Source: an optimization exercise on an open RTL-to-GDS flow (aim: small area and a short achievable clock period). Production flows keep margins and buffers that such runs may drop. Where RTL was checked, it was by simulation tests only, not by an equivalence proof against the original. The series may have gaps, and a smaller design here may also do less where the tests do not look. No functional check of the RTL was part of run 7.

--- flow/design.v: outline only ---
// module Comparator: 7 lines
// module Comparator_25: 7 lines
// module MultipleComparator: 70 lines
// module MultipleComparator_1: 110 lines
// module MultipleComparator_4: 90 lines
// module MultipleComparator_5: 102 lines
// module RegularFuzzification: 5655 lines
module RegularFuzzification(
  input        clock,
  input        reset,
  input        io_start,
  input  [9:0] io_inputs_0,
  input  [9:0] io_inputs_1,
  output       io_outResultValid,
  output [6:0] io_outResult
);
  // ...
==> flow/run.sh <==
#!/bin/bash
# synth_recipe.tcl (not shown) runs the flow's synth.tcl, then flattens the netlist and writes it again
# the make line also repeats each setting of config.mk as NAME=value (left out here)
make -C /OpenROAD-flow-scripts/flow DESIGN_CONFIG=/design/flow/config.mk WORK_HOME=/design/flow/orfs CLKGATE_MAP_FILE= SYNTH_SCRIPT=/design/flow/synth_recipe.tcl finish
==> flow/config.mk <==
export PLATFORM = sky130hd
export DESIGN_NAME = RegularFuzzification
export DESIGN_NICKNAME = RegularFuzzification
export VERILOG_FILES = /design/flow/design.v
export SDC_FILE = /design/flow/constraint.sdc
export NUM_CORES = 4
export LEC_CHECK = 0
export CAP_MARGIN = 20
export CORE_MARGIN = 2
export CORE_UTILIZATION = 40
export SLEW_MARGIN = 20
==> flow/constraint.sdc <==
create_clock -name core_clock -period 8.0 [get_ports {clock}]
set_input_delay 1.6000 -clock core_clock [delete_from_list [all_inputs] [get_ports {clock}]]
set_output_delay 1.6000 -clock core_clock [all_outputs]
set_load 0.01 [all_outputs]
Run 1, port wiring:
Scale bar: 100 microns.
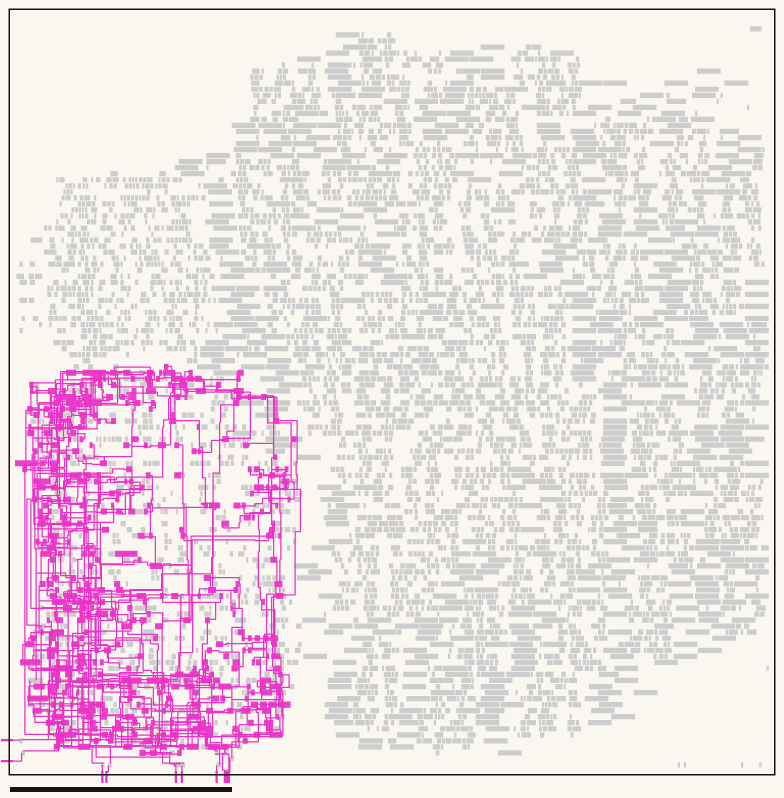
[`io_inputs_0`] magenta | bits: 10 | direction: input | edge: 8 south, 2 west | end cells: 497 | wire: 10900 microns

Run 1, signal wires on met4:
Supply wires on this layer in gray. Cells faint in the background.
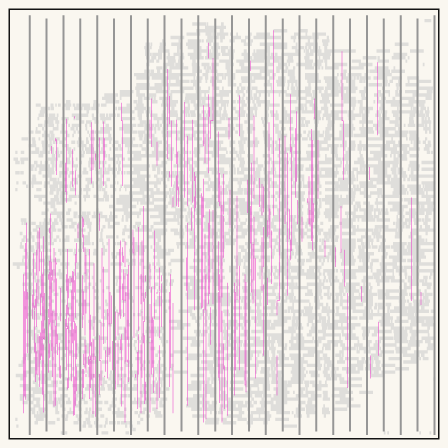
wire length on this layer: 11900 microns
main direction: vertical
longest straight run: 149 microns
drt total wl: 183 mm
Vias: 47000

Run 1, routing congestion map:
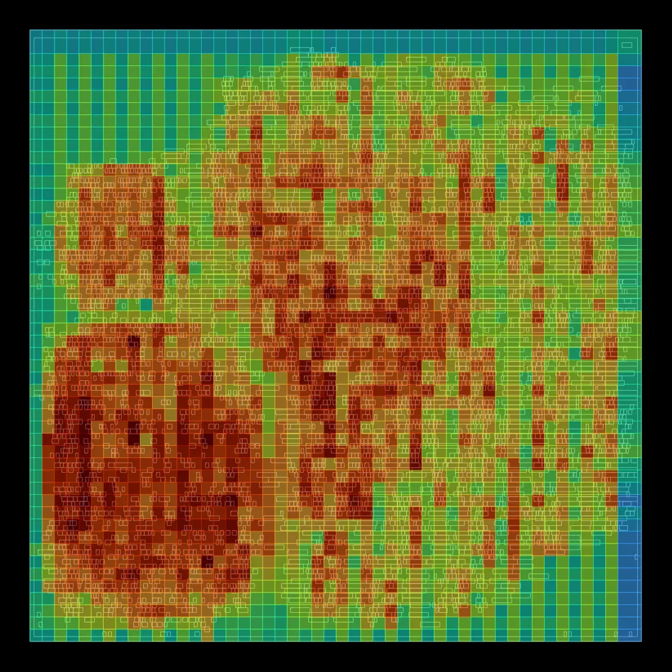
met3 GRT Util: 6.54%
GR Util met2: 44.4%

Run 1, cell area per tile:
The die is cut into 34 by 34 equal tiles; dark blue is low, red is high, 0 to 100% covered.
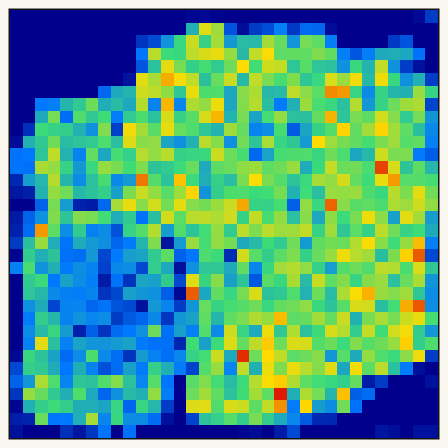
nearly empty tiles: 15%
mean over tiles: 39%
fullest tile: 97%
emptiest ninth of the die: north-west
densest ninth of the die: east
Core Box Area: 115000 sq um
Initial Utilization: 40.4%
final core occ: 42.3%

==> flow_metrics.py, run 1 <==
metrics = {
    "grt": {
        "first_global_vias": 41800,
        "grt_use_met1_pct": 39.8,
        "antenna_found_initial": 8,
        "grt_pass1_wl_mm": 272,
        "grt-ovfl-total": 0,
    },
    "min_path": {
        "hold_depth": 0,
    },
    "synthesis": {
        "synth_top_family_by_area": "compound AO/OA/AOI/OAI gates",
        "syn_inst": 5666,
        "synth-xor-area-share_pct": 0.305,
        "synth-edff-count": 448,
        "yosysMostFrequentCell": "nand3_1",
        "yosys.area_share.simple_pct": 24.6,
        "post_synth_mux_area_share_pct": 0.175,
        "async_flop_share_pct": 0,
        "ys_ff_latch": 448,
        "synth.area.top_cells": "edfxtp_1, ha_1, nand3_1",
    },
    "sta": {
        "finalCritPeriodShare_pct": 67.3,
        "worst_slack_ns": 2.61,
        "hold_ws_ns": 0.414,
        "setup_tns_ns": 0,
        "worstMarginPinSlew_ns": 1.20,
        "fin_crit_ns": 5.39,
    },
    "finish": {
        "area_growth_pct": 4.69,
        "nets": 5602,
        "clock_area_share_pct": 3.70,
        "ff_latch_area_sq_um": 13500,
        "fin_area_sq_um": 48500,
        "layout-drive-gt1-share_pct": 5.27,
        "multi_input_comb_cells": 4354,
        "layout_commonest_cell": "nand3_1",
        "layout.cells.non_filler": 6791,
        "inverters": 244,
    },
    "route": {
        "via_per_inst": 6.92,
        "m1WireLength_mm": 73.4,
        "wl_met2_mm": 78.7,
        "wl_met3_mm": 19.2,
        "final_antenna_net_count": 0,
        "highest_layer": "met5",
    },
    "die": {
        "dieArea_sq_um": 119000,
        "ios": 31,
        "die_h_microns": 344,
        "num_tap_cells": 1512,
        "rows": 124,
        "die_x_microns": 344,
    },
    "cts": {
        "clkTransAtPathRegs_ns": 0.06,
        "cts_tree": "done",
        "cts_resized": 0,
        "clockRootBuffer": "clkbuf_16",
    },
    "worst_setup_path": {
        "slowest_delay_ns": 0.70,
        "crit_arrival_ns": 5.74,
        "crit_family": "compound AO/OA/AOI/OAI gates",
        "regToRegSetupSlack_ns": 4.51,
        "crit_fanout": 39,
    },
    "place": {
        "dp_hpwl_mm": 124,
        "dp_cells": 6695,
    },
    "job": {
        "maxCapViolations": 0,
    },
    "outcome": {
        "status": "no timing/DRC/antenna violations",
    },
}
--- run 2 (changed files replaced; the others as in run 1) ---
==> flow/design.v <==
module RegularFuzzification(
  input        clock,
  input        reset,
  input        io_start,
  input  [9:0] io_inputs_0,
  input  [9:0] io_inputs_1,
  output       io_outResultValid,
  output [6:0] io_outResult
);
  reg [9:0] xr;
  reg [7:0] yr;
  always @(posedge clock) if (io_start) begin
    xr <= io_inputs_0;
    yr <= io_inputs_1[7:0];
  end
  wire x50  = xr > 10'd50;
  wire x150 = xr > 10'd150;
  wire x200 = xr > 10'd200;
  wire x300 = xr > 10'd300;
  wire x350 = xr > 10'd350;
  wire x450 = xr > 10'd450;
  wire x500 = xr > 10'd500;
  wire x550 = xr > 10'd550;
  wire x600 = xr > 10'd600;
  wire [9:0] cx = !x150 ? 10'd50 : !x300 ? 10'd200 : !x450 ? 10'd350 : !x500 ? 10'd450 : 10'd500;
  wire [9:0] ud = xr - cx;
  wire [6:0] u  = ud[6:0];
  wire y20  = yr > 8'd20;
  wire y40  = yr > 8'd40;
  wire y60  = yr > 8'd60;
  wire y80  = yr > 8'd80;
  wire y100 = yr > 8'd100;
  wire y120 = yr > 8'd120;
  wire y140 = yr > 8'd140;
  wire y160 = yr > 8'd160;
  wire [7:0] cy = !y40 ? 8'd20 : !y80 ? 8'd60 : !y120 ? 8'd100 : 8'd140;
  wire [7:0] yd = yr - cy;
  wire [6:0] s5 = {yd[4:0], 2'b00} + {2'b00, yd[4:0]};
  wire slope = (y20 && !y40) || (y60 && !y80) || (y100 && !y120) || (y140 && !y160);
  wire [6:0] s  = y160 ? 7'd100 : slope ? s5 : 7'd0;
  wire [6:0] vC  = 7'd100;
  wire [6:0] vU  = u;
  wire [6:0] vNU = 7'd100 - u;
  wire [6:0] vFU = 7'd50 - u;
  wire [6:0] vS  = s;
  wire [6:0] vNS = 7'd100 - s;
  wire [7:0] us = {1'b0, u} + {1'b0, s};
  wire ugts     = u > s;
  wire ueqs     = u == s;
  wire u50ges   = ({1'b0, u} + 8'd50) >= {1'b0, s};
  wire uspgt100 = us > 8'd100;
  wire uspge50  = us >= 8'd50;
  wire ugt50    = u > 7'd50;
  wire ugt25    = u > 7'd25;
  wire sgt50    = s > 7'd50;
  wire a_C = 1'b0;
  wire a_FU = (x500 && !x550 && y80 && !ueqs && uspge50 && !ugt25) ||
      (x500 && !x550 && y120 && !ueqs && !ugt25) ||
      (x500 && !x600 && y120 && !u50ges) ||
      (x500 && !x600 && y120 && !ugts && !uspge50);
  wire a_NS = (x600 && y80 && !sgt50) ||
      (x550 && y120 && !y160 && uspgt100) ||
      (x450 && !x500 && y140 && !ugts && !sgt50) ||
      (x600 && y120 && !y160) ||
      (x550 && y80 && uspgt100 && !sgt50) ||
      (x350 && y140 && uspgt100 && !sgt50) ||
      (x500 && y120 && !y160 && u50ges && uspgt100);
  wire a_NU = (x450 && !x500 && y80 && !y160 && uspgt100) ||
      (x450 && !x500 && y120 && ugts && !uspge50) ||
      (x450 && !x500 && y160 && !u50ges) ||
      (x450 && !x500 && y140 && ugts);
  wire a_S = (x600 && y60 && !y80) ||
      (x450 && !x500 && y100 && !y120 && !uspgt100) ||
      (x350 && !x450 && y80 && ueqs) ||
      (x600 && y100 && !y120 && sgt50) ||
      (x500 && y60 && !y80 && ugts) ||
      (x350 && !x450 && y100 && !y120 && ugts) ||
      (x500 && !x550 && y40 && !y140 && ueqs) ||
      (x450 && !x500 && y140 && !uspgt100 && sgt50) ||
      (x500 && !x550 && y100 && ueqs && uspge50) ||
      (x500 && y60 && !y80 && ueqs) ||
      (x350 && !x500 && y120 && ugts && sgt50) ||
      (x500 && y40 && !y120 && ugts && sgt50) ||
      (x350 && !x600 && y80 && !y140 && ueqs) ||
      (x500 && !x550 && y80 && !y140 && !ugts && !uspge50);
  wire a_U = (x350 && !x450 && y100 && !ugts && !ueqs) ||
      (x500 && !x550 && y80 && !ueqs && !uspgt100 && ugt25) ||
      (x500 && !x600 && y40 && !y100 && !ugts && !ueqs) ||
      (x350 && !x450 && y120 && ugts && !uspgt100) ||
      (x550 && !x600 && y100 && !uspgt100) ||
      (x500 && !x600 && y80 && !y100) ||
      (x500 && !x550 && y80 && !y120 && uspgt100 && ugt25) ||
      (x450 && !x500 && y160 && u50ges) ||
      (x500 && !x550 && y100 && !y120 && ugts) ||
      (x350 && !x600 && y120 && !y140 && uspge50) ||
      (x550 && !x600 && y100 && !y120 && !ugts && !ueqs);
  wire n_C = 1'b0;
  wire n_FU = (x500 && !x600 && !y40 && !ueqs && !ugt25 && !sgt50) ||
      (x500 && !x600 && !y40 && !ugts && !uspge50) ||
      (x500 && !x600 && !y40 && u50ges && !ugt25 && sgt50);
  wire n_NS = (x600 && !y80 && !sgt50) ||
      (!x150 && !y120 && !ugts && !sgt50) ||
      (x500 && y40 && !y80 && uspgt100) ||
      (!x50 && !y120 && !sgt50) ||
      (x450 && !x500 && !y40 && !ugts) ||
      (x150 && !x200 && !y40) ||
      (x200 && !x300 && !y60 && !ugts && !uspgt100) ||
      (x150 && !x300 && y120 && !ugts && !sgt50) ||
      (x350 && !x500 && !y60 && uspgt100) ||
      (!x50 && y100 && !y120) ||
      (x150 && !x200 && y120 && !sgt50) ||
      (x600 && y40 && !y80) ||
      (!x150 && y100 && !y120 && !ugts && !uspgt100) ||
      (x200 && !x300 && !y140 && uspgt100 && !sgt50) ||
      (x50 && !x150 && !y80 && ueqs) ||
      (x50 && !x150 && !y60 && ugts && uspgt100) ||
      (x350 && !y40 && uspgt100 && !sgt50) ||
      (x50 && !x200 && y140 && uspgt100 && !sgt50) ||
      (x200 && !x300 && y140 && !y160 && ueqs) ||
      (x450 && !x600 && !y40 && !u50ges && !uspgt100) ||
      (x200 && !x300 && y80 && !y120 && ueqs && sgt50) ||
      (x150 && !x200 && y100 && u50ges && uspge50 && !ugt50) ||
      (x200 && !x300 && y80 && !y120 && ugts && sgt50);
  wire n_NU = (!x150 && !y100 && ugts && !uspge50) ||
      (!x150 && !y100 && uspgt100 && !ugt50) ||
      (x200 && !x300 && y140 && ugts) ||
      (x200 && !x300 && y100 && !u50ges && uspgt100) ||
      (x450 && !x500 && !y40 && ugts && !uspge50) ||
      (!x300 && y20 && !y40 && ugts && !ugt50) ||
      (x50 && !x150 && y60 && !y80 && ugts) ||
      (!x150 && y100 && !y120 && ugts && !ugt50) ||
      (x200 && !x300 && y120 && !ueqs && ugt50) ||
      (!x350 && !y20 && ugts && !uspge50) ||
      (x200 && !x350 && y120 && ugts && !uspge50) ||
      (x150 && !x350 && y80 && !y160 && uspgt100 && !ugt50) ||
      (x50 && !x150 && !y80 && !ugts && !ueqs && ugt50) ||
      (x50 && !x150 && y40 && !y60 && ugt50) ||
      (x50 && !x150 && y80 && !y100 && ugt50) ||
      (x450 && !x500 && y20 && !y40 && ugts) ||
      (x200 && !x300 && y100 && !ugts && !ueqs && ugt50) ||
      (x50 && !x150 && y100 && !y120 && !uspgt100 && ugt50);
  wire n_S = (x150 && !x200 && y80 && sgt50) ||
      (x600 && !y60 && sgt50) ||
      (x200 && !x300 && y80 && !y140 && !ugts && !uspgt100) ||
      (!x50 && !y80 && sgt50) ||
      (!x150 && !y80 && !uspgt100 && sgt50) ||
      (x50 && !x200 && y140 && ueqs) ||
      (x500 && !x550 && !y80 && ueqs && uspge50) ||
      (x200 && !x300 && y40 && !y80 && ueqs) ||
      (x150 && !x300 && y140 && !uspgt100 && sgt50) ||
      (x350 && !x450 && !y60 && ueqs && !uspgt100) ||
      (x150 && !x200 && y100 && !y120 && ugts) ||
      (x200 && !x300 && !y80 && ugts && sgt50) ||
      (x50 && !x150 && y100 && ugts && sgt50) ||
      (x450 && !y40 && ueqs && sgt50) ||
      (x450 && !y40 && ugts && sgt50) ||
      (x200 && !x300 && !y100 && ueqs && sgt50) ||
      (x150 && !x200 && y100 && !y120 && !uspge50) ||
      (x50 && !x150 && y80 && ueqs && uspgt100) ||
      (x500 && !x550 && y40 && !y80 && ueqs) ||
      (x50 && !x150 && y80 && !y140 && ugts && uspgt100);
  wire n_U = (x50 && !x150 && y120 && !ueqs && !ugt50) ||
      (x200 && !x300 && y40 && !y100 && !ueqs && !uspgt100) ||
      (x350 && !x450 && !y40 && !ueqs && !uspgt100) ||
      (x500 && !x600 && y40 && !y80 && !ueqs && !uspgt100) ||
      (x500 && !x550 && !y40 && !ueqs && ugt25) ||
      (x200 && !x300 && !y100 && !ugts && !ueqs && uspgt100) ||
      (x50 && !x150 && y100 && !ugts && !ueqs && uspgt100) ||
      (x200 && !x300 && y60 && !y120 && ugts && !uspgt100) ||
      (!x550 && !y20 && uspge50 && !ugt50) ||
      (x550 && !x600 && !y80 && !uspgt100) ||
      (x200 && !x300 && !y100 && !uspgt100 && ugt50) ||
      (x50 && !x150 && !y40 && !uspgt100 && ugt50) ||
      (x50 && !x150 && y120 && !y140) ||
      (!x350 && y160 && u50ges && !ugt50) ||
      (x500 && !x550 && !y60 && uspgt100) ||
      (!x200 && y80 && !y100 && uspge50 && !ugt50) ||
      (x50 && !x150 && y140 && !ueqs && !uspgt100) ||
      (!x300 && y40 && !y60 && uspge50 && !ugt50) ||
      (!x300 && y120 && !y140 && uspge50 && !ugt50) ||
      (x550 && !x600 && !y40 && !ugts && !ueqs);
  wire n_c0 = (x550) ||
      (y120 && !sgt50) ||
      (x150 && y80 && !y140 && !ugts) ||
      (x500 && ugt25) ||
      (x350 && y40) ||
      (x50 && !x200 && y80 && !y140 && uspgt100) ||
      (!x150 && y140 && !uspgt100) ||
      (x200 && !x300 && !y40 && ugt50 && !sgt50) ||
      (x500 && uspgt100) ||
      (x200 && y120 && ugts) ||
      (x200 && y140 && ueqs) ||
      (x150 && !x200 && y80 && !y120);
  wire n_c1 = (x350) ||
      (x200 && y40 && !y100) ||
      (y140 && !ugts && !ueqs && uspgt100) ||
      (!x200 && y120 && ugt50 && sgt50) ||
      (x200 && y60 && !y120 && ugts) ||
      (x200 && !y80 && uspgt100 && sgt50) ||
      (x150 && y120 && !u50ges) ||
      (x200 && y120 && !uspgt100 && sgt50);
  wire o_C = 1'b0;
  wire o_FU = (x500 && !x550 && !y80 && sgt50) ||
      (x500 && !x600 && y40 && !y120 && !uspge50) ||
      (x500 && !x550 && y100 && !y120 && !ueqs && u50ges) ||
      (x500 && !x550 && !y100 && !ugts && ugt25) ||
      (x500 && !x550 && y60 && !y80 && !ueqs) ||
      (x500 && !x550 && y20 && !y40 && !ueqs && uspge50) ||
      (x500 && !x550 && !y120 && ueqs && ugt25);
  wire o_NS = (x150 && !x200 && y40 && !y120 && !sgt50) ||
      (x450 && !x500 && y100 && !y120 && !ugts) ||
      (x200 && !x300 && y60 && !y140 && !ugts && !sgt50) ||
      (!x150 && y120 && !ugts && !sgt50) ||
      (x350 && !x450 && y80 && !y140 && uspgt100) ||
      (x450 && !x500 && y60 && !y120 && !ugts && !sgt50) ||
      (!x50 && y120 && !sgt50) ||
      (x150 && !x200 && y80 && !y120) ||
      (x500 && !x600 && y80 && !y120 && !u50ges) ||
      (x150 && !x300 && y80 && !y140 && !uspgt100 && sgt50) ||
      (x200 && !x300 && !y80 && ueqs && uspgt100) ||
      (x50 && !x200 && y100 && !y120 && ugts && uspgt100) ||
      (!x50 && y80 && uspge50 && !ugt50 && !sgt50) ||
      (x200 && !x300 && y140 && uspgt100 && !sgt50) ||
      (x50 && !x150 && y140 && !y160 && ueqs) ||
      (x50 && !x200 && y80 && !y140 && ueqs && sgt50) ||
      (x150 && !x200 && !y100 && u50ges && uspge50 && !ugt50) ||
      (x350 && !x500 && y60 && !y120 && uspgt100 && !sgt50) ||
      (x50 && !x200 && y40 && !y100 && uspgt100 && !sgt50);
  wire o_NU = (x200 && !x300 && !y80 && !ueqs && uspgt100) ||
      (x450 && !x500 && !y80 && uspgt100) ||
      (x50 && !x150 && y140 && ugts) ||
      (!x200 && y80 && !u50ges && uspgt100) ||
      (x200 && !x300 && y60 && !y80 && ugts) ||
      (x200 && !x300 && y100 && !y120 && ugts && !uspgt100) ||
      (x450 && !x500 && y100 && !y120 && ugts) ||
      (x50 && !x150 && y120 && !ueqs && ugt50) ||
      (x450 && !x500 && y60 && !y80 && ugts) ||
      (!x200 && y120 && ugts && !uspge50) ||
      (!x150 && y100 && !y160 && uspgt100 && !ugt50) ||
      (x200 && !x300 && y80 && !y100 && !uspge50) ||
      (x450 && !x500 && y80 && !y100 && !uspge50) ||
      (x450 && !x500 && y40 && !y60 && !uspge50) ||
      (x200 && !x300 && y40 && !y60 && !uspge50) ||
      (x200 && !x300 && y40 && !y60 && ugt50) ||
      (x200 && !x300 && y80 && !y100 && ugt50) ||
      (x50 && !x150 && y80 && !ugts && !ueqs && ugt50);
  wire o_S = (x200 && !x300 && y20 && !y40 && !uspgt100) ||
      (!x50 && y100 && sgt50) ||
      (x450 && !x500 && y20 && !y40 && !uspgt100) ||
      (x50 && !x200 && y20 && !y40 && ugts) ||
      (x350 && !x450 && !y120 && ueqs && !ugt50) ||
      (x50 && !x150 && !y120 && ueqs && !ugt50) ||
      (x150 && !x200 && !y80 && sgt50) ||
      (!x150 && y100 && !uspgt100 && sgt50) ||
      (x350 && !x500 && y20 && !y40 && ugts) ||
      (x200 && !x300 && y120 && ueqs) ||
      (x450 && !x600 && y20 && !y40 && !uspge50) ||
      (x450 && !x500 && !y100 && !uspgt100 && sgt50) ||
      (x200 && !x300 && !y100 && !uspgt100 && sgt50) ||
      (x50 && !x150 && y80 && !y120 && !ugts && !uspgt100) ||
      (x500 && !x600 && !y140 && ueqs && uspge50 && !ugt25) ||
      (x50 && !x150 && !y80 && ueqs) ||
      (x350 && !x450 && !y100 && ueqs) ||
      (!x50 && y100 && !y120 && ugt50) ||
      (x200 && !x300 && y80 && ugts && sgt50) ||
      (!x150 && y100 && !y120 && !ugts && !uspge50) ||
      (x50 && !x150 && !y100 && ugts && sgt50) ||
      (x350 && !x550 && !y80 && ugts && sgt50) ||
      (x150 && !x300 && y20 && !y40 && !uspge50) ||
      (x200 && !x300 && y80 && ueqs && uspgt100) ||
      (x200 && !x300 && y100 && !y120 && uspgt100 && !sgt50);
  wire o_U = (x350 && !x450 && y40 && !y120 && !ueqs && !uspgt100) ||
      (x50 && !x150 && !y80 && !ugts && !ueqs) ||
      (x200 && !x300 && y140 && !ueqs && !ugt50) ||
      (x350 && !x450 && !y100 && !ugts && !ueqs) ||
      (x50 && !x150 && y60 && !y120 && ugts && !uspgt100) ||
      (x200 && !x300 && y100 && !ugts && !ueqs && uspgt100) ||
      (x200 && !x300 && y120 && !ueqs && !uspgt100) ||
      (x50 && !x150 && y40 && !y60) ||
      (!x200 && y160 && u50ges && !ugt50) ||
      (!x300 && y80 && !y100 && uspge50 && !ugt50) ||
      (x350 && !x500 && y40 && !y60 && uspge50) ||
      (!x150 && y120 && !y140 && uspge50 && !ugt50) ||
      (x350 && !x500 && y80 && !y100 && uspge50) ||
      (!x300 && y40 && !y60 && uspge50 && !ugt50);
  wire o_c3 = (x350) ||
      (x200 && y120) ||
      (x200 && y80 && uspgt100);
  function [6:0] pick(input c, input uu, input nu, input fu, input ss, input ns,
                      input [6:0] a, input [6:0] b, input [6:0] d, input [6:0] e, input [6:0] f, input [6:0] g);
    pick = ({7{c}} & a) | ({7{uu}} & b) | ({7{nu}} & d) | ({7{fu}} & e) | ({7{ss}} & f) | ({7{ns}} & g);
  endfunction
  wire [6:0] ov = pick(o_C, o_U, o_NU, o_FU, o_S, o_NS, vC, vU, vNU, vFU, vS, vNS);
  wire [6:0] nv = pick(n_C, n_U, n_NU, n_FU, n_S, n_NS, vC, vU, vNU, vFU, vS, vNS);
  wire [6:0] av = pick(a_C, a_U, a_NU, a_FU, a_S, a_NS, vC, vU, vNU, vFU, vS, vNS);
  reg [6:0] rov, rnv, rav;
  reg       ro3;
  reg [1:0] rnk;
  always @(posedge clock) if (io_start) begin
    rov <= ov;
    ro3 <= o_c3;
    rnv <= nv;
    rnk <= {n_c1, n_c0};
    rav <= av;
  end
  reg [6:0] rov2;
  reg       ro32;
  always @(posedge clock) if (io_start) begin
    rov2 <= rov;
    ro32 <= ro3;
  end
  wire [1:0] ok = {ro32, 1'b1};
  wire       take_new = (rnv > rov2) || (rnv == rov2 && rnk < ok);
  reg  [6:0] bv;
  reg  [1:0] bk;
  always @(posedge clock) if (io_start) begin
    bv <= take_new ? rnv : rov2;
    bk <= take_new ? rnk : ok;
  end
  wire [9:0] tx = 10'd500 + bv;
  wire [7:0] ty = 8'd140 + bv / 7'd5;
  wire       keep = (bv == 7'd100) || (io_inputs_0 <= tx) || (io_inputs_1[7:0] <= ty);
  wire [2:0] fin = (bv >= rav && keep) ? ((bv == 7'd0) ? 3'd0 : {1'b0, bk}) : 3'd4;
  reg [2:0] f1, f2, f3, f4, f5;
  always @(posedge clock) if (io_start) begin
    f1 <= fin;
    f2 <= f1;
    f3 <= f2;
    f4 <= f3;
    f5 <= f4;
  end
  assign io_outResultValid = 1'b0;
  assign io_outResult = io_start ? {4'd0, f5} : 7'd0;
endmodule
Run 2, selected gate families:
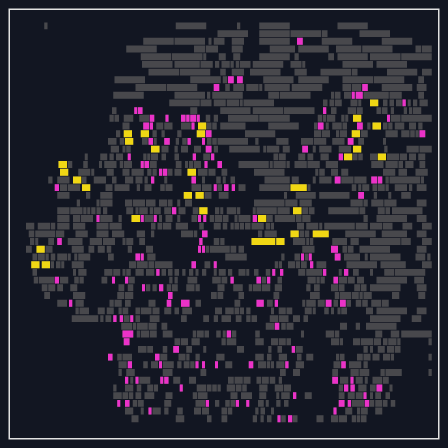
[nand cells] magenta | cells: 138
[xor and xnor cells] yellow | cells: 32

Run 2, routing congestion map:
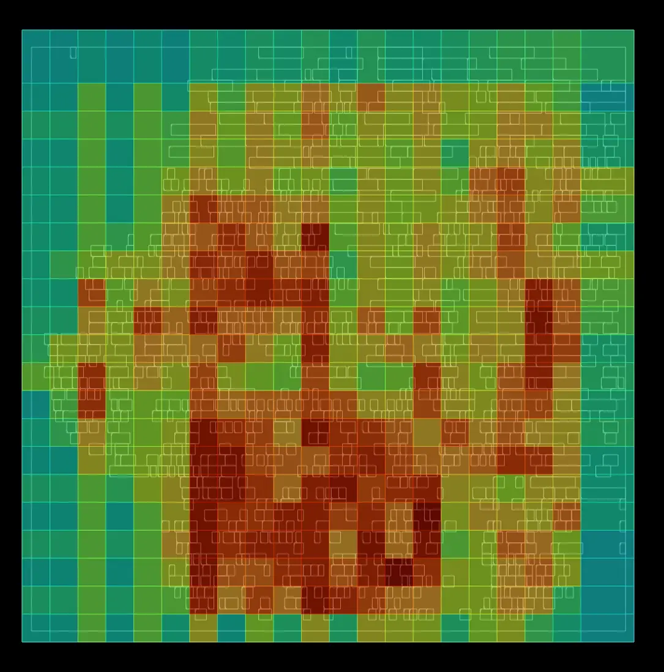
GR Layer Usage met1: 37.3%
GR Util met2: 39.4%
met3 GRT Util: 6.42%
Avg WL per Cell: 23.2 microns

Run 2, cell area per tile:
The die is cut into 15 by 15 equal tiles; dark blue is low, red is high, 0 to 100% covered.
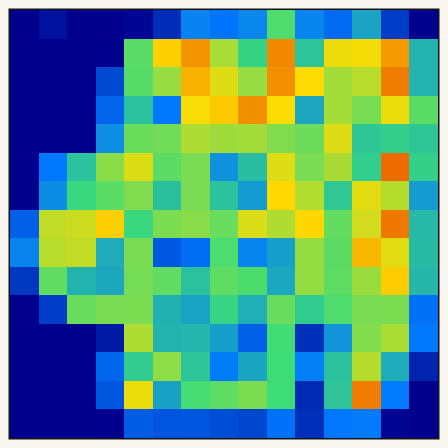
emptiest ninth of the die: north-west
fullest tile: 88%
nearly empty tiles: 16%
tiles over 75% full: 7.6%
mean over tiles: 41%
final core occ: 45.5%
Initial Utilization: 40.9%
Core Box Area: 21200 sq um

==> flow_metrics.py, run 2 <==
metrics = {
    "min_path": {
        "hold_depth": 0,
    },
    "die": {
        "die_x_microns": 151,
        "ios": 31,
        "rows": 53,
        "num_tap_cells": 275,
        "dieArea_sq_um": 22800,
    },
    "cts": {
        "clkTransAtPathRegs_ns": 0.06,
        "clockRootBuffer": "clkbuf_16",
    },
    "sta": {
        "worst_slack_ns": 0.422,
        "worstMarginPinSlew_ns": 1.11,
        "setup_tns_ns": 0,
    },
    "finish": {
        "layout.cells.non_filler": 1331,
        "ff_latch_area_sq_um": 2220,
        "layout_commonest_cell": "nor2_1",
        "clock_area_share_pct": 3.81,
        "inverters": 62,
        "multi_input_comb_cells": 839,
        "layout-drive-gt1-share_pct": 9.38,
    },
    "route": {
        "highest_layer": "met4",
        "vias": 8978,
        "wl_met2_mm": 12.8,
        "routed_wl_mm": 30.8,
        "final_antenna_net_count": 0,
    },
    "worst_setup_path": {
        "slowest_delay_ns": 0.60,
        "regToRegSetupSlack_ns": 0.42,
        "crit_family": "compound AO/OA/AOI/OAI gates",
    },
    "synthesis": {
        "synth_top_family_by_area": "compound AO/OA/AOI/OAI gates",
        "post_synth_mux_area_share_pct": 1.88,
        "ys_ff_latch": 74,
        "yosys.area_share.simple_pct": 18.8,
    },
    "job": {
        "maxCapViolations": 0,
    },
    "grt": {
        "grt_pass1_wl_mm": 47.2,
        "antenna_found_initial": 0,
        "first_global_vias": 8200,
    },
    "place": {
        "dp_cells": 1315,
        "dp_hpwl_mm": 22.5,
    },
    "outcome": {
        "status": "no timing/DRC/antenna violations",
    },
}
Run 2, port wiring:
Scale bar: 50 microns.
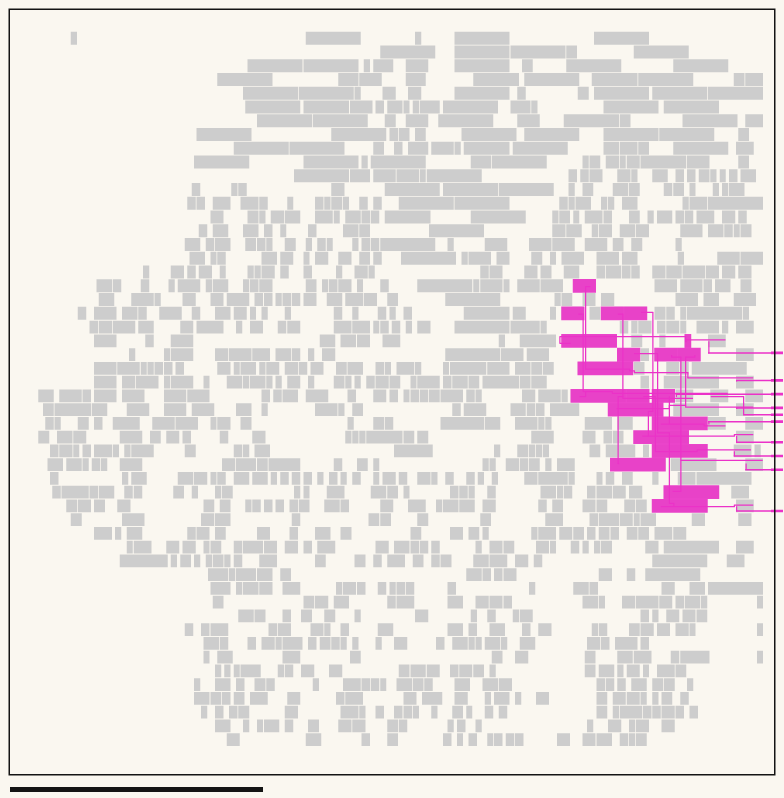

==> run 2 -> run 3 <==
--- a/flow/design.v
+++ b/flow/design.v
@@ -7,37 +7,46 @@
   output       io_outResultValid,
   output [6:0] io_outResult
 );
-  reg [9:0] xr;
-  reg [7:0] yr;
+  wire [9:0] xi = io_inputs_0;
+  wire [7:0] yi = io_inputs_1[7:0];
+  wire [3:0] xseg = (xi <= 10'd50) ? 4'd0 : (xi <= 10'd150) ? 4'd1 : (xi <= 10'd200) ? 4'd2 :
+                    (xi <= 10'd300) ? 4'd3 : (xi <= 10'd350) ? 4'd4 : (xi <= 10'd450) ? 4'd5 :
+                    (xi <= 10'd500) ? 4'd6 : (xi <= 10'd550) ? 4'd7 : (xi <= 10'd600) ? 4'd8 : 4'd9;
+  wire [9:0] cxi = (xi <= 10'd150) ? 10'd50 : (xi <= 10'd300) ? 10'd200 : (xi <= 10'd450) ? 10'd350 :
+                   (xi <= 10'd500) ? 10'd450 : 10'd500;
+  wire [9:0] udi = xi - cxi;
+  wire [3:0] yseg = (yi <= 8'd20) ? 4'd0 : (yi <= 8'd40) ? 4'd1 : (yi <= 8'd60) ? 4'd2 :
+                    (yi <= 8'd80) ? 4'd3 : (yi <= 8'd100) ? 4'd4 : (yi <= 8'd120) ? 4'd5 :
+                    (yi <= 8'd140) ? 4'd6 : (yi <= 8'd160) ? 4'd7 : 4'd8;
+  wire [7:0] cyi = (yi <= 8'd40) ? 8'd20 : (yi <= 8'd80) ? 8'd60 : (yi <= 8'd120) ? 8'd100 : 8'd140;
+  wire [7:0] ydi = yi - cyi;
+  wire [6:0] s5i = {ydi[4:0], 2'b00} + {2'b00, ydi[4:0]};
+  wire [6:0] si  = (yseg == 4'd8) ? 7'd100 : yseg[0] ? s5i : 7'd0;
+  reg [3:0] xs, ys;
+  reg [6:0] u, s;
   always @(posedge clock) if (io_start) begin
-    xr <= io_inputs_0;
-    yr <= io_inputs_1[7:0];
+    xs <= xseg;
+    u  <= udi[6:0];
+    ys <= yseg;
+    s  <= si;
   end
-  wire x50  = xr > 10'd50;
-  wire x150 = xr > 10'd150;
-  wire x200 = xr > 10'd200;
-  wire x300 = xr > 10'd300;
-  wire x350 = xr > 10'd350;
-  wire x450 = xr > 10'd450;
-  wire x500 = xr > 10'd500;
-  wire x550 = xr > 10'd550;
-  wire x600 = xr > 10'd600;
-  wire [9:0] cx = !x150 ? 10'd50 : !x300 ? 10'd200 : !x450 ? 10'd350 : !x500 ? 10'd450 : 10'd500;
-  wire [9:0] ud = xr - cx;
-  wire [6:0] u  = ud[6:0];
-  wire y20  = yr > 8'd20;
-  wire y40  = yr > 8'd40;
-  wire y60  = yr > 8'd60;
-  wire y80  = yr > 8'd80;
-  wire y100 = yr > 8'd100;
-  wire y120 = yr > 8'd120;
-  wire y140 = yr > 8'd140;
-  wire y160 = yr > 8'd160;
-  wire [7:0] cy = !y40 ? 8'd20 : !y80 ? 8'd60 : !y120 ? 8'd100 : 8'd140;
-  wire [7:0] yd = yr - cy;
-  wire [6:0] s5 = {yd[4:0], 2'b00} + {2'b00, yd[4:0]};
-  wire slope = (y20 && !y40) || (y60 && !y80) || (y100 && !y120) || (y140 && !y160);
-  wire [6:0] s  = y160 ? 7'd100 : slope ? s5 : 7'd0;
+  wire x50  = xs > 4'd0;
+  wire x150 = xs > 4'd1;
+  wire x200 = xs > 4'd2;
+  wire x300 = xs > 4'd3;
+  wire x350 = xs > 4'd4;
+  wire x450 = xs > 4'd5;
+  wire x500 = xs > 4'd6;
+  wire x550 = xs > 4'd7;
+  wire x600 = xs > 4'd8;
+  wire y20  = ys > 4'd0;
+  wire y40  = ys > 4'd1;
+  wire y60  = ys > 4'd2;
+  wire y80  = ys > 4'd3;
+  wire y100 = ys > 4'd4;
+  wire y120 = ys > 4'd5;
+  wire y140 = ys > 4'd6;
+  wire y160 = ys > 4'd7;
   wire [6:0] vC  = 7'd100;
   wire [6:0] vU  = u;
   wire [6:0] vNU = 7'd100 - u;
@@ -318,8 +327,10 @@
     bk <= take_new ? rnk : ok;
   end
   wire [9:0] tx = 10'd500 + bv;
-  wire [7:0] ty = 8'd140 + bv / 7'd5;
-  wire       keep = (bv == 7'd100) || (io_inputs_0 <= tx) || (io_inputs_1[7:0] <= ty);
+  wire [4:0] t4 = yi[4:0] + 5'd20;                        
+  wire [6:0] b4 = {t4, 2'b00} + {2'b00, t4};
+  wire       keep = (bv == 7'd100) || (xi <= tx) || (yi <= 8'd140) ||
+                    (yi <= 8'd160 && b4 <= bv);
   wire [2:0] fin = (bv >= rav && keep) ? ((bv == 7'd0) ? 3'd0 : {1'b0, bk}) : 3'd4;
   reg [2:0] f1, f2, f3, f4, f5;
   always @(posedge clock) if (io_start) begin
Run 3, port wiring:
Scale bar: 50 microns.
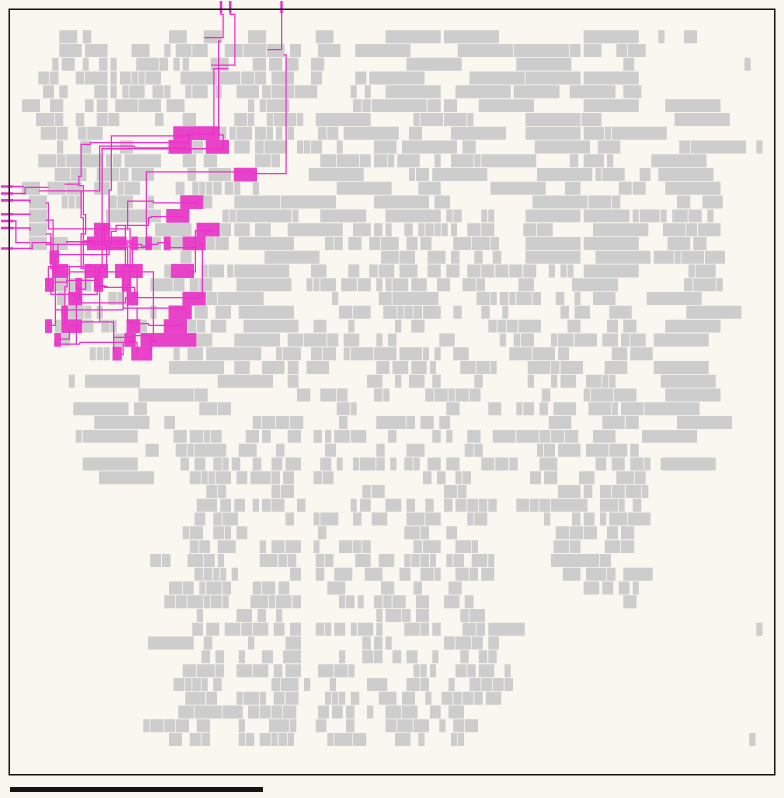
[`io_inputs_0`] magenta | bits: 10 | direction: input | edge: 7 west, 3 north | end cells: 45 | wire: 905 microns
number of port buffers: 22
I/O pins: 31

Run 3, signal wires on met4:
Supply wires on this layer in gray. Cells faint in the background.
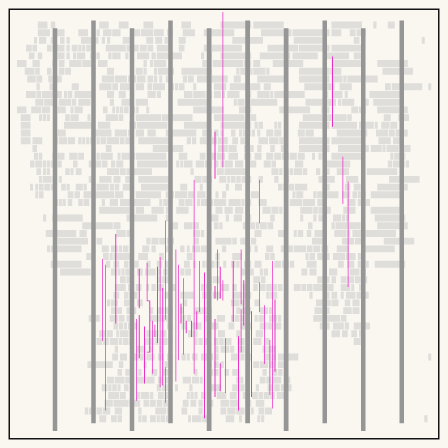
main direction: vertical
nets with wire on the layer: 41
Vias: 8308
drt total wl: 28.1 mm

==> flow_metrics.py, run 3 <==
metrics = {
    "finish": {
        "clock_area_share_pct": 3.27,
        "fin_area_sq_um": 9300,
        "post-route-util_pct": 44.1,
        "layout-drive-gt1-share_pct": 8.32,
        "layout.cells.non_filler": 1286,
        "area_growth_pct": 7.91,
    },
    "die": {
        "dieArea_sq_um": 22700,
        "rows": 53,
        "num_tap_cells": 275,
        "start_util_pct": 40.9,
    },
    "synthesis": {
        "synth-edff-count": 78,
        "yosys.area_share.simple_pct": 19.9,
        "post_synth_mux_area_share_pct": 1.64,
        "syn_inst": 1020,
        "synth-xor-area-share_pct": 4.17,
        "async_flop_share_pct": 0,
        "synth.area.top_cells": "edfxtp_1, ha_1, a21oi_1",
    },
    "job": {
        "maxCapViolations": 0,
    },
    "grt": {
        "antenna_found_initial": 1,
        "grt_pass1_wl_mm": 43.9,
        "grt-ovfl-total": 0,
        "use_met2_pct": 37.1,
        "use_met3_pct": 5.15,
        "first_global_vias": 7778,
    },
    "outcome": {
        "status": "no timing/DRC/antenna violations",
    },
    "route": {
        "highest_layer": "met4",
        "wl_met3_mm": 3.01,
        "m1WireLength_mm": 12.0,
        "routedWlPerCell_microns": 21.9,
    },
    "sta": {
        "finalCritPeriodShare_pct": 61.1,
        "fin_crit_ns": 4.88,
        "setup_tns_ns": 0,
    },
    "worst_setup_path": {
        "regToRegSetupSlack_ns": 3.12,
        "crit_family": "simple AND/OR/NAND/NOR gates",
        "crit_arrival_ns": 4.94,
        "crit_fanout": 23,
    },
    "place": {
        "dp_cells": 1269,
    },
    "min_path": {
        "hold_depth": 0,
    },
    "cts": {
        "cts_tree": "done",
        "cts_resized": 0,
    },
}
Run 3, selected gate families:
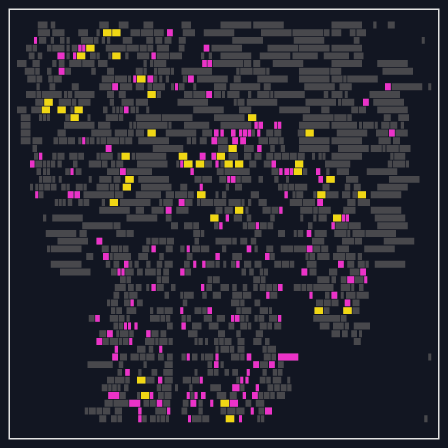
[xor and xnor cells] yellow | cells: 41
[nand cells] magenta | cells: 150

Run 3, cell area per tile:
The die is cut into 15 by 15 equal tiles; dark blue is low, red is high, 0 to 100% covered.
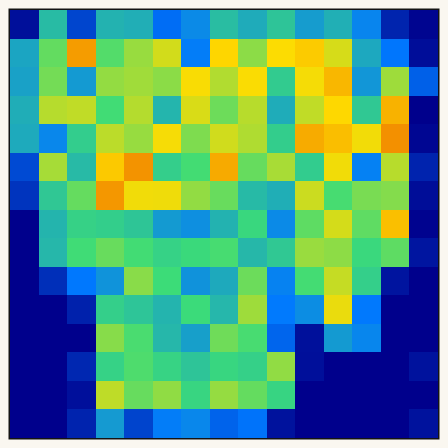

==> run 3 -> run 4 <==
--- a/flow/config.mk
+++ b/flow/config.mk
@@ -8,4 +8,5 @@
 export CAP_MARGIN = 20
 export CORE_MARGIN = 2
 export CORE_UTILIZATION = 40
+export SETUP_SLACK_MARGIN = 3.0
 export SLEW_MARGIN = 20
Run 4, cell area per tile:
The die is cut into 15 by 15 equal tiles; dark blue is low, red is high, 0 to 100% covered.
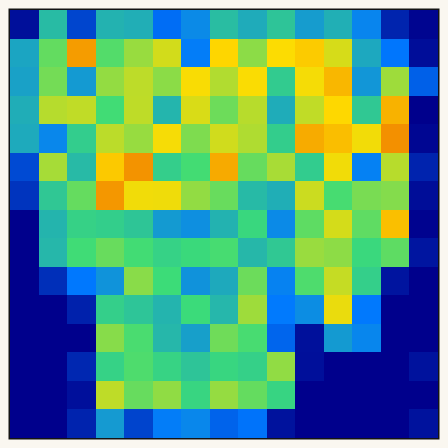
emptiest ninth of the die: south-east
nearly empty tiles: 16%
densest ninth of the die: north
fullest tile: 84%
tiles over 75% full: 6.2%
mean over tiles: 39%

Run 4, selected gate families:
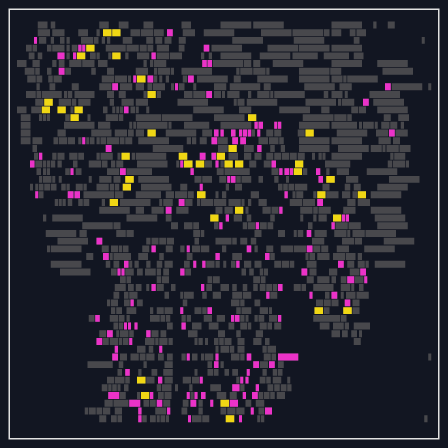
[nand cells] magenta | cells: 150
[xor and xnor cells] yellow | cells: 41
Finished Layout Cells: 1286
multi-input combinational area share: 61.5%

Run 4, port wiring:
Scale bar: 50 microns.
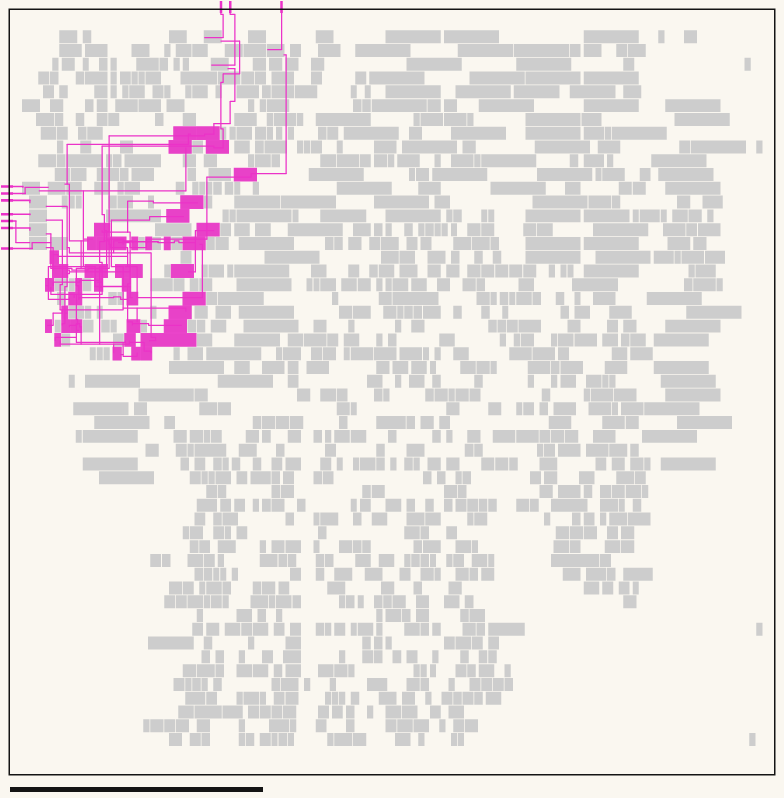
[`io_inputs_0`] magenta | bits: 10 | direction: input | edge: 7 west, 3 north | end cells: 45 | wire: 919 microns

==> flow_metrics.py, run 4 <==
metrics = {
    "sta": {
        "drv_slew": 0,
        "worstMarginPinSlew_ns": 1.06,
        "fin_skew_ns": 0.00942,
        "finalSetupViolations": 0,
        "hold_ws_ns": 0.415,
        "fin_crit_ns": 4.76,
        "setup_tns_ns": 0,
        "finalCritPeriodShare_pct": 59.5,
        "fmax_mhz": 210,
        "worst_slack_ns": 3.24,
    },
    "route": {
        "m1WireLength_mm": 12.0,
        "final_antenna_net_count": 0,
        "vias": 8372,
        "drc_errors": 0,
        "wl_met3_mm": 3.12,
        "wl_met2_mm": 11.7,
        "routedWlPerCell_microns": 21.8,
        "routed_wl_mm": 28.1,
        "highest_layer": "met4",
        "via_per_inst": 6.51,
    },
    "worst_setup_path": {
        "crit_fanout": 23,
        "worst_setup_path_start_kind": "flip-flop",
        "cp_slowest_cell": "or3_2",
        "regToRegSetupSlack_ns": 3.24,
        "crit_family": "compound AO/OA/AOI/OAI gates",
        "slowest_delay_ns": 0.76,
        "crit_required_ns": 8.05,
        "crit_arrival_ns": 4.81,
        "r2r_cells": 11,
    },
    "die": {
        "dieArea_sq_um": 22700,
        "core_sq_um": 21100,
        "die_h_microns": 151,
        "ios": 31,
        "die_x_microns": 151,
        "num_tap_cells": 275,
        "rows": 53,
        "start_util_pct": 40.9,
    },
    "grt": {
        "first_global_vias": 7778,
        "grt_pass1_wl_mm": 43.9,
        "use_met2_pct": 37.1,
        "busiest_layer": "met2",
        "grt_usage_pct": 24.9,
        "use_met3_pct": 5.15,
        "antenna_found_initial": 1,
        "grt-ovfl-total": 0,
        "grt_use_met1_pct": 35.0,
    },
    "cts": {
        "htree_levels": 3,
        "clockRootBuffer": "clkbuf_16",
        "cts_tree": "done",
        "worstSkewPairLatency_ns": 0.34,
        "cts_resized": 0,
        "numCtsBuffers": 9,
        "cts_setup_buffers": 0,
        "clkTransAtPathRegs_ns": 0.06,
        "hold_buffers": 0,
    },
    "synthesis": {
        "async_flop_share_pct": 0,
        "post_synth_mux_area_share_pct": 1.64,
        "synth.area.top_cells": "edfxtp_1, ha_1, a21oi_1",
        "ys_ff_latch": 78,
        "dominantRegCellSynth": "edfxtp_1",
        "syn_area_sq_um": 8620,
        "syn_inst": 1020,
        "synth_common_cells": "edfxtp_1, nor2_1, ha_1, nand2_1, a21oi_1",
        "synth-xor-area-share_pct": 4.17,
        "yosys.area_share.simple_pct": 19.9,
        "synth-seq-area-share_pct": 27.2,
        "synth_top_family_by_area": "compound AO/OA/AOI/OAI gates",
        "synth_top_area_share_pct": 27.2,
        "synth-edff-count": 78,
    },
    "finish": {
        "inverters": 65,
        "post-route-util_pct": 44.1,
        "area_growth_pct": 7.98,
        "clkbuf_count": 9,
        "mostFrequentLayoutCells": "nor2_1, edfxtp_1, ha_1",
        "sh_seq_area_pct": 25.2,
        "layout-drive-gt1-share_pct": 8.61,
        "ff_latch_area_sq_um": 2340,
        "nets": 1110,
        "clock_area_share_pct": 3.27,
        "multi_input_comb_cells": 812,
        "fin_area_sq_um": 9310,
        "largestClassByArea": "multi-input gates",
    },
    "place": {
        "placed_area_sq_um": 8990,
        "port_buffers": 22,
        "dp_cells": 1269,
        "pre_cts_ws_ns": 2.80,
        "dp_hpwl_mm": 20.3,
        "gp_congestion": 1.04,
    },
    "min_path": {
        "hold_path.class": "flip-flop to flip-flop",
        "hold_depth": 0,
    },
    "outcome": {
        "status": "no timing/DRC/antenna violations",
    },
    "job": {
        "maxCapViolations": 0,
    },
}
Run 4, routing congestion map:
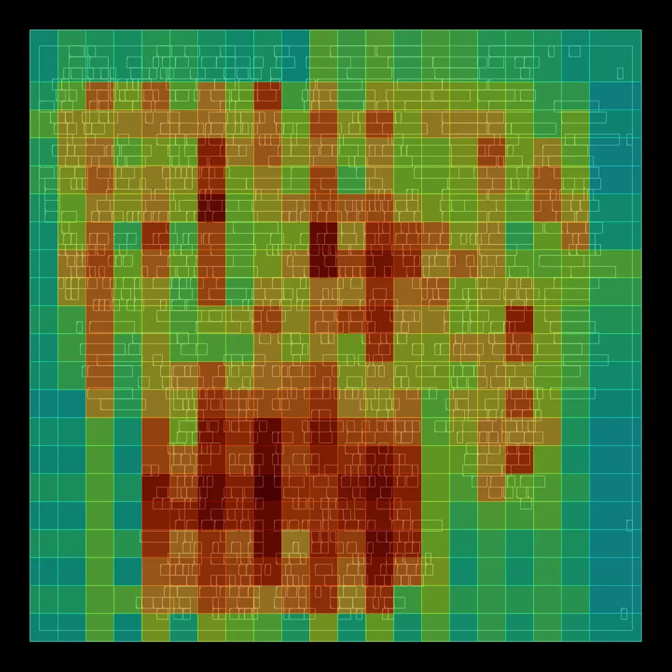

--- run 5 (changed files replaced; the others as in run 4) ---
==> flow/design.v <==
module RegularFuzzification(
  input        clock,
  input        reset,
  input        io_start,
  input  [9:0] io_inputs_0,
  input  [9:0] io_inputs_1,
  output       io_outResultValid,
  output [6:0] io_outResult
);
  function gt7(input [6:0] a, input [6:0] b);
    integer i;
    reg g;
    begin
      g = 1'b0;
      for (i = 0; i < 7; i = i + 1)
        g = (a[i] & ~b[i]) | (~(~a[i] & b[i]) & g);
      gt7 = g;
    end
  endfunction
  function gt10(input [9:0] a, input [9:0] b);
    integer i;
    reg g;
    begin
      g = 1'b0;
      for (i = 0; i < 10; i = i + 1)
        g = (a[i] & ~b[i]) | (~(~a[i] & b[i]) & g);
      gt10 = g;
    end
  endfunction
  wire [9:0] xi = io_inputs_0;
  wire [7:0] yi = io_inputs_1[7:0];
  wire [3:0] xseg = (xi <= 10'd50) ? 4'd0 : (xi <= 10'd150) ? 4'd1 : (xi <= 10'd200) ? 4'd2 :
                    (xi <= 10'd300) ? 4'd3 : (xi <= 10'd350) ? 4'd4 : (xi <= 10'd450) ? 4'd5 :
                    (xi <= 10'd500) ? 4'd6 : (xi <= 10'd550) ? 4'd7 : (xi <= 10'd600) ? 4'd8 : 4'd9;
  wire [9:0] cxi = (xi <= 10'd150) ? 10'd50 : (xi <= 10'd300) ? 10'd200 : (xi <= 10'd450) ? 10'd350 :
                   (xi <= 10'd500) ? 10'd450 : 10'd500;
  wire [9:0] udi = xi - cxi;
  wire [3:0] yseg = (yi <= 8'd20) ? 4'd0 : (yi <= 8'd40) ? 4'd1 : (yi <= 8'd60) ? 4'd2 :
                    (yi <= 8'd80) ? 4'd3 : (yi <= 8'd100) ? 4'd4 : (yi <= 8'd120) ? 4'd5 :
                    (yi <= 8'd140) ? 4'd6 : (yi <= 8'd160) ? 4'd7 : 4'd8;
  wire [7:0] cyi = (yi <= 8'd40) ? 8'd20 : (yi <= 8'd80) ? 8'd60 : (yi <= 8'd120) ? 8'd100 : 8'd140;
  wire [7:0] ydi = yi - cyi;
  wire [6:0] s5i = {ydi[4:0], 2'b00} + {2'b00, ydi[4:0]};
  wire [6:0] si  = (yseg == 4'd8) ? 7'd100 : yseg[0] ? s5i : 7'd0;
  reg [3:0] xs, ys;
  reg [6:0] u, s;
  always @(posedge clock) if (io_start) begin
    xs <= xseg;
    u  <= udi[6:0];
    ys <= yseg;
    s  <= si;
  end
  wire x50  = xs > 4'd0;
  wire x150 = xs > 4'd1;
  wire x200 = xs > 4'd2;
  wire x300 = xs > 4'd3;
  wire x350 = xs > 4'd4;
  wire x450 = xs > 4'd5;
  wire x500 = xs > 4'd6;
  wire x550 = xs > 4'd7;
  wire x600 = xs > 4'd8;
  wire y20  = ys > 4'd0;
  wire y40  = ys > 4'd1;
  wire y60  = ys > 4'd2;
  wire y80  = ys > 4'd3;
  wire y100 = ys > 4'd4;
  wire y120 = ys > 4'd5;
  wire y140 = ys > 4'd6;
  wire y160 = ys > 4'd7;
  wire [6:0] vC  = 7'd100;
  wire [6:0] vU  = u;
  wire [6:0] vNU = 7'd100 - u;
  wire [6:0] vFU = 7'd50 - u;
  wire [6:0] vS  = s;
  wire [6:0] vNS = 7'd100 - s;
  wire ugts     = gt7(u, s);
  wire ueqs     = u == s;
  wire u50ges   = !gt7(vFU, vNS);      
  wire uspgt100 = gt7(u, vNS);         
  wire uspge50  = !gt7(vFU, vS);       
  wire ugt50    = u > 7'd50;
  wire ugt25    = u > 7'd25;
  wire sgt50    = s > 7'd50;
  wire a_C = 1'b0;
  wire a_FU = (x500 && !x550 && y80 && !ueqs && uspge50 && !ugt25) ||
      (x500 && !x550 && y120 && !ueqs && !ugt25) ||
      (x500 && !x550 && y120 && !u50ges) ||
      (x500 && !x550 && y120 && ueqs && !uspge50);
  wire a_NS = (x600 && y80 && !sgt50) ||
      (x550 && y140 && !y160 && sgt50) ||
      (x450 && !x500 && y140 && !ugts && !sgt50) ||
      (x350 && y120 && uspgt100 && !sgt50) ||
      (x550 && y100 && uspgt100 && !sgt50) ||
      (x500 && y120 && !y160 && u50ges && uspgt100);
  wire a_NU = (x450 && !x500 && y80 && !y160 && uspgt100) ||
      (x450 && !x500 && y120 && ugts && !uspge50) ||
      (x450 && !x500 && y160 && !u50ges) ||
      (x450 && !x500 && y140 && ugts);
  wire a_S = (x600 && y60 && !y80) ||
      (x600 && y80 && !y120 && sgt50) ||
      (x450 && !x500 && y100 && !y120 && !uspgt100) ||
      (x350 && !x450 && y80 && ueqs) ||
      (x500 && !x600 && y40 && !y140 && ueqs) ||
      (x500 && y60 && !y80 && ugts) ||
      (x350 && !x450 && y100 && !y120 && ugts) ||
      (x450 && !x500 && y100 && !uspgt100 && sgt50) ||
      (x500 && !x550 && y40 && ueqs && uspge50) ||
      (x500 && y80 && !y140 && ugts && sgt50) ||
      (x350 && !x550 && y80 && ugts && sgt50) ||
      (x450 && !x550 && y80 && !y140 && !ugts && !uspge50);
  wire a_U = (x350 && !x450 && y100 && !ugts && !ueqs) ||
      (x500 && !x600 && y40 && !y140 && !ugts && !ueqs && ugt25) ||
      (x500 && !x600 && y120 && !ueqs && !uspgt100 && ugt25) ||
      (x350 && !x450 && y120 && !ueqs && !ugt50) ||
      (x500 && !x600 && y80 && !y100) ||
      (x500 && !x550 && y40 && !y100 && !ugts && !ueqs) ||
      (x500 && !x550 && y100 && !y120 && ugts) ||
      (x350 && !x450 && y120 && !y140) ||
      (x550 && !x600 && y100 && !uspgt100) ||
      (x350 && !x450 && y140 && !ueqs && !uspgt100) ||
      (x300 && !x500 && y160 && u50ges) ||
      (x350 && !x500 && y120 && !y140 && uspge50);
  wire n_C = 1'b0;
  wire n_FU = (x500 && !x600 && !y40 && !ueqs && !ugt25 && !sgt50) ||
      (x500 && !x550 && !y40 && !ugts && !uspge50) ||
      (x500 && !x600 && !y40 && u50ges && !ugt25 && sgt50);
  wire n_NS = (x600 && !y80 && !sgt50) ||
      (!x50 && !y120 && !sgt50) ||
      (x500 && y40 && !y80 && uspgt100) ||
      (!x150 && !y120 && !ugts && !sgt50) ||
      (x150 && !x200 && !y40) ||
      (x350 && !x500 && !y60 && uspgt100) ||
      (x450 && !x500 && !y40 && !ugts) ||
      (x150 && !x200 && y120 && !sgt50) ||
      (x200 && !x300 && !y60 && !ugts && !uspgt100) ||
      (!x50 && y100 && !y120) ||
      (x150 && !x300 && y140 && !ugts && !sgt50) ||
      (x200 && !x300 && !y120 && uspgt100 && !sgt50) ||
      (x50 && !x150 && !y80 && ueqs) ||
      (x50 && !x150 && !y60 && ugts && uspgt100) ||
      (x600 && y40 && !y80) ||
      (!x150 && y100 && !y120 && !ugts && !uspgt100) ||
      (x550 && !y60 && uspgt100 && !sgt50) ||
      (x200 && !x300 && y140 && !y160 && ueqs) ||
      (x50 && !x150 && y120 && uspgt100 && !sgt50) ||
      (x200 && !x300 && y100 && !y140 && ugts && sgt50) ||
      (x200 && !x300 && y100 && !y140 && ueqs && ugt50) ||
      (x500 && !x550 && !y60 && !u50ges && !uspgt100) ||
      (x150 && !x200 && y100 && uspge50 && !sgt50);
  wire n_NU = (!x200 && !y120 && ugts && !uspge50 && !ugt50) ||
      (x200 && !x300 && y120 && !ueqs && ugt50) ||
      (x50 && !x150 && !y80 && !ugts && !ueqs && uspgt100) ||
      (x50 && !x150 && y60 && !y80 && ugts) ||
      (x200 && !x350 && y100 && !u50ges && uspgt100 && !ugt50) ||
      (!x350 && y20 && !y40 && ugts && !ugt50) ||
      (x50 && !x150 && y80 && !y120 && !uspgt100 && ugt50) ||
      (x200 && !x300 && y140 && ugts) ||
      (x450 && !x500 && y20 && !y40 && ugts) ||
      (x450 && !x500 && !y20 && !uspge50) ||
      (!x300 && !y20 && !ueqs && !uspge50 && !ugt50) ||
      (x50 && !x150 && y40 && !y60 && !uspge50) ||
      (x200 && !x300 && y120 && !y140 && !uspge50) ||
      (x200 && !x300 && y80 && !ugts && !ueqs && ugt50) ||
      (x200 && !x300 && y100 && !y160 && uspgt100 && !ugt50) ||
      (!x150 && y100 && !y120 && ugts && !ugt50);
  wire n_S = (x150 && !x200 && y80 && sgt50) ||
      (!x50 && !y80 && sgt50) ||
      (x600 && !y60 && sgt50) ||
      (x200 && !x300 && y80 && !y140 && !ugts && !uspgt100) ||
      (!x150 && !y80 && !uspgt100 && sgt50) ||
      (x50 && !x200 && y140 && ueqs) ||
      (x150 && !x200 && y100 && !y120 && !uspge50) ||
      (x200 && !x300 && y40 && !y80 && ueqs) ||
      (x50 && !x200 && y100 && ugts && sgt50) ||
      (x200 && !x300 && !y80 && ugts && sgt50) ||
      (x500 && !x550 && !y100 && ueqs && uspge50) ||
      (x150 && !x300 && y140 && !uspgt100 && sgt50) ||
      (x350 && !x450 && !y60 && ueqs && !uspgt100) ||
      (x550 && !y40 && ueqs && uspgt100) ||
      (x450 && !y60 && ugts && sgt50) ||
      (x50 && !x200 && y100 && ueqs && !u50ges) ||
      (x200 && !x300 && !y80 && ueqs && ugt50) ||
      (x50 && !x150 && y80 && !y140 && uspgt100 && !sgt50) ||
      (x500 && !x550 && y40 && !y80 && ueqs);
  wire n_U = (x200 && !x300 && y40 && !y100 && !ueqs && !uspgt100) ||
      (x500 && !x600 && !y80 && !ueqs && !uspgt100 && ugt25) ||
      (x50 && !x150 && y120 && !ugts && !ueqs) ||
      (x350 && !x450 && !y40 && !ueqs && !uspgt100) ||
      (x50 && !x150 && y120 && !ueqs && !uspgt100) ||
      (x200 && !x350 && !y80 && uspgt100 && !ugt50) ||
      (x200 && !x300 && !y120 && !uspgt100 && ugt50) ||
      (x500 && !x600 && y40 && !y80 && !ueqs && !uspgt100) ||
      (x500 && !x600 && !y40 && !ugts && !ueqs && uspgt100) ||
      (x50 && !x150 && y100 && !ugts && !ueqs && uspgt100) ||
      (x50 && !x150 && !y40 && !uspgt100 && ugt50) ||
      (x200 && !x300 && !y100 && !ugts && !ueqs && ugt50) ||
      (!x500 && !y20 && uspge50) ||
      (x200 && !x300 && y80 && !y120 && ugts && !uspgt100) ||
      (!x300 && y160 && u50ges) ||
      (!x300 && y40 && !y60 && uspge50) ||
      (!x350 && y120 && !y140 && uspge50) ||
      (!x150 && y80 && !y100 && uspge50);
  wire n_c0 = (x550) ||
      (y120 && !sgt50) ||
      (x150 && y80 && !y140 && !ugts) ||
      (x500 && ugt25) ||
      (x50 && !x200 && y100 && !y120 && uspgt100) ||
      (x350 && y40) ||
      (x200 && !x300 && !y40 && ugt50 && !sgt50) ||
      (!x150 && y140 && !uspgt100) ||
      (x200 && y120 && ugts) ||
      (x200 && y140 && ueqs) ||
      (x150 && !x200 && y80 && !y120) ||
      (x500 && uspgt100);
  wire n_c1 = (x350) ||
      (x200 && y40 && !y100) ||
      (y140 && !ugts && !ueqs && uspgt100) ||
      (x200 && y100 && !y120 && ugts) ||
      (x200 && !y80 && uspgt100 && sgt50) ||
      (x150 && !x200 && y120 && sgt50) ||
      (!x200 && y120 && ueqs && uspgt100) ||
      (x150 && y120 && !ugt50 && sgt50) ||
      (!x200 && y140 && ugts && sgt50);
  wire o_C = 1'b0;
  wire o_FU = (x500 && !x550 && !y80 && sgt50) ||
      (x500 && !x550 && y40 && !y120 && !uspge50) ||
      (x500 && !x550 && y100 && !y120 && !ueqs && u50ges) ||
      (x500 && !x550 && !y100 && !ugts && ugt25) ||
      (x500 && !x550 && y60 && !y80 && !ueqs) ||
      (x500 && !x550 && !y120 && ueqs && ugt25) ||
      (x500 && !x550 && y20 && !y40 && ugts && uspge50) ||
      (x500 && !x600 && !y80 && !ueqs && uspge50 && !ugt25);
  wire o_NS = (x150 && !x300 && y40 && !y120 && !ugts && !sgt50) ||
      (x350 && !x500 && y80 && !y140 && uspgt100) ||
      (x150 && !x200 && y80 && !y120) ||
      (x450 && !x500 && y60 && !y140 && !ugts && !sgt50) ||
      (!x50 && y120 && !sgt50) ||
      (!x150 && y120 && !ugts && !sgt50) ||
      (x150 && !x200 && y40 && !y80 && !sgt50) ||
      (x200 && !x300 && !y80 && ueqs && !u50ges) ||
      (x450 && !x550 && y100 && !y120 && !u50ges) ||
      (x50 && !x150 && y40 && !y120 && uspgt100 && !sgt50) ||
      (x150 && !x300 && y100 && !y140 && !uspgt100 && sgt50) ||
      (x450 && !x500 && y100 && !y120 && !ugts) ||
      (x200 && !x300 && y140 && uspgt100 && !sgt50) ||
      (x50 && !x150 && y120 && !y160 && ueqs) ||
      (x50 && !x200 && y80 && !y140 && ugts && sgt50) ||
      (x50 && !x200 && y100 && !y120 && ueqs && ugt50) ||
      (x350 && !x550 && y40 && !y100 && uspgt100 && !sgt50) ||
      (!x50 && y80 && u50ges && uspge50) ||
      (x150 && !x200 && !y120 && uspge50 && !sgt50);
  wire o_NU = (x200 && !x300 && !y80 && !ueqs && uspgt100) ||
      (x50 && !x150 && y120 && !ueqs && ugt50) ||
      (x450 && !x500 && !y80 && uspgt100) ||
      (!x200 && y80 && !y160 && uspgt100 && !ugt50) ||
      (x150 && !x300 && y40 && !y100 && ugts && !uspge50 && !ugt50) ||
      (x200 && !x300 && y100 && !y120 && ugts && !uspgt100) ||
      (x50 && !x150 && y120 && ugts && !uspge50) ||
      (x200 && !x300 && y60 && !y80 && ugts) ||
      (x450 && !x500 && y100 && !y120 && ugts) ||
      (x450 && !x500 && y60 && !y80 && ugts) ||
      (x200 && !x300 && y40 && !y60 && ugt50) ||
      (x450 && !x500 && y80 && !y100 && !uspge50) ||
      (x450 && !x500 && y40 && !y60 && !uspge50) ||
      (x200 && !x300 && y80 && !y100 && ugt50) ||
      (!x150 && y80 && !u50ges && uspgt100 && !ugt50) ||
      (x50 && !x150 && y80 && !ugts && !ueqs && ugt50) ||
      (x50 && !x150 && y140 && ugts);
  wire o_S = (!x50 && y100 && sgt50) ||
      (x50 && !x200 && y20 && !y40 && ugts) ||
      (x200 && !x300 && y20 && !y40 && !uspgt100) ||
      (x150 && !x200 && !y80 && sgt50) ||
      (x450 && !x500 && y20 && !y40 && !uspgt100) ||
      (x50 && !x150 && !y80 && ueqs) ||
      (x350 && !x450 && !y100 && ueqs) ||
      (x350 && !x500 && y20 && !y40 && ugts) ||
      (x200 && !x300 && y120 && ueqs) ||
      (!x150 && y100 && !uspgt100 && sgt50) ||
      (x50 && !x150 && y100 && !y120 && !ugts && !sgt50) ||
      (!x50 && y100 && !y120 && !uspge50) ||
      (x450 && !x550 && y20 && !y40 && !uspge50) ||
      (x200 && !x300 && y100 && ugts && sgt50) ||
      (x450 && !x500 && !y100 && !uspgt100 && sgt50) ||
      (x200 && !x300 && !y100 && !uspgt100 && sgt50) ||
      (x350 && !x450 && !y140 && ueqs && !uspgt100) ||
      (x500 && !x550 && !y140 && ueqs && uspge50 && !ugt25) ||
      (x350 && !x550 && !y100 && ugts && sgt50) ||
      (x50 && !x200 && !y100 && ugts && sgt50) ||
      (x200 && !x300 && y80 && ueqs && uspgt100) ||
      (x200 && !x300 && y80 && !y140 && ugts && uspgt100) ||
      (x150 && !x200 && !y60 && !ueqs && !uspge50 && !ugt50);
  wire o_U = (x350 && !x450 && y60 && !y120 && !ueqs && !uspgt100) ||
      (x50 && !x150 && !y80 && !ugts && !ueqs) ||
      (x200 && !x300 && y120 && !ueqs && !uspgt100) ||
      (x350 && !x450 && !y100 && !ugts && !ueqs) ||
      (x200 && !x300 && y100 && !ugts && !ueqs && uspgt100) ||
      (x50 && !x150 && y60 && !y100 && !ueqs && !uspgt100) ||
      (x350 && !x450 && y40 && !y60) ||
      (x50 && !x150 && y40 && !y60) ||
      (!x200 && y60 && !y120 && ugts && !ugt50) ||
      (!x500 && y80 && !y100 && uspge50) ||
      (!x500 && y40 && !y60 && uspge50) ||
      (x50 && !x150 && y100 && !y120 && !uspgt100 && ugt50) ||
      (!x200 && y160 && u50ges) ||
      (!x350 && y120 && !y140 && uspge50);
  wire o_c3 = (x350) ||
      (x200 && y120) ||
      (x200 && y80 && uspgt100);
  function [6:0] pick(input c, input uu, input nu, input fu, input ss, input ns,
                      input [6:0] a, input [6:0] b, input [6:0] d, input [6:0] e, input [6:0] f, input [6:0] g);
    pick = ({7{c}} & a) | ({7{uu}} & b) | ({7{nu}} & d) | ({7{fu}} & e) | ({7{ss}} & f) | ({7{ns}} & g);
  endfunction
  wire [6:0] ov = pick(o_C, o_U, o_NU, o_FU, o_S, o_NS, vC, vU, vNU, vFU, vS, vNS);
  wire [6:0] nv = pick(n_C, n_U, n_NU, n_FU, n_S, n_NS, vC, vU, vNU, vFU, vS, vNS);
  wire [6:0] av = pick(a_C, a_U, a_NU, a_FU, a_S, a_NS, vC, vU, vNU, vFU, vS, vNS);
  reg [6:0] rov, rnv, rav;
  reg       ro3;
  reg [1:0] rnk;
  always @(posedge clock) if (io_start) begin
    rov <= ov;
    ro3 <= o_c3;
    rnv <= nv;
    rnk <= {n_c1, n_c0};
    rav <= av;
  end
  reg [6:0] rov2;
  reg       ro32;
  always @(posedge clock) if (io_start) begin
    rov2 <= rov;
    ro32 <= ro3;
  end
  wire [1:0] ok = {ro32, 1'b1};
  wire       take_new = gt7(rnv, rov2) || (rnv == rov2 && rnk < ok);
  reg  [6:0] bv;
  reg  [1:0] bk;
  always @(posedge clock) if (io_start) begin
    bv <= take_new ? rnv : rov2;
    bk <= take_new ? rnk : ok;
  end
  wire [9:0] tx = 10'd500 + bv;
  wire [4:0] t4 = yi[4:0] + 5'd20;                        
  wire [6:0] b4 = {t4, 2'b00} + {2'b00, t4};
  wire       keep = (bv == 7'd100) || (xi <= tx) || (yi <= 8'd140) ||
                    (yi <= 8'd160 && b4 <= bv);
  wire [2:0] fin = (!gt7(rav, bv) && keep) ? ((bv == 7'd0) ? 3'd0 : {1'b0, bk}) : 3'd4;
  reg [2:0] f1, f2, f3, f4, f5;
  always @(posedge clock) if (io_start) begin
    f1 <= fin;
    f2 <= f1;
    f3 <= f2;
    f4 <= f3;
    f5 <= f4;
  end
  assign io_outResultValid = 1'b0;
  assign io_outResult = io_start ? {4'd0, f5} : 7'd0;
endmodule
==> flow/config.mk <==
export PLATFORM = sky130hd
export DESIGN_NAME = RegularFuzzification
export DESIGN_NICKNAME = RegularFuzzification
export VERILOG_FILES = /design/flow/design.v
export SDC_FILE = /design/flow/constraint.sdc
export NUM_CORES = 4
export LEC_CHECK = 0
export CAP_MARGIN = 20
export CORE_MARGIN = 2
export CORE_UTILIZATION = 40
export SETUP_SLACK_MARGIN = 3.5
export SLEW_MARGIN = 20
Run 5, routing congestion map:
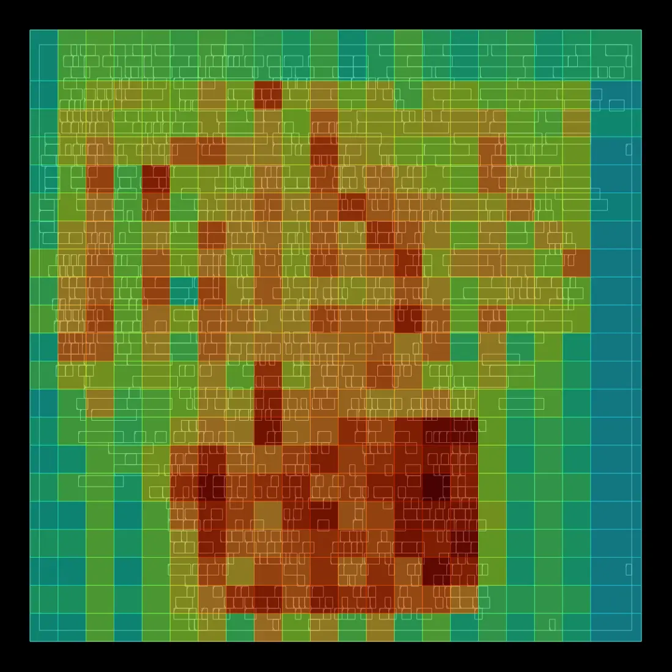
busiest grt layer: met2
GR Util met2: 37.8%
met3 GRT Util: 4.55%
Total Routing Usage GR: 25.4%
Avg WL per Cell: 21.8 microns

Run 5, port wiring:
Scale bar: 50 microns.
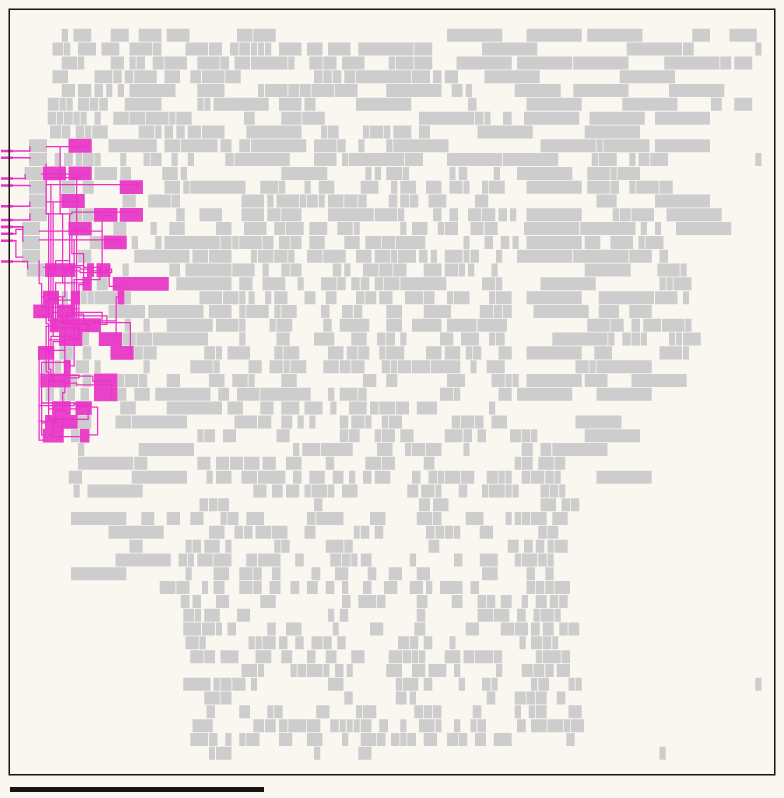
[`io_inputs_0`] magenta | bits: 10 | direction: input | edge: west | end cells: 49 | wire: 780 microns

Run 5, cell area per tile:
The die is cut into 15 by 15 equal tiles; dark blue is low, red is high, 0 to 100% covered.
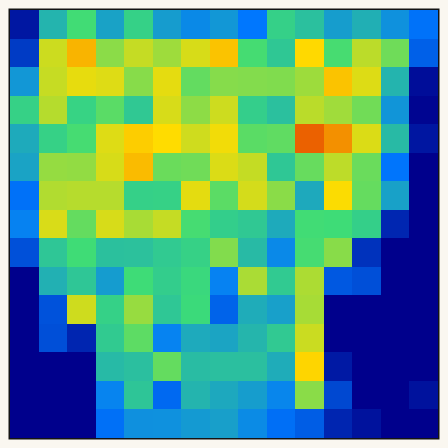
mean over tiles: 40%
tiles over 75% full: 4.0%
emptiest ninth of the die: south-east
fullest tile: 89%
nearly empty tiles: 16%
Initial Utilization: 40.8%
Core Box Area: 21000 sq um
final core occ: 44.6%

==> flow_metrics.py, run 5 <==
metrics = {
    "synthesis": {
        "yosysMostFrequentCell": "nand2_1",
        "post_synth_mux_area_share_pct": 1.43,
        "synth-xor-area-share_pct": 3.56,
        "dominantRegCellSynth": "edfxtp_1",
        "synth_top_family_by_area": "compound AO/OA/AOI/OAI gates",
        "syn_area_sq_um": 8590,
        "synth-seq-area-share_pct": 27.3,
        "synth_common_cells": "nand2_1, nor2_1, edfxtp_1, a21oi_1, ha_1",
        "syn_inst": 1043,
        "ys_ff_latch": 78,
        "async_flop_share_pct": 0,
        "synth_top_area_share_pct": 27.3,
        "synth.area.top_cells": "edfxtp_1, ha_1, nand2_1",
    },
    "sta": {
        "setup_tns_ns": 0,
        "drv_slew": 0,
        "worstMarginPinSlew_ns": 1.20,
        "fin_skew_ns": 0.0110,
        "fin_crit_ns": 4.37,
        "fmax_mhz": 229,
        "finalSetupViolations": 0,
        "worst_slack_ns": 3.63,
        "hold_ws_ns": 0.418,
        "finalCritPeriodShare_pct": 54.7,
    },
    "finish": {
        "layout.cells.non_filler": 1308,
        "layout-drive-gt1-share_pct": 9.78,
        "clock_area_share_pct": 3.01,
        "nets": 1121,
        "buffers": 48,
        "area_growth_pct": 9.24,
        "largestClassByArea": "multi-input gates",
        "ff_latch_area_sq_um": 2340,
        "flops_and_latches": 78,
        "sh_seq_area_pct": 25.0,
        "clkbuf_count": 9,
        "layout_commonest_cell": "nand2_1",
        "multi_input_comb_cells": 824,
        "mostFrequentLayoutCells": "nand2_1, nor2_1, edfxtp_1",
        "inverters": 67,
        "fin_area_sq_um": 9380,
        "multi_input_area_share_pct": 61.0,
    },
    "grt": {
        "grt-ovfl-total": 0,
        "antenna_found_initial": 0,
        "grt_pass1_wl_mm": 44.5,
        "first_global_vias": 7795,
        "grt_use_met1_pct": 36.2,
    },
    "cts": {
        "htree_levels": 3,
        "numCtsBuffers": 9,
        "clockRootBuffer": "clkbuf_16",
        "clkTransAtPathRegs_ns": 0.06,
        "worstSkewPairLatency_ns": 0.35,
        "cts_tree": "done",
        "cts_resized": 10,
        "hold_buffers": 0,
    },
    "job": {
        "maxCapViolations": 0,
    },
    "route": {
        "final_antenna_net_count": 0,
        "wl_met3_mm": 2.84,
        "m1WireLength_mm": 12.4,
        "highest_layer": "met4",
        "routed_wl_mm": 28.6,
        "vias": 8522,
        "drc_errors": 0,
        "wl_met2_mm": 12.3,
        "via_per_inst": 6.52,
    },
    "min_path": {
        "hold_depth": 0,
        "hold_path.class": "flip-flop to flip-flop",
    },
    "place": {
        "pre_cts_ws_ns": 2.82,
        "gp_congestion": 0.976,
        "dp_cells": 1285,
        "port_buffers": 22,
        "placed_area_sq_um": 8930,
    },
    "worst_setup_path": {
        "crit_fanout": 81,
        "r2r_cells": 12,
        "crit_required_ns": 6.40,
        "slowest_delay_ns": 0.53,
        "crit_arrival_ns": 2.77,
        "regToRegSetupSlack_ns": 3.67,
        "worst_setup_path_start_kind": "input port",
        "crit_family": "buffers and inverters",
        "cp_slowest_cell": "clkdlybuf4s50_1",
    },
    "die": {
        "dieArea_sq_um": 22700,
        "rows": 53,
        "die_x_microns": 151,
        "ios": 31,
    },
    "outcome": {
        "status": "no timing/DRC/antenna violations",
    },
}
Run 5, signal wires on met4:
Supply wires on this layer in gray. Cells faint in the background.
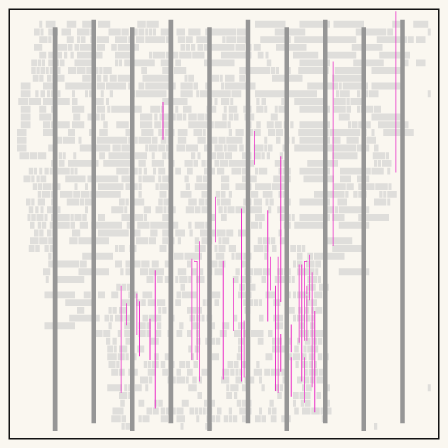

==> run 5 -> run 6 <==
--- a/flow/config.mk
+++ b/flow/config.mk
@@ -8,5 +8,5 @@
 export CAP_MARGIN = 20
 export CORE_MARGIN = 2
 export CORE_UTILIZATION = 40
-export SETUP_SLACK_MARGIN = 3.5
+export SETUP_SLACK_MARGIN = 4.0
 export SLEW_MARGIN = 20
Run 6, signal wires on met4:
Supply wires on this layer in gray. Cells faint in the background.
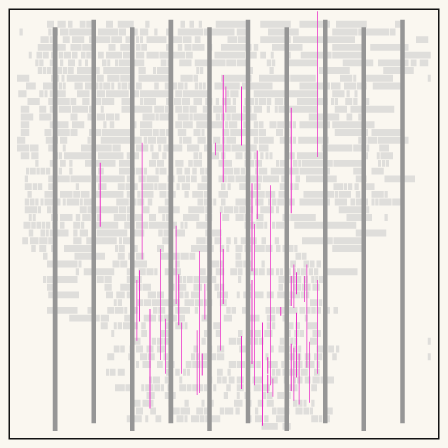
wire length on this layer: 1070 microns
share of all routed wire: 3.6%
nets with wire on the layer: 38
drt total wl: 29.7 mm
Vias: 8823

Run 6, cell area per tile:
The die is cut into 15 by 15 equal tiles; dark blue is low, red is high, 0 to 100% covered.
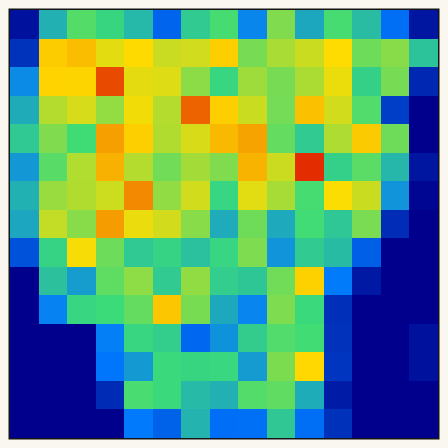
nearly empty tiles: 16%
mean over tiles: 42%
emptiest ninth of the die: south-east

==> flow_metrics.py, run 6 <==
metrics = {
    "route": {
        "drc_errors": 0,
        "wl_met2_mm": 13.1,
        "wl_met3_mm": 3.12,
        "m1WireLength_mm": 12.4,
    },
    "outcome": {
        "status": "no timing/DRC/antenna violations",
    },
    "worst_setup_path": {
        "regToRegSetupSlack_ns": 4.11,
        "slowest_delay_ns": 0.41,
        "r2r_cells": 13,
        "crit_family": "compound AO/OA/AOI/OAI gates",
        "worst_setup_path_start_kind": "input port",
    },
    "synthesis": {
        "synth-seq-area-share_pct": 27.3,
        "dominantRegCellSynth": "edfxtp_1",
        "yosys.area_share.simple_pct": 20.8,
        "synth.area.top_cells": "edfxtp_1, ha_1, nand2_1",
        "synth_top_area_share_pct": 27.3,
        "syn_area_sq_um": 8590,
    },
    "die": {
        "rows": 53,
        "num_tap_cells": 275,
        "die_h_microns": 151,
        "start_util_pct": 40.8,
    },
    "finish": {
        "sh_seq_area_pct": 23.5,
        "ff_latch_area_sq_um": 2340,
        "multi_input_comb_cells": 824,
        "fin_area_sq_um": 9950,
        "nets": 1158,
        "layout-drive-gt1-share_pct": 16.4,
        "mostFrequentLayoutCells": "nand2_1, edfxtp_1, nor2_1",
    },
    "sta": {
        "finalSetupViolations": 0,
        "worst_slack_ns": 4.06,
        "fmax_mhz": 254,
        "setup_tns_ns": 0,
    },
    "grt": {
        "use_met2_pct": 39.7,
        "grt-ovfl-total": 0,
    },
    "place": {
        "dp_cells": 1286,
        "placed_area_sq_um": 8960,
    },
    "cts": {
        "numCtsBuffers": 9,
        "cts_resized": 63,
        "clkTransAtPathRegs_ns": 0.06,
        "hold_buffers": 0,
    },
}
Run 6, routing congestion map:
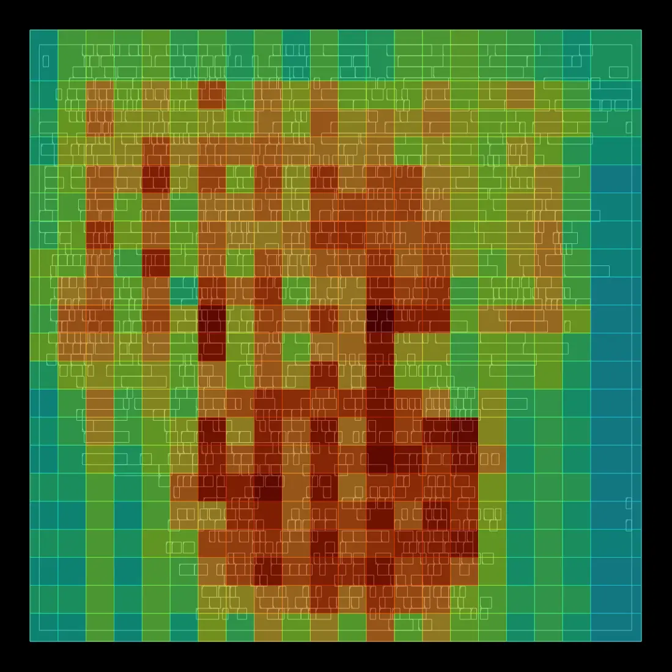
Total Routing Usage GR: 26.1%
GR Layer Usage met1: 36.5%
Avg WL per Cell: 22.1 microns
final core occ: 47.3%
met3 GRT Util: 5.73%

Run 6, selected gate families:
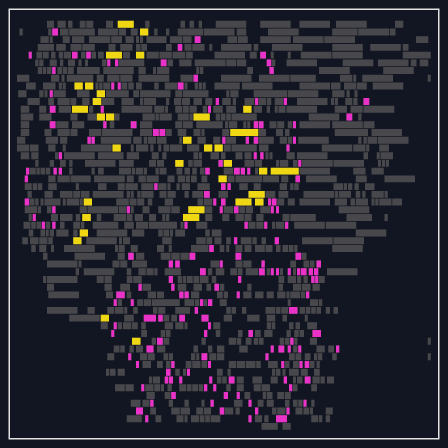

==> run 7: a larger rewrite; changed files in full <==
==> flow/design.v <==
module RegularFuzzification(
  input        clock,
  input        reset,
  input        io_start,
  input  [9:0] io_inputs_0,
  input  [9:0] io_inputs_1,
  output       io_outResultValid,
  output [6:0] io_outResult
);
  function gt7(input [6:0] a, input [6:0] b);
    integer i;
    reg g;
    begin
      g = 1'b0;
      for (i = 0; i < 7; i = i + 1)
        g = (a[i] & ~b[i]) | (~(~a[i] & b[i]) & g);
      gt7 = g;
    end
  endfunction
  wire [9:0] xi = io_inputs_0;
  wire [7:0] yi = io_inputs_1[7:0];
  wire xa = xi > 10'd50,  xb = xi > 10'd150, xc = xi > 10'd200, xd = xi > 10'd300,
       xe = xi > 10'd350, xf = xi > 10'd450, xg = xi > 10'd500, xh = xi > 10'd550,
       xk = xi > 10'd600;
  wire [9:0] xm50  = xi - 10'd50;
  wire [9:0] xm200 = xi - 10'd200;
  wire [9:0] xm350 = xi - 10'd350;
  wire [9:0] xm500 = xi - 10'd500;
  wire [9:0] m150x = 10'd150 - xi;
  wire [9:0] m300x = 10'd300 - xi;
  wire [9:0] m550x = 10'd550 - xi;
  wire [6:0] x1i = ({7{!xa}}       & 7'd100)      | ({7{xa && !xb}} & m150x[6:0]) |
                   ({7{xc && !xd}} & m300x[6:0])  | ({7{xe && !xf}} & xm350[6:0]) |
                   ({7{xf && !xh}} & m550x[6:0]);
  wire [6:0] x2i = ({7{xa && !xb}} & xm50[6:0])   | ({7{xb && !xc}} & 7'd100) |
                   ({7{xc && !xd}} & xm200[6:0])  | ({7{xg && !xk}} & xm500[6:0]) |
                   ({7{xk}}        & 7'd100);
  wire [1:0] ii  = {xe, xc};
  wire hxgi = (xi < 10'd100) || (xc && xi < 10'd250) || (xe && xi < 10'd525);
  wire hxei = (xi == 10'd100) || (xi == 10'd250) || (xd && !xe) || (xi == 10'd525);
  wire ya = yi > 8'd20,  yb = yi > 8'd40,  yc = yi > 8'd60,  yd = yi > 8'd80,
       ye = yi > 8'd100, yf = yi > 8'd120, yg = yi > 8'd140, yh = yi > 8'd160;
  wire [1:0] ji  = {yd, yb} == 2'b11 ? {1'b1, yf} : {1'b0, yb};
  wire s1 = ya && !yb, s2 = yc && !yd, s3 = ye && !yf, s4 = yg && !yh;
  wire [6:0] y5  = {yi[4:0], 2'b00} + yi[6:0];               
  wire [6:0] y2i = ({7{s1}} & (y5 - 7'd100)) | ({7{s2}} & (y5 - 7'd44)) |
                   ({7{s3}} & (y5 - 7'd116)) | ({7{s4}} & (y5 - 7'd60)) | ({7{yh}} & 7'd100);
  wire [6:0] y1i = ({7{s1}} & (7'd72 - y5)) | ({7{s2}} & (7'd16 - y5)) |
                   ({7{s3}} & (7'd88 - y5)) | ({7{s4}} & (7'd32 - y5)) |
                   ({7{!s1 && !s2 && !s3 && !s4 && !yh}} & 7'd100);
  wire hyei = (yi == 8'd30) || (yi == 8'd70) || (yi == 8'd110) || (yi == 8'd150);
  wire hygi = !yh && !hyei && !(s1 && yi > 8'd30) && !(s2 && yi > 8'd70) &&
              !(s3 && yi > 8'd110) && !(s4 && yi > 8'd150);
  reg [6:0] X1, X2, Y1, Y2;
  reg       i1, i0, j1, j0, hxg, hxe, hyg, hye;
  always @(posedge clock) if (io_start) begin
    X1 <= x1i;  X2 <= x2i;  {i1, i0} <= ii;  hxg <= hxgi; hxe <= hxei;
    Y1 <= y1i;  Y2 <= y2i;  {j1, j0} <= ji;  hyg <= hygi; hye <= hyei;
  end
  wire g11 = gt7(X1, Y1);
  wire g12 = gt7(X1, Y2);
  wire g21 = gt7(X2, Y1);
  wire g22 = gt7(X2, Y2);
  wire a_X1 = (i1 && j1 && !g12 && hxg) ||
      (i1 && j1 && j0 && !g11 && hxg) ||
      (i1 && j1 && j0 && g11 && g21 && !hxe);
  wire a_X2 = (i1 && j1 && !g21 && !hxg) ||
      (i1 && !j1 && j0 && !g12 && !g22) ||
      (i1 && j1 && !j0 && !g22 && !hxg) ||
      (i1 && j1 && hxe) ||
      (i1 && !j1 && j0 && !g11 && !g22) ||
      (i1 && j1 && !j0 && g12 && g22);
  wire a_Y1 = (i1 && j1 && j0 && !g11 && g21 && !hye) ||
      (i1 && j1 && g21 && hyg) ||
      (i1 && j1 && j0 && g11 && hyg);
  wire a_Y2 = (i1 && !j1 && j0 && g22) ||
      (i1 && j1 && g12 && !hyg) ||
      (i1 && j1 && g22 && hye) ||
      (i1 && j1 && !j0 && g12 && !g22) ||
      (i1 && j1 && !j0 && g22 && !hyg);
  wire n_X1 = (!j1 && !j0 && !g11 && hxg) ||
      (!i0 && !j1 && j0 && !g11 && !hxe) ||
      (!i1 && i0 && j1 && j0 && !g11 && !hxe) ||
      (!i1 && i0 && j1 && g21 && !g22 && !hxe) ||
      (!i0 && !j1 && !g12 && hxg) ||
      (!i0 && j1 && !j0 && !g11 && !g21 && !hxe) ||
      (!i0 && !j1 && !g22 && !hxg && !hxe) ||
      (!i1 && i0 && j1 && !g12 && hxg);
  wire n_X2 = (i1 && !j1 && !g21 && !hxg) ||
      (!i0 && hxe) ||
      (!i0 && j1 && !g12 && !g22) ||
      (i0 && !j1 && !j0 && g21 && !g22) ||
      (!i0 && j1 && j0 && !g21) ||
      (i0 && !j1 && j0 && !g11 && hxg) ||
      (!i1 && i0 && !j1 && g11 && !g12) ||
      (!i1 && i0 && !j1 && j0 && g12) ||
      (!j1 && !j0 && !g21 && g22 && !hxg) ||
      (!i1 && hxe && hye) ||
      (!i1 && i0 && j1 && !j0 && !g11 && g12) ||
      (!i1 && g11 && hxe) ||
      (!i1 && g12 && hxe) ||
      (i0 && !j1 && !g21 && !hxg && !hxe) ||
      (i1 && !j1 && j0 && !g12 && !g21) ||
      (!i1 && i0 && !j1 && g21 && !g22) ||
      (!i1 && i0 && j1 && !j0 && !g21 && g22);
  wire n_Y1 = (i1 && !j1 && j0 && g21 && !hye) ||
      (i0 && !j1 && !j0 && g11 && g12 && !hye) ||
      (i0 && !j1 && g21 && hyg) ||
      (!i0 && !j0 && g11 && hyg) ||
      (!i1 && i0 && j1 && !j0 && g21 && g22 && !hye) ||
      (!i0 && !j1 && g11 && hyg) ||
      (!j1 && !j0 && g21 && hyg) ||
      (!i0 && j1 && j0 && g21 && hyg) ||
      (!i0 && j1 && !j0 && g12 && !hyg && !hye) ||
      (i1 && !j1 && !j0 && g11 && !g21 && !hye) ||
      (!i1 && i0 && j1 && j0 && g11 && hyg) ||
      (!i0 && !j1 && !j0 && g22 && !hyg && !hye);
  wire n_Y2 = (!i1 && !j0 && !hxe && hye) ||
      (!i0 && j1 && g22 && !hyg) ||
      (i0 && !j1 && g21 && hye) ||
      (!i0 && !j1 && g12 && !hyg) ||
      (!i1 && i0 && j1 && g12 && !hyg) ||
      (!i1 && i0 && !j1 && g22 && !hyg) ||
      (!j1 && !j0 && g11 && hye) ||
      (!i0 && j1 && !j0 && g21 && g22) ||
      (i0 && !j1 && !j0 && g22 && !hyg) ||
      (!i1 && i0 && j1 && !j0 && g11 && hyg);
  wire n_c0 = (i1 && j0) ||
      (j1 && j0 && hyg) ||
      (i1 && !hxg && !hxe) ||
      (i0 && j1 && !j0 && !g22) ||
      (!i0 && j1 && !j0 && g21) ||
      (j1 && j0 && hye) ||
      (i0 && !j1 && !j0 && !hxg && !hxe && hyg) ||
      (i1 && g21) ||
      (i0 && j1 && j0 && !g11) ||
      (!i0 && j1 && j0 && !g21) ||
      (i0 && !j1 && !j0 && g22 && hye);
  wire n_c1 = (i1) ||
      (i0 && !j1 && j0) ||
      (i0 && j1 && !j0 && g22) ||
      (j1 && j0 && g11 && g21) ||
      (i0 && !j1 && g21 && !g22) ||
      (i0 && j0 && !g21 && !hyg && !hye) ||
      (!i0 && j1 && j0 && g21 && !g22) ||
      (i0 && !j1 && !g11 && !hyg && !hye) ||
      (!i0 && j1 && j0 && g22 && !hyg && !hye);
  wire o_X1 = (i0 && !j1 && !g12 && !g22 && !hxe) ||
      (i0 && j1 && !j0 && !g11 && !g21 && !hxe) ||
      (!i0 && j1 && j0 && !g11 && !hxe) ||
      (!i1 && i0 && !j1 && !g12 && g22) ||
      (!i0 && j1 && !g12 && !g22 && !hxe) ||
      (i0 && !j1 && j0 && !g21 && g22 && !hxe) ||
      (i0 && !j1 && j0 && !g11 && hxg) ||
      (!j1 && !j0 && !g12 && !g21 && g22) ||
      (i1 && !j0 && !g11 && g21 && !g22);
  wire o_X2 = (!i0 && !j1 && !g22) ||
      (i1 && !j1 && !g12 && hxe) ||
      (!i1 && i0 && j1 && g21 && !g22) ||
      (!i1 && i0 && j1 && j0 && g12) ||
      (!i0 && j1 && hxe) ||
      (!i1 && hxe && hye) ||
      (!i0 && !j1 && j0 && !g21) ||
      (!i0 && j1 && !j0 && !g11 && !g21) ||
      (i1 && !j0 && !g11 && !g12 && hxe) ||
      (!j1 && g11 && hxe) ||
      (j1 && !j0 && g12 && hxe) ||
      (!j1 && j0 && g12 && hxe) ||
      (!i1 && i0 && j1 && !g12 && hxg) ||
      (!i1 && i0 && j1 && j0 && !g21 && g22) ||
      (!i1 && !j1 && !j0 && !g11 && g12 && !g22);
  wire o_Y1 = (i1 && j1 && !j0 && g11 && !hye) ||
      (i0 && !j1 && j0 && g11 && hyg) ||
      (i0 && j1 && !j0 && g11 && g12 && !hye) ||
      (!i0 && !j1 && j0 && g21 && hyg) ||
      (!i0 && j1 && j0 && g11 && hyg) ||
      (!i0 && j1 && !j0 && g21 && hyg) ||
      (!i0 && j1 && !j0 && g22 && !hyg && !hye) ||
      (!i1 && i0 && j1 && j0 && g21 && hyg);
  wire o_Y2 = (!j1 && !j0 && g12 && g22) ||
      (i0 && !j1 && g12 && !hyg) ||
      (!i0 && j1 && g12 && !hyg) ||
      (!i0 && !j1 && g22 && !hyg) ||
      (!i1 && i0 && j1 && g22 && !hyg) ||
      (i1 && !j1 && !j0 && g12) ||
      (i0 && !j0 && g11 && hye) ||
      (!i0 && !j0 && g22 && hye) ||
      (!i0 && j1 && !j0 && g11 && hyg) ||
      (i0 && !j1 && !j0 && g11 && hyg) ||
      (!i0 && !j1 && !j0 && g21 && g22) ||
      (!i1 && i0 && j1 && !j0 && g21 && g22);
  wire o_c3 = (i1) ||
      (i0 && j1 && j0) ||
      (i0 && j1 && g21);
  function [6:0] pick(input s1, input s2, input s3, input s4,
                      input [6:0] a, input [6:0] b, input [6:0] c, input [6:0] d);
    pick = ({7{s1}} & a) | ({7{s2}} & b) | ({7{s3}} & c) | ({7{s4}} & d);
  endfunction
  wire [6:0] ov = pick(o_X1, o_X2, o_Y1, o_Y2, X1, X2, Y1, Y2);
  wire [6:0] nv = pick(n_X1, n_X2, n_Y1, n_Y2, X1, X2, Y1, Y2);
  wire [6:0] av = pick(a_X1, a_X2, a_Y1, a_Y2, X1, X2, Y1, Y2);
  reg [6:0] rov, rnv, rav;
  reg       ro3;
  reg [1:0] rnk;
  always @(posedge clock) if (io_start) begin
    rov <= ov;
    ro3 <= o_c3;
    rnv <= nv;
    rnk <= {n_c1, n_c0};
    rav <= av;
  end
  reg [6:0] rov2;
  reg       ro32;
  always @(posedge clock) if (io_start) begin
    rov2 <= rov;
    ro32 <= ro3;
  end
  wire [1:0] ok = {ro32, 1'b1};
  wire       take_new = gt7(rnv, rov2) || (rnv == rov2 && rnk < ok);
  reg  [6:0] bv;
  reg  [1:0] bk;
  always @(posedge clock) if (io_start) begin
    bv <= take_new ? rnv : rov2;
    bk <= take_new ? rnk : ok;
  end
  wire [9:0] tx = 10'd500 + bv;
  wire [4:0] t4 = yi[4:0] + 5'd20;                        
  wire [6:0] b4 = {t4, 2'b00} + {2'b00, t4};
  wire       keep = (bv == 7'd100) || (xi <= tx) || (yi <= 8'd140) ||
                    (yi <= 8'd160 && b4 <= bv);
  wire [2:0] fin = (!gt7(rav, bv) && keep) ? ((bv == 7'd0) ? 3'd0 : {1'b0, bk}) : 3'd4;
  reg [2:0] f1, f2, f3, f4, f5;
  always @(posedge clock) if (io_start) begin
    f1 <= fin;
    f2 <= f1;
    f3 <= f2;
    f4 <= f3;
    f5 <= f4;
  end
  assign io_outResultValid = 1'b0;
  assign io_outResult = io_start ? {4'd0, f5} : 7'd0;
endmodule
Run 7, selected gate families:
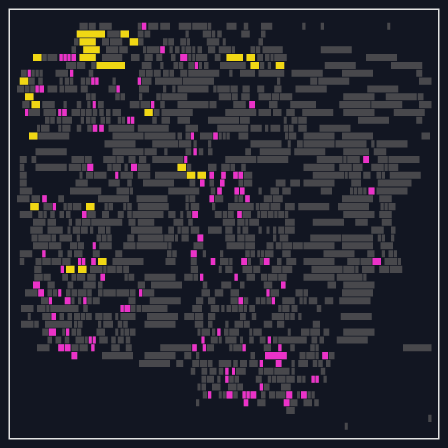
[nand cells] magenta | cells: 114
[xor and xnor cells] yellow | cells: 25
multi-input combinational area share: 56.6%
commonest non-fill, non-tap cell in the layout: edfxtp_1
Finished Layout Cells: 1213

Run 7, cell area per tile:
The die is cut into 15 by 15 equal tiles; dark blue is low, red is high, 0 to 100% covered.
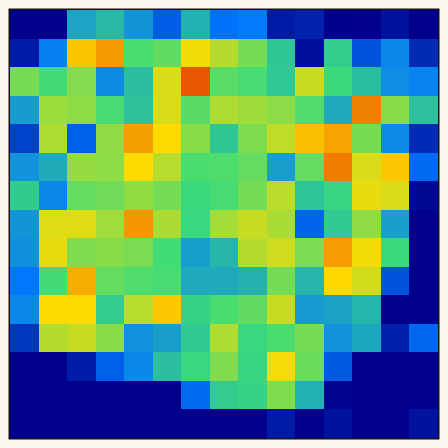
nearly empty tiles: 17%
tiles over 75% full: 6.7%
mean over tiles: 41%
emptiest ninth of the die: south-east
fullest tile: 90%
final core occ: 45.6%
Initial Utilization: 41.0%
Core Box Area: 20400 sq um

Run 7, routing congestion map:
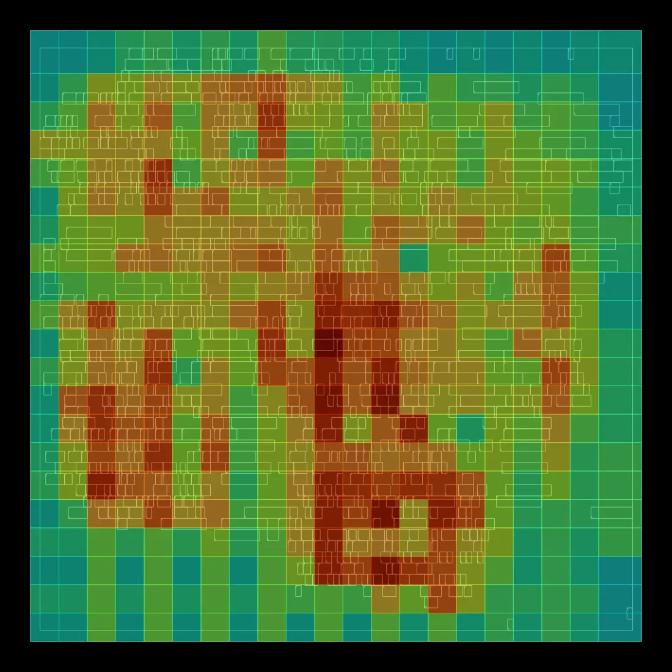
Avg WL per Cell: 20.2 microns
met3 GRT Util: 3.56%

==> flow_metrics.py, run 7 <==
metrics = {
    "die": {
        "rows": 52,
        "die_h_microns": 148,
        "dieArea_sq_um": 22000,
        "die_x_microns": 148,
        "ios": 31,
        "num_tap_cells": 270,
    },
    "sta": {
        "finalCritPeriodShare_pct": 49.1,
        "finalSetupViolations": 0,
        "worst_slack_ns": 4.07,
        "worstMarginPinSlew_ns": 0.919,
        "fmax_mhz": 255,
        "fin_crit_ns": 3.93,
        "setup_tns_ns": 0,
        "hold_ws_ns": 0.420,
        "drv_slew": 0,
        "fin_skew_ns": 0.00887,
    },
    "worst_setup_path": {
        "crit_family": "compound AO/OA/AOI/OAI gates",
        "crit_required_ns": 8.08,
        "slowest_delay_ns": 0.52,
        "regToRegSetupSlack_ns": 4.29,
        "worst_setup_path_start_kind": "input port",
        "r2r_cells": 7,
        "crit_arrival_ns": 4.01,
        "cp_slowest_cell": "a2111oi_0",
        "cp-end-kind": "flip-flop",
    },
    "synthesis": {
        "synth_common_cells": "edfxtp_1, inv_1, a21oi_1, ha_1, nor2_1",
        "synth-seq-area-share_pct": 32.8,
        "synth-edff-count": 91,
        "syn_area_sq_um": 8340,
        "synth-xor-area-share_pct": 2.62,
        "dominantRegCellSynth": "edfxtp_1",
        "syn_inst": 945,
        "async_flop_share_pct": 0,
        "yosys.area_share.simple_pct": 16.3,
        "ys_ff_latch": 91,
        "synth.area.top_cells": "edfxtp_1, ha_1, a21oi_1",
        "yosysMostFrequentCell": "edfxtp_1",
    },
    "finish": {
        "area_growth_pct": 11.3,
        "buffers": 30,
        "clock_area_share_pct": 3.25,
        "nets": 1031,
        "clkbuf_count": 9,
        "largestClassByArea": "multi-input gates",
        "layout-drive-gt1-share_pct": 10.5,
        "inverters": 87,
        "ff_latch_area_sq_um": 2730,
        "multi_input_comb_cells": 719,
        "mostFrequentLayoutCells": "edfxtp_1, inv_1, a21oi_1",
        "fin_area_sq_um": 9280,
    },
    "place": {
        "gp_congestion": 0.937,
        "pre_cts_ws_ns": 2.67,
        "dp_cells": 1193,
        "dp_hpwl_mm": 17.4,
    },
    "min_path": {
        "hold_path.class": "flip-flop to flip-flop",
        "hold_depth": 0,
    },
    "route": {
        "wl_met2_mm": 11.1,
        "final_antenna_net_count": 0,
        "m1WireLength_mm": 10.9,
        "highest_layer": "met4",
        "drc_errors": 0,
        "wl_met3_mm": 2.02,
        "vias": 7718,
        "routed_wl_mm": 24.5,
        "via_per_inst": 6.36,
    },
    "cts": {
        "clockRootBuffer": "clkbuf_16",
        "cts_tree": "done",
        "hold_buffers": 0,
        "worstSkewPairLatency_ns": 0.35,
        "numCtsBuffers": 9,
        "cts_resized": 67,
        "clkTransAtPathRegs_ns": 0.07,
        "clock_sinks": 91,
    },
    "outcome": {
        "status": "no timing/DRC/antenna violations",
    },
    "grt": {
        "grt_usage_pct": 22.3,
        "busiest_layer": "met2",
        "use_met2_pct": 34.3,
        "antenna_found_initial": 0,
        "grt-ovfl-total": 0,
        "grt_pass1_wl_mm": 39.0,
        "first_global_vias": 7041,
    },
    "job": {
        "maxCapViolations": 0,
    },
}
Run 7, signal wires on met4:
Supply wires on this layer in gray. Cells faint in the background.
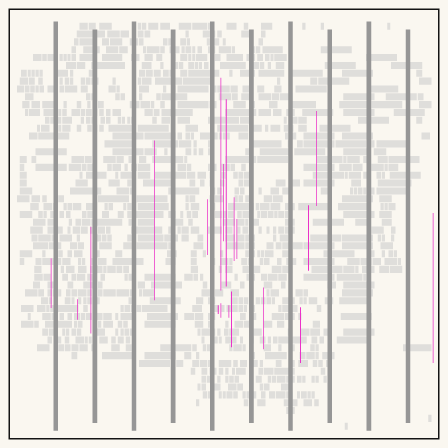

==> run 7 -> run 8 <==
--- a/flow/design.v
+++ b/flow/design.v
@@ -22,19 +22,15 @@
   wire xa = xi > 10'd50,  xb = xi > 10'd150, xc = xi > 10'd200, xd = xi > 10'd300,
        xe = xi > 10'd350, xf = xi > 10'd450, xg = xi > 10'd500, xh = xi > 10'd550,
        xk = xi > 10'd600;
-  wire [9:0] xm50  = xi - 10'd50;
-  wire [9:0] xm200 = xi - 10'd200;
-  wire [9:0] xm350 = xi - 10'd350;
-  wire [9:0] xm500 = xi - 10'd500;
-  wire [9:0] m150x = 10'd150 - xi;
-  wire [9:0] m300x = 10'd300 - xi;
-  wire [9:0] m550x = 10'd550 - xi;
-  wire [6:0] x1i = ({7{!xa}}       & 7'd100)      | ({7{xa && !xb}} & m150x[6:0]) |
-                   ({7{xc && !xd}} & m300x[6:0])  | ({7{xe && !xf}} & xm350[6:0]) |
-                   ({7{xf && !xh}} & m550x[6:0]);
-  wire [6:0] x2i = ({7{xa && !xb}} & xm50[6:0])   | ({7{xb && !xc}} & 7'd100) |
-                   ({7{xc && !xd}} & xm200[6:0])  | ({7{xg && !xk}} & xm500[6:0]) |
-                   ({7{xk}}        & 7'd100);
+  wire a1 = xa && !xb, a2 = xb && !xc, a3 = xc && !xd, a5 = xe && !xf, a67 = xf && !xh,
+       a78 = xg && !xk;
+  wire [6:0] k2 = ({7{a1}} & 7'd78) | ({7{a3}} & 7'd56) | ({7{a78}} & 7'd12);
+  wire [6:0] x2s = xi[6:0] + k2;                            
+  wire [6:0] x2i = ({7{a1 || a3 || a78}} & x2s) | ({7{a2 || xk}} & 7'd100);
+  wire       neg = !a5;                                     
+  wire [6:0] k1 = ({7{a1}} & 7'd23) | ({7{a3}} & 7'd45) | ({7{a5}} & 7'd34) | ({7{a67}} & 7'd39);
+  wire [6:0] x1s = (xi[6:0] ^ {7{neg}}) + k1;
+  wire [6:0] x1i = ({7{a1 || a3 || a5 || a67}} & x1s) | ({7{!xa}} & 7'd100);
   wire [1:0] ii  = {xe, xc};
   wire hxgi = (xi < 10'd100) || (xc && xi < 10'd250) || (xe && xi < 10'd525);
   wire hxei = (xi == 10'd100) || (xi == 10'd250) || (xd && !xe) || (xi == 10'd525);
@@ -43,11 +39,13 @@
   wire [1:0] ji  = {yd, yb} == 2'b11 ? {1'b1, yf} : {1'b0, yb};
   wire s1 = ya && !yb, s2 = yc && !yd, s3 = ye && !yf, s4 = yg && !yh;
   wire [6:0] y5  = {yi[4:0], 2'b00} + yi[6:0];               
-  wire [6:0] y2i = ({7{s1}} & (y5 - 7'd100)) | ({7{s2}} & (y5 - 7'd44)) |
-                   ({7{s3}} & (y5 - 7'd116)) | ({7{s4}} & (y5 - 7'd60)) | ({7{yh}} & 7'd100);
-  wire [6:0] y1i = ({7{s1}} & (7'd72 - y5)) | ({7{s2}} & (7'd16 - y5)) |
-                   ({7{s3}} & (7'd88 - y5)) | ({7{s4}} & (7'd32 - y5)) |
-                   ({7{!s1 && !s2 && !s3 && !s4 && !yh}} & 7'd100);
+  wire [6:0] ky2 = ({7{s1}} & 7'd28) | ({7{s2}} & 7'd84) | ({7{s3}} & 7'd12) | ({7{s4}} & 7'd68);
+  wire [6:0] ky1 = ({7{s1}} & 7'd73) | ({7{s2}} & 7'd17) | ({7{s3}} & 7'd89) | ({7{s4}} & 7'd33);
+  wire       ysl = s1 || s2 || s3 || s4;
+  wire [6:0] y2s = y5 + ky2;                                
+  wire [6:0] y1s = ~y5 + ky1;                               
+  wire [6:0] y2i = ({7{ysl}} & y2s) | ({7{yh}} & 7'd100);
+  wire [6:0] y1i = ({7{ysl}} & y1s) | ({7{!ysl && !yh}} & 7'd100);
   wire hyei = (yi == 8'd30) || (yi == 8'd70) || (yi == 8'd110) || (yi == 8'd150);
   wire hygi = !yh && !hyei && !(s1 && yi > 8'd30) && !(s2 && yi > 8'd70) &&
               !(s3 && yi > 8'd110) && !(s4 && yi > 8'd150);
Run 8, signal wires on met4:
Supply wires on this layer in gray. Cells faint in the background.
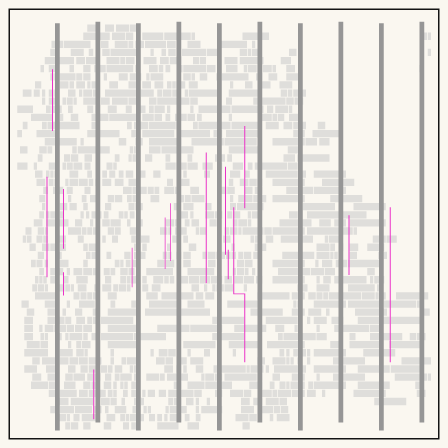
share of all routed wire: 1.7%
longest straight run: 51.7 microns
main direction: vertical

Run 8, cell area per tile:
The die is cut into 14 by 14 equal tiles; dark blue is low, red is high, 0 to 100% covered.
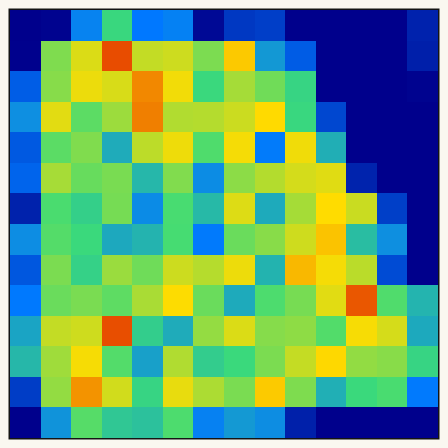
emptiest ninth of the die: north-east
mean over tiles: 44%
nearly empty tiles: 16%
fullest tile: 91%
tiles over 75% full: 6.1%

Run 8, selected gate families:
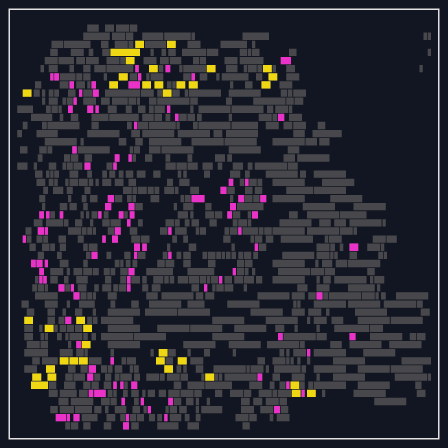
[xor and xnor cells] yellow | cells: 37
[nand cells] magenta | cells: 102
multi-input combinational area share: 53.4%
Finished Layout Cells: 1159

==> flow_metrics.py, run 8 <==
metrics = {
    "place": {
        "port_buffers": 22,
        "placed_area_sq_um": 8350,
        "dp_cells": 1095,
        "dp_hpwl_mm": 15.9,
        "gp_congestion": 0.971,
        "pre_cts_ws_ns": 2.26,
    },
    "grt": {
        "grt_usage_pct": 22.5,
        "grt-ovfl-total": 0,
        "antenna_found_initial": 1,
        "grt_pass1_wl_mm": 35.8,
    },
    "worst_setup_path": {
        "cp-end-kind": "flip-flop",
        "crit_fanout": 4,
        "r2r_cells": 8,
        "crit_required_ns": 8.09,
    },
    "route": {
        "wl_met2_mm": 10.5,
        "via_per_inst": 5.99,
        "m1WireLength_mm": 10.1,
        "routedWlPerCell_microns": 19.3,
        "final_antenna_net_count": 0,
        "drc_errors": 0,
    },
    "finish": {
        "nets": 985,
        "clkbuf_count": 9,
        "layout_commonest_cell": "edfxtp_1",
        "ff_latch_area_sq_um": 2730,
        "fin_area_sq_um": 9340,
        "multi_input_comb_cells": 643,
        "clock_area_share_pct": 3.23,
        "inverters": 74,
    },
    "synthesis": {
        "synth_top_area_share_pct": 35.1,
        "dominantRegCellSynth": "edfxtp_1",
        "syn_inst": 851,
        "synth.area.top_cells": "edfxtp_1, ha_1, o21ai_0",
        "post_synth_mux_area_share_pct": 1.32,
        "synth-xor-area-share_pct": 4.17,
        "yosys.area_share.simple_pct": 15.5,
        "synth_common_cells": "edfxtp_1, inv_1, ha_1, nor2_1, o21ai_0",
    },
    "min_path": {
        "hold_depth": 0,
    },
    "cts": {
        "htree_levels": 3,
        "cts_tree": "done",
        "cts_setup_buffers": 34,
        "worstSkewPairLatency_ns": 0.35,
        "numCtsBuffers": 9,
        "clockRootBuffer": "clkbuf_16",
        "hold_buffers": 0,
    },
    "sta": {
        "fmax_mhz": 249,
        "finalCritPeriodShare_pct": 50.1,
        "fin_crit_ns": 4.01,
        "worst_slack_ns": 3.99,
    },
    "outcome": {
        "status": "no timing/DRC/antenna violations",
    },
    "die": {
        "ios": 31,
        "dieArea_sq_um": 20600,
        "core_sq_um": 18900,
    },
}
Run 8, port wiring:
Scale bar: 50 microns.
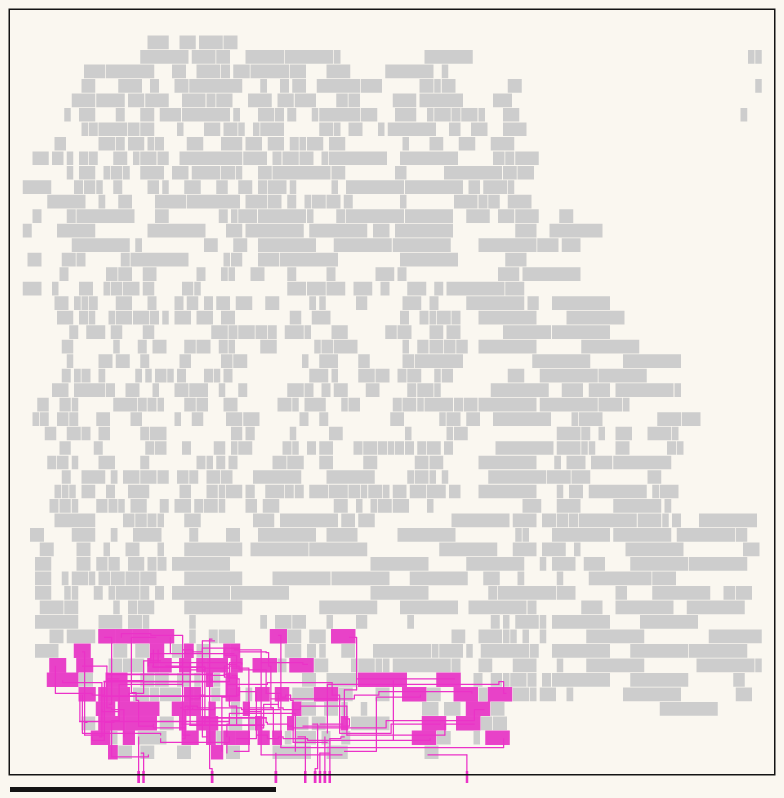

==> run 8 -> run 9 <==
--- a/flow/design.v
+++ b/flow/design.v
@@ -197,7 +197,7 @@
   wire [6:0] ov = pick(o_X1, o_X2, o_Y1, o_Y2, X1, X2, Y1, Y2);
   wire [6:0] nv = pick(n_X1, n_X2, n_Y1, n_Y2, X1, X2, Y1, Y2);
   wire [6:0] av = pick(a_X1, a_X2, a_Y1, a_Y2, X1, X2, Y1, Y2);
-  reg [6:0] rov, rnv, rav;
+  reg [6:0] rov, rnv;
   reg       ro3;
   reg [1:0] rnk;
   always @(posedge clock) if (io_start) begin
@@ -205,7 +205,6 @@
     ro3 <= o_c3;
     rnv <= nv;
     rnk <= {n_c1, n_c0};
-    rav <= av;
   end
   reg [6:0] rov2;
   reg       ro32;
@@ -215,26 +214,29 @@
   end
   wire [1:0] ok = {ro32, 1'b1};
   wire       take_new = gt7(rnv, rov2) || (rnv == rov2 && rnk < ok);
-  reg  [6:0] bv;
-  reg  [1:0] bk;
-  always @(posedge clock) if (io_start) begin
-    bv <= take_new ? rnv : rov2;
-    bk <= take_new ? rnk : ok;
-  end
-  wire [9:0] tx = 10'd500 + bv;
-  wire [4:0] t4 = yi[4:0] + 5'd20;                        
-  wire [6:0] b4 = {t4, 2'b00} + {2'b00, t4};
-  wire       keep = (bv == 7'd100) || (xi <= tx) || (yi <= 8'd140) ||
-                    (yi <= 8'd160 && b4 <= bv);
-  wire [2:0] fin = (!gt7(rav, bv) && keep) ? ((bv == 7'd0) ? 3'd0 : {1'b0, bk}) : 3'd4;
-  reg [2:0] f1, f2, f3, f4, f5;
+  wire [6:0] bv = take_new ? rnv : rov2;
+  wire [1:0] bk = take_new ? rnk : ok;
+  reg  [6:0] wv;
+  reg  [2:0] wi;
+  always @(posedge clock) if (io_start) begin
+    wv <= bv;
+    wi <= gt7(av, bv) ? 3'd4 : (bv == 7'd0) ? 3'd0 : {1'b0, bk};
+  end
+  reg  [6:0] wv2;
+  reg  [2:0] wi2;
+  always @(posedge clock) if (io_start) begin
+    wv2 <= wv;
+    wi2 <= wi;
+  end
+  wire r24gt = i1 && i0 && j1 && j0 && gt7(X2, wv2) && gt7(Y2, wv2);
+  wire [2:0] fin = (wi2[2] || r24gt) ? 3'd4 : wi2;
+  reg [2:0] f1, f2, f3, f4;
   always @(posedge clock) if (io_start) begin
     f1 <= fin;
     f2 <= f1;
     f3 <= f2;
     f4 <= f3;
-    f5 <= f4;
   end
   assign io_outResultValid = 1'b0;
-  assign io_outResult = io_start ? {4'd0, f5} : 7'd0;
+  assign io_outResult = io_start ? {4'd0, f4} : 7'd0;
 endmodule
Run 9, port wiring:
Scale bar: 50 microns.
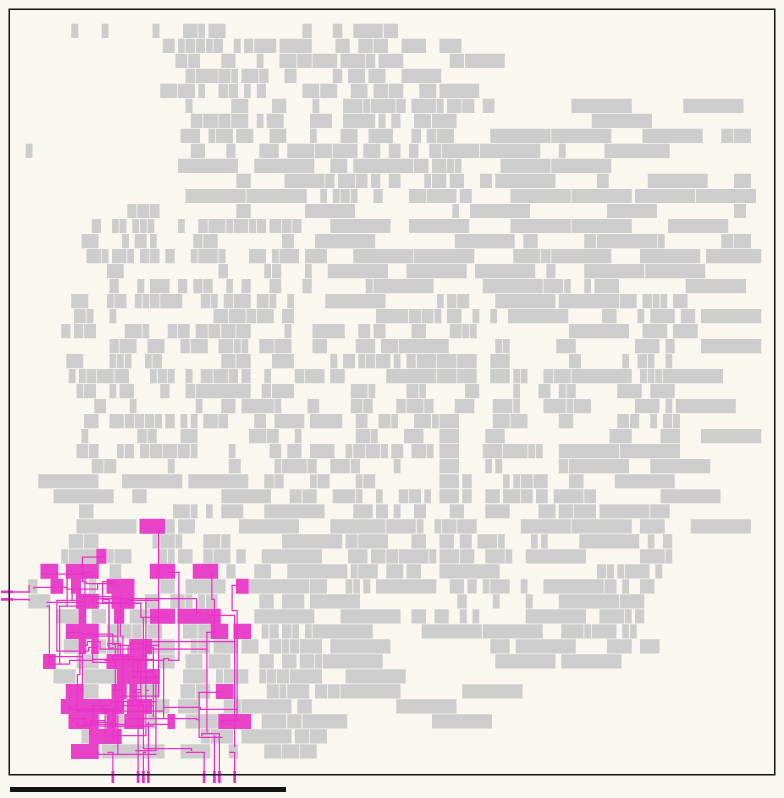
[`io_inputs_0`] magenta | bits: 10 | direction: input | edge: 8 south, 2 west | end cells: 53 | wire: 876 microns

Run 9, cell area per tile:
The die is cut into 14 by 14 equal tiles; dark blue is low, red is high, 0 to 100% covered.
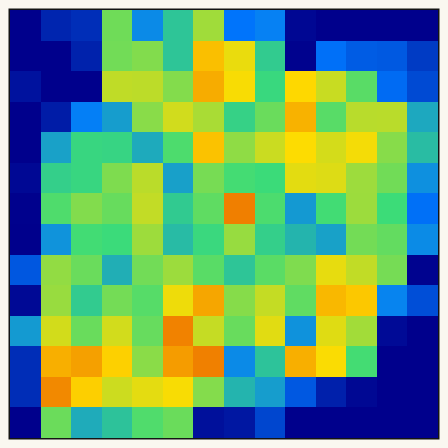
mean over tiles: 43%
nearly empty tiles: 15%
tiles over 75% full: 9.2%

==> flow_metrics.py, run 9 <==
metrics = {
    "route": {
        "highest_layer": "met4",
        "final_antenna_net_count": 0,
        "routedWlPerCell_microns": 18.4,
        "routed_wl_mm": 19.7,
        "vias": 6317,
        "drc_errors": 0,
        "via_per_inst": 5.89,
        "wl_met2_mm": 9.20,
        "m1WireLength_mm": 9.11,
        "wl_met3_mm": 1.18,
    },
    "synthesis": {
        "synth-xor-area-share_pct": 3.27,
        "yosys.area_share.simple_pct": 16.7,
        "post_synth_mux_area_share_pct": 1.13,
        "syn_inst": 801,
        "synth_top_family_by_area": "compound AO/OA/AOI/OAI gates",
        "dominantRegCellSynth": "edfxtp_1",
        "synth.area.top_cells": "edfxtp_1, ha_1, nand2_1",
        "syn_area_sq_um": 7230,
        "async_flop_share_pct": 0,
        "ys_ff_latch": 92,
        "synth-seq-area-share_pct": 38.2,
        "synth_top_area_share_pct": 38.2,
        "synth-edff-count": 92,
    },
    "finish": {
        "layout_commonest_cell": "edfxtp_1",
        "sh_seq_area_pct": 32.1,
        "post-route-util_pct": 48.2,
        "fin_area_sq_um": 8610,
        "inverters": 64,
        "clkbuf_count": 9,
        "multi_input_comb_cells": 602,
        "largestClassByArea": "multi-input gates",
        "buffers": 69,
        "ff_latch_area_sq_um": 2760,
        "flops_and_latches": 92,
    },
    "sta": {
        "fin_skew_ns": 0.00649,
        "worst_slack_ns": 3.85,
        "worstMarginPinSlew_ns": 0.933,
        "finalCritPeriodShare_pct": 51.9,
        "fin_crit_ns": 4.15,
        "fmax_mhz": 241,
        "finalSetupViolations": 0,
        "drv_slew": 0,
        "hold_ws_ns": 0.415,
    },
    "die": {
        "die_x_microns": 138,
        "rows": 49,
        "die_h_microns": 138,
        "core_sq_um": 17800,
        "dieArea_sq_um": 19200,
    },
    "grt": {
        "first_global_vias": 5790,
        "use_met2_pct": 31.3,
        "grt_pass1_wl_mm": 31.2,
        "grt-ovfl-total": 0,
        "busiest_layer": "met2",
        "antenna_found_initial": 0,
        "use_met3_pct": 2.84,
        "grt_usage_pct": 20.1,
        "grt_use_met1_pct": 29.0,
    },
    "place": {
        "dp_hpwl_mm": 13.4,
        "pre_cts_ws_ns": 2.63,
        "gp_congestion": 0.893,
        "dp_cells": 1014,
        "placed_area_sq_um": 7710,
        "port_buffers": 22,
    },
    "min_path": {
        "hold_depth": 0,
        "hold_path.class": "flip-flop to flip-flop",
    },
    "worst_setup_path": {
        "cp_slowest_cell": "or3b_4",
        "worst_setup_path_start_kind": "input port",
        "cp-end-kind": "flip-flop",
        "r2r_cells": 12,
        "crit_fanout": 8,
        "slowest_delay_ns": 0.43,
        "regToRegSetupSlack_ns": 4.16,
    },
    "cts": {
        "cts_setup_buffers": 20,
        "cts_tree": "done",
        "numCtsBuffers": 9,
        "htree_levels": 3,
        "clkTransAtPathRegs_ns": 0.07,
        "clockRootBuffer": "clkbuf_16",
    },
    "outcome": {
        "status": "no timing/DRC/antenna violations",
    },
    "job": {
        "maxCapViolations": 0,
    },
}
Run 9, selected gate families:
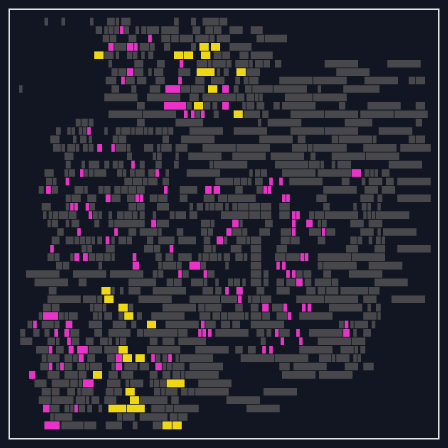
[xor and xnor cells] yellow | cells: 27
[nand cells] magenta | cells: 112
Finished Layout Cells: 1072
multi-input combinational area share: 51.0%


## Gallery

Routing congestion map.
shot_01.png
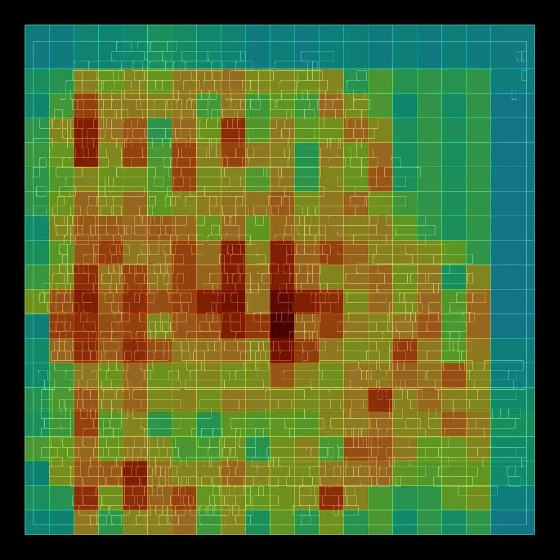
shot_02.png
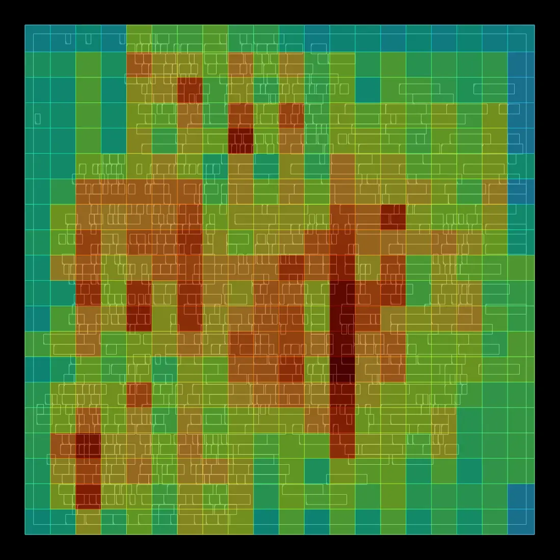
shot_03.png
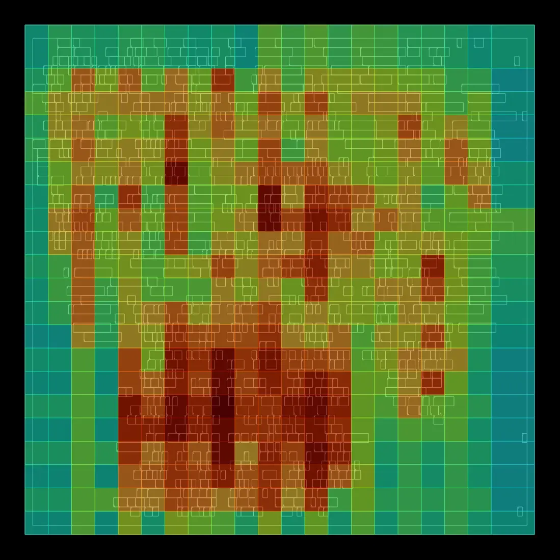
shot_02.png: run 9
shot_03.png: run 3
shot_01.png: run 8

## afterwards: timing with drivers on the ports
In the flow no input, the clock included, has a driving cell. The finished layouts below were timed again as built, in two steps. Step 1: set_driving_cell puts a clkbuf_16 on clock and a buf_2 on each other input, an assumption about the parent block. Step 2, shift: input delay + t, output delay - t, t = (earliest + latest rising clock arrival at the registers) / 2. This alone moves slack from input paths to output paths. Three values: ideal ports, drivers, drivers and shift; two values: the first two.
run | shift t [ns] | slack for setup (ns) | latest minus earliest clock arrival (ns) | slew at the worst register clock pin (ns) | cell pins on the clock port's net
run 1 | 0.673 | 2.615 / 2.660 / 1.987 | 0.028 / 0.027 | 0.08 / 0.08 | 1
run 2 | 0.375 | 0.422 / 0.422 / 0.422 | 0.010 / 0.010 | 0.06 / 0.06 | 1
run 3 | 0.369 | 3.115 / 3.115 / 2.786 | 0.011 / 0.010 | 0.06 / 0.06 | 1
run 4 | 0.371 | 3.238 / 3.238 / 2.918 | 0.010 / 0.010 | 0.06 / 0.06 | 1
run 5 | 0.383 | 3.628 / 3.580 / 3.338 | 0.011 / 0.012 | 0.07 / 0.07 | 1
run 6 | 0.384 | 4.057 / 4.042 / 3.659 | 0.009 / 0.009 | 0.06 / 0.06 | 1
run 7 | 0.394 | 4.072 / 4.076 / 3.683 | 0.011 / 0.011 | 0.07 / 0.07 | 1
run 8 | 0.391 | 3.989 / 3.993 / 3.602 | 0.009 / 0.009 | 0.07 / 0.07 | 1
run 9 | 0.387 | 3.851 / 3.852 / 3.466 | 0.006 / 0.007 | 0.07 / 0.07 | 1
After both steps setup and hold are still met in every run listed. The setup slack of run 1, which loses most, moves by +0.045 ns with the drivers and by -0.628 ns with both steps.
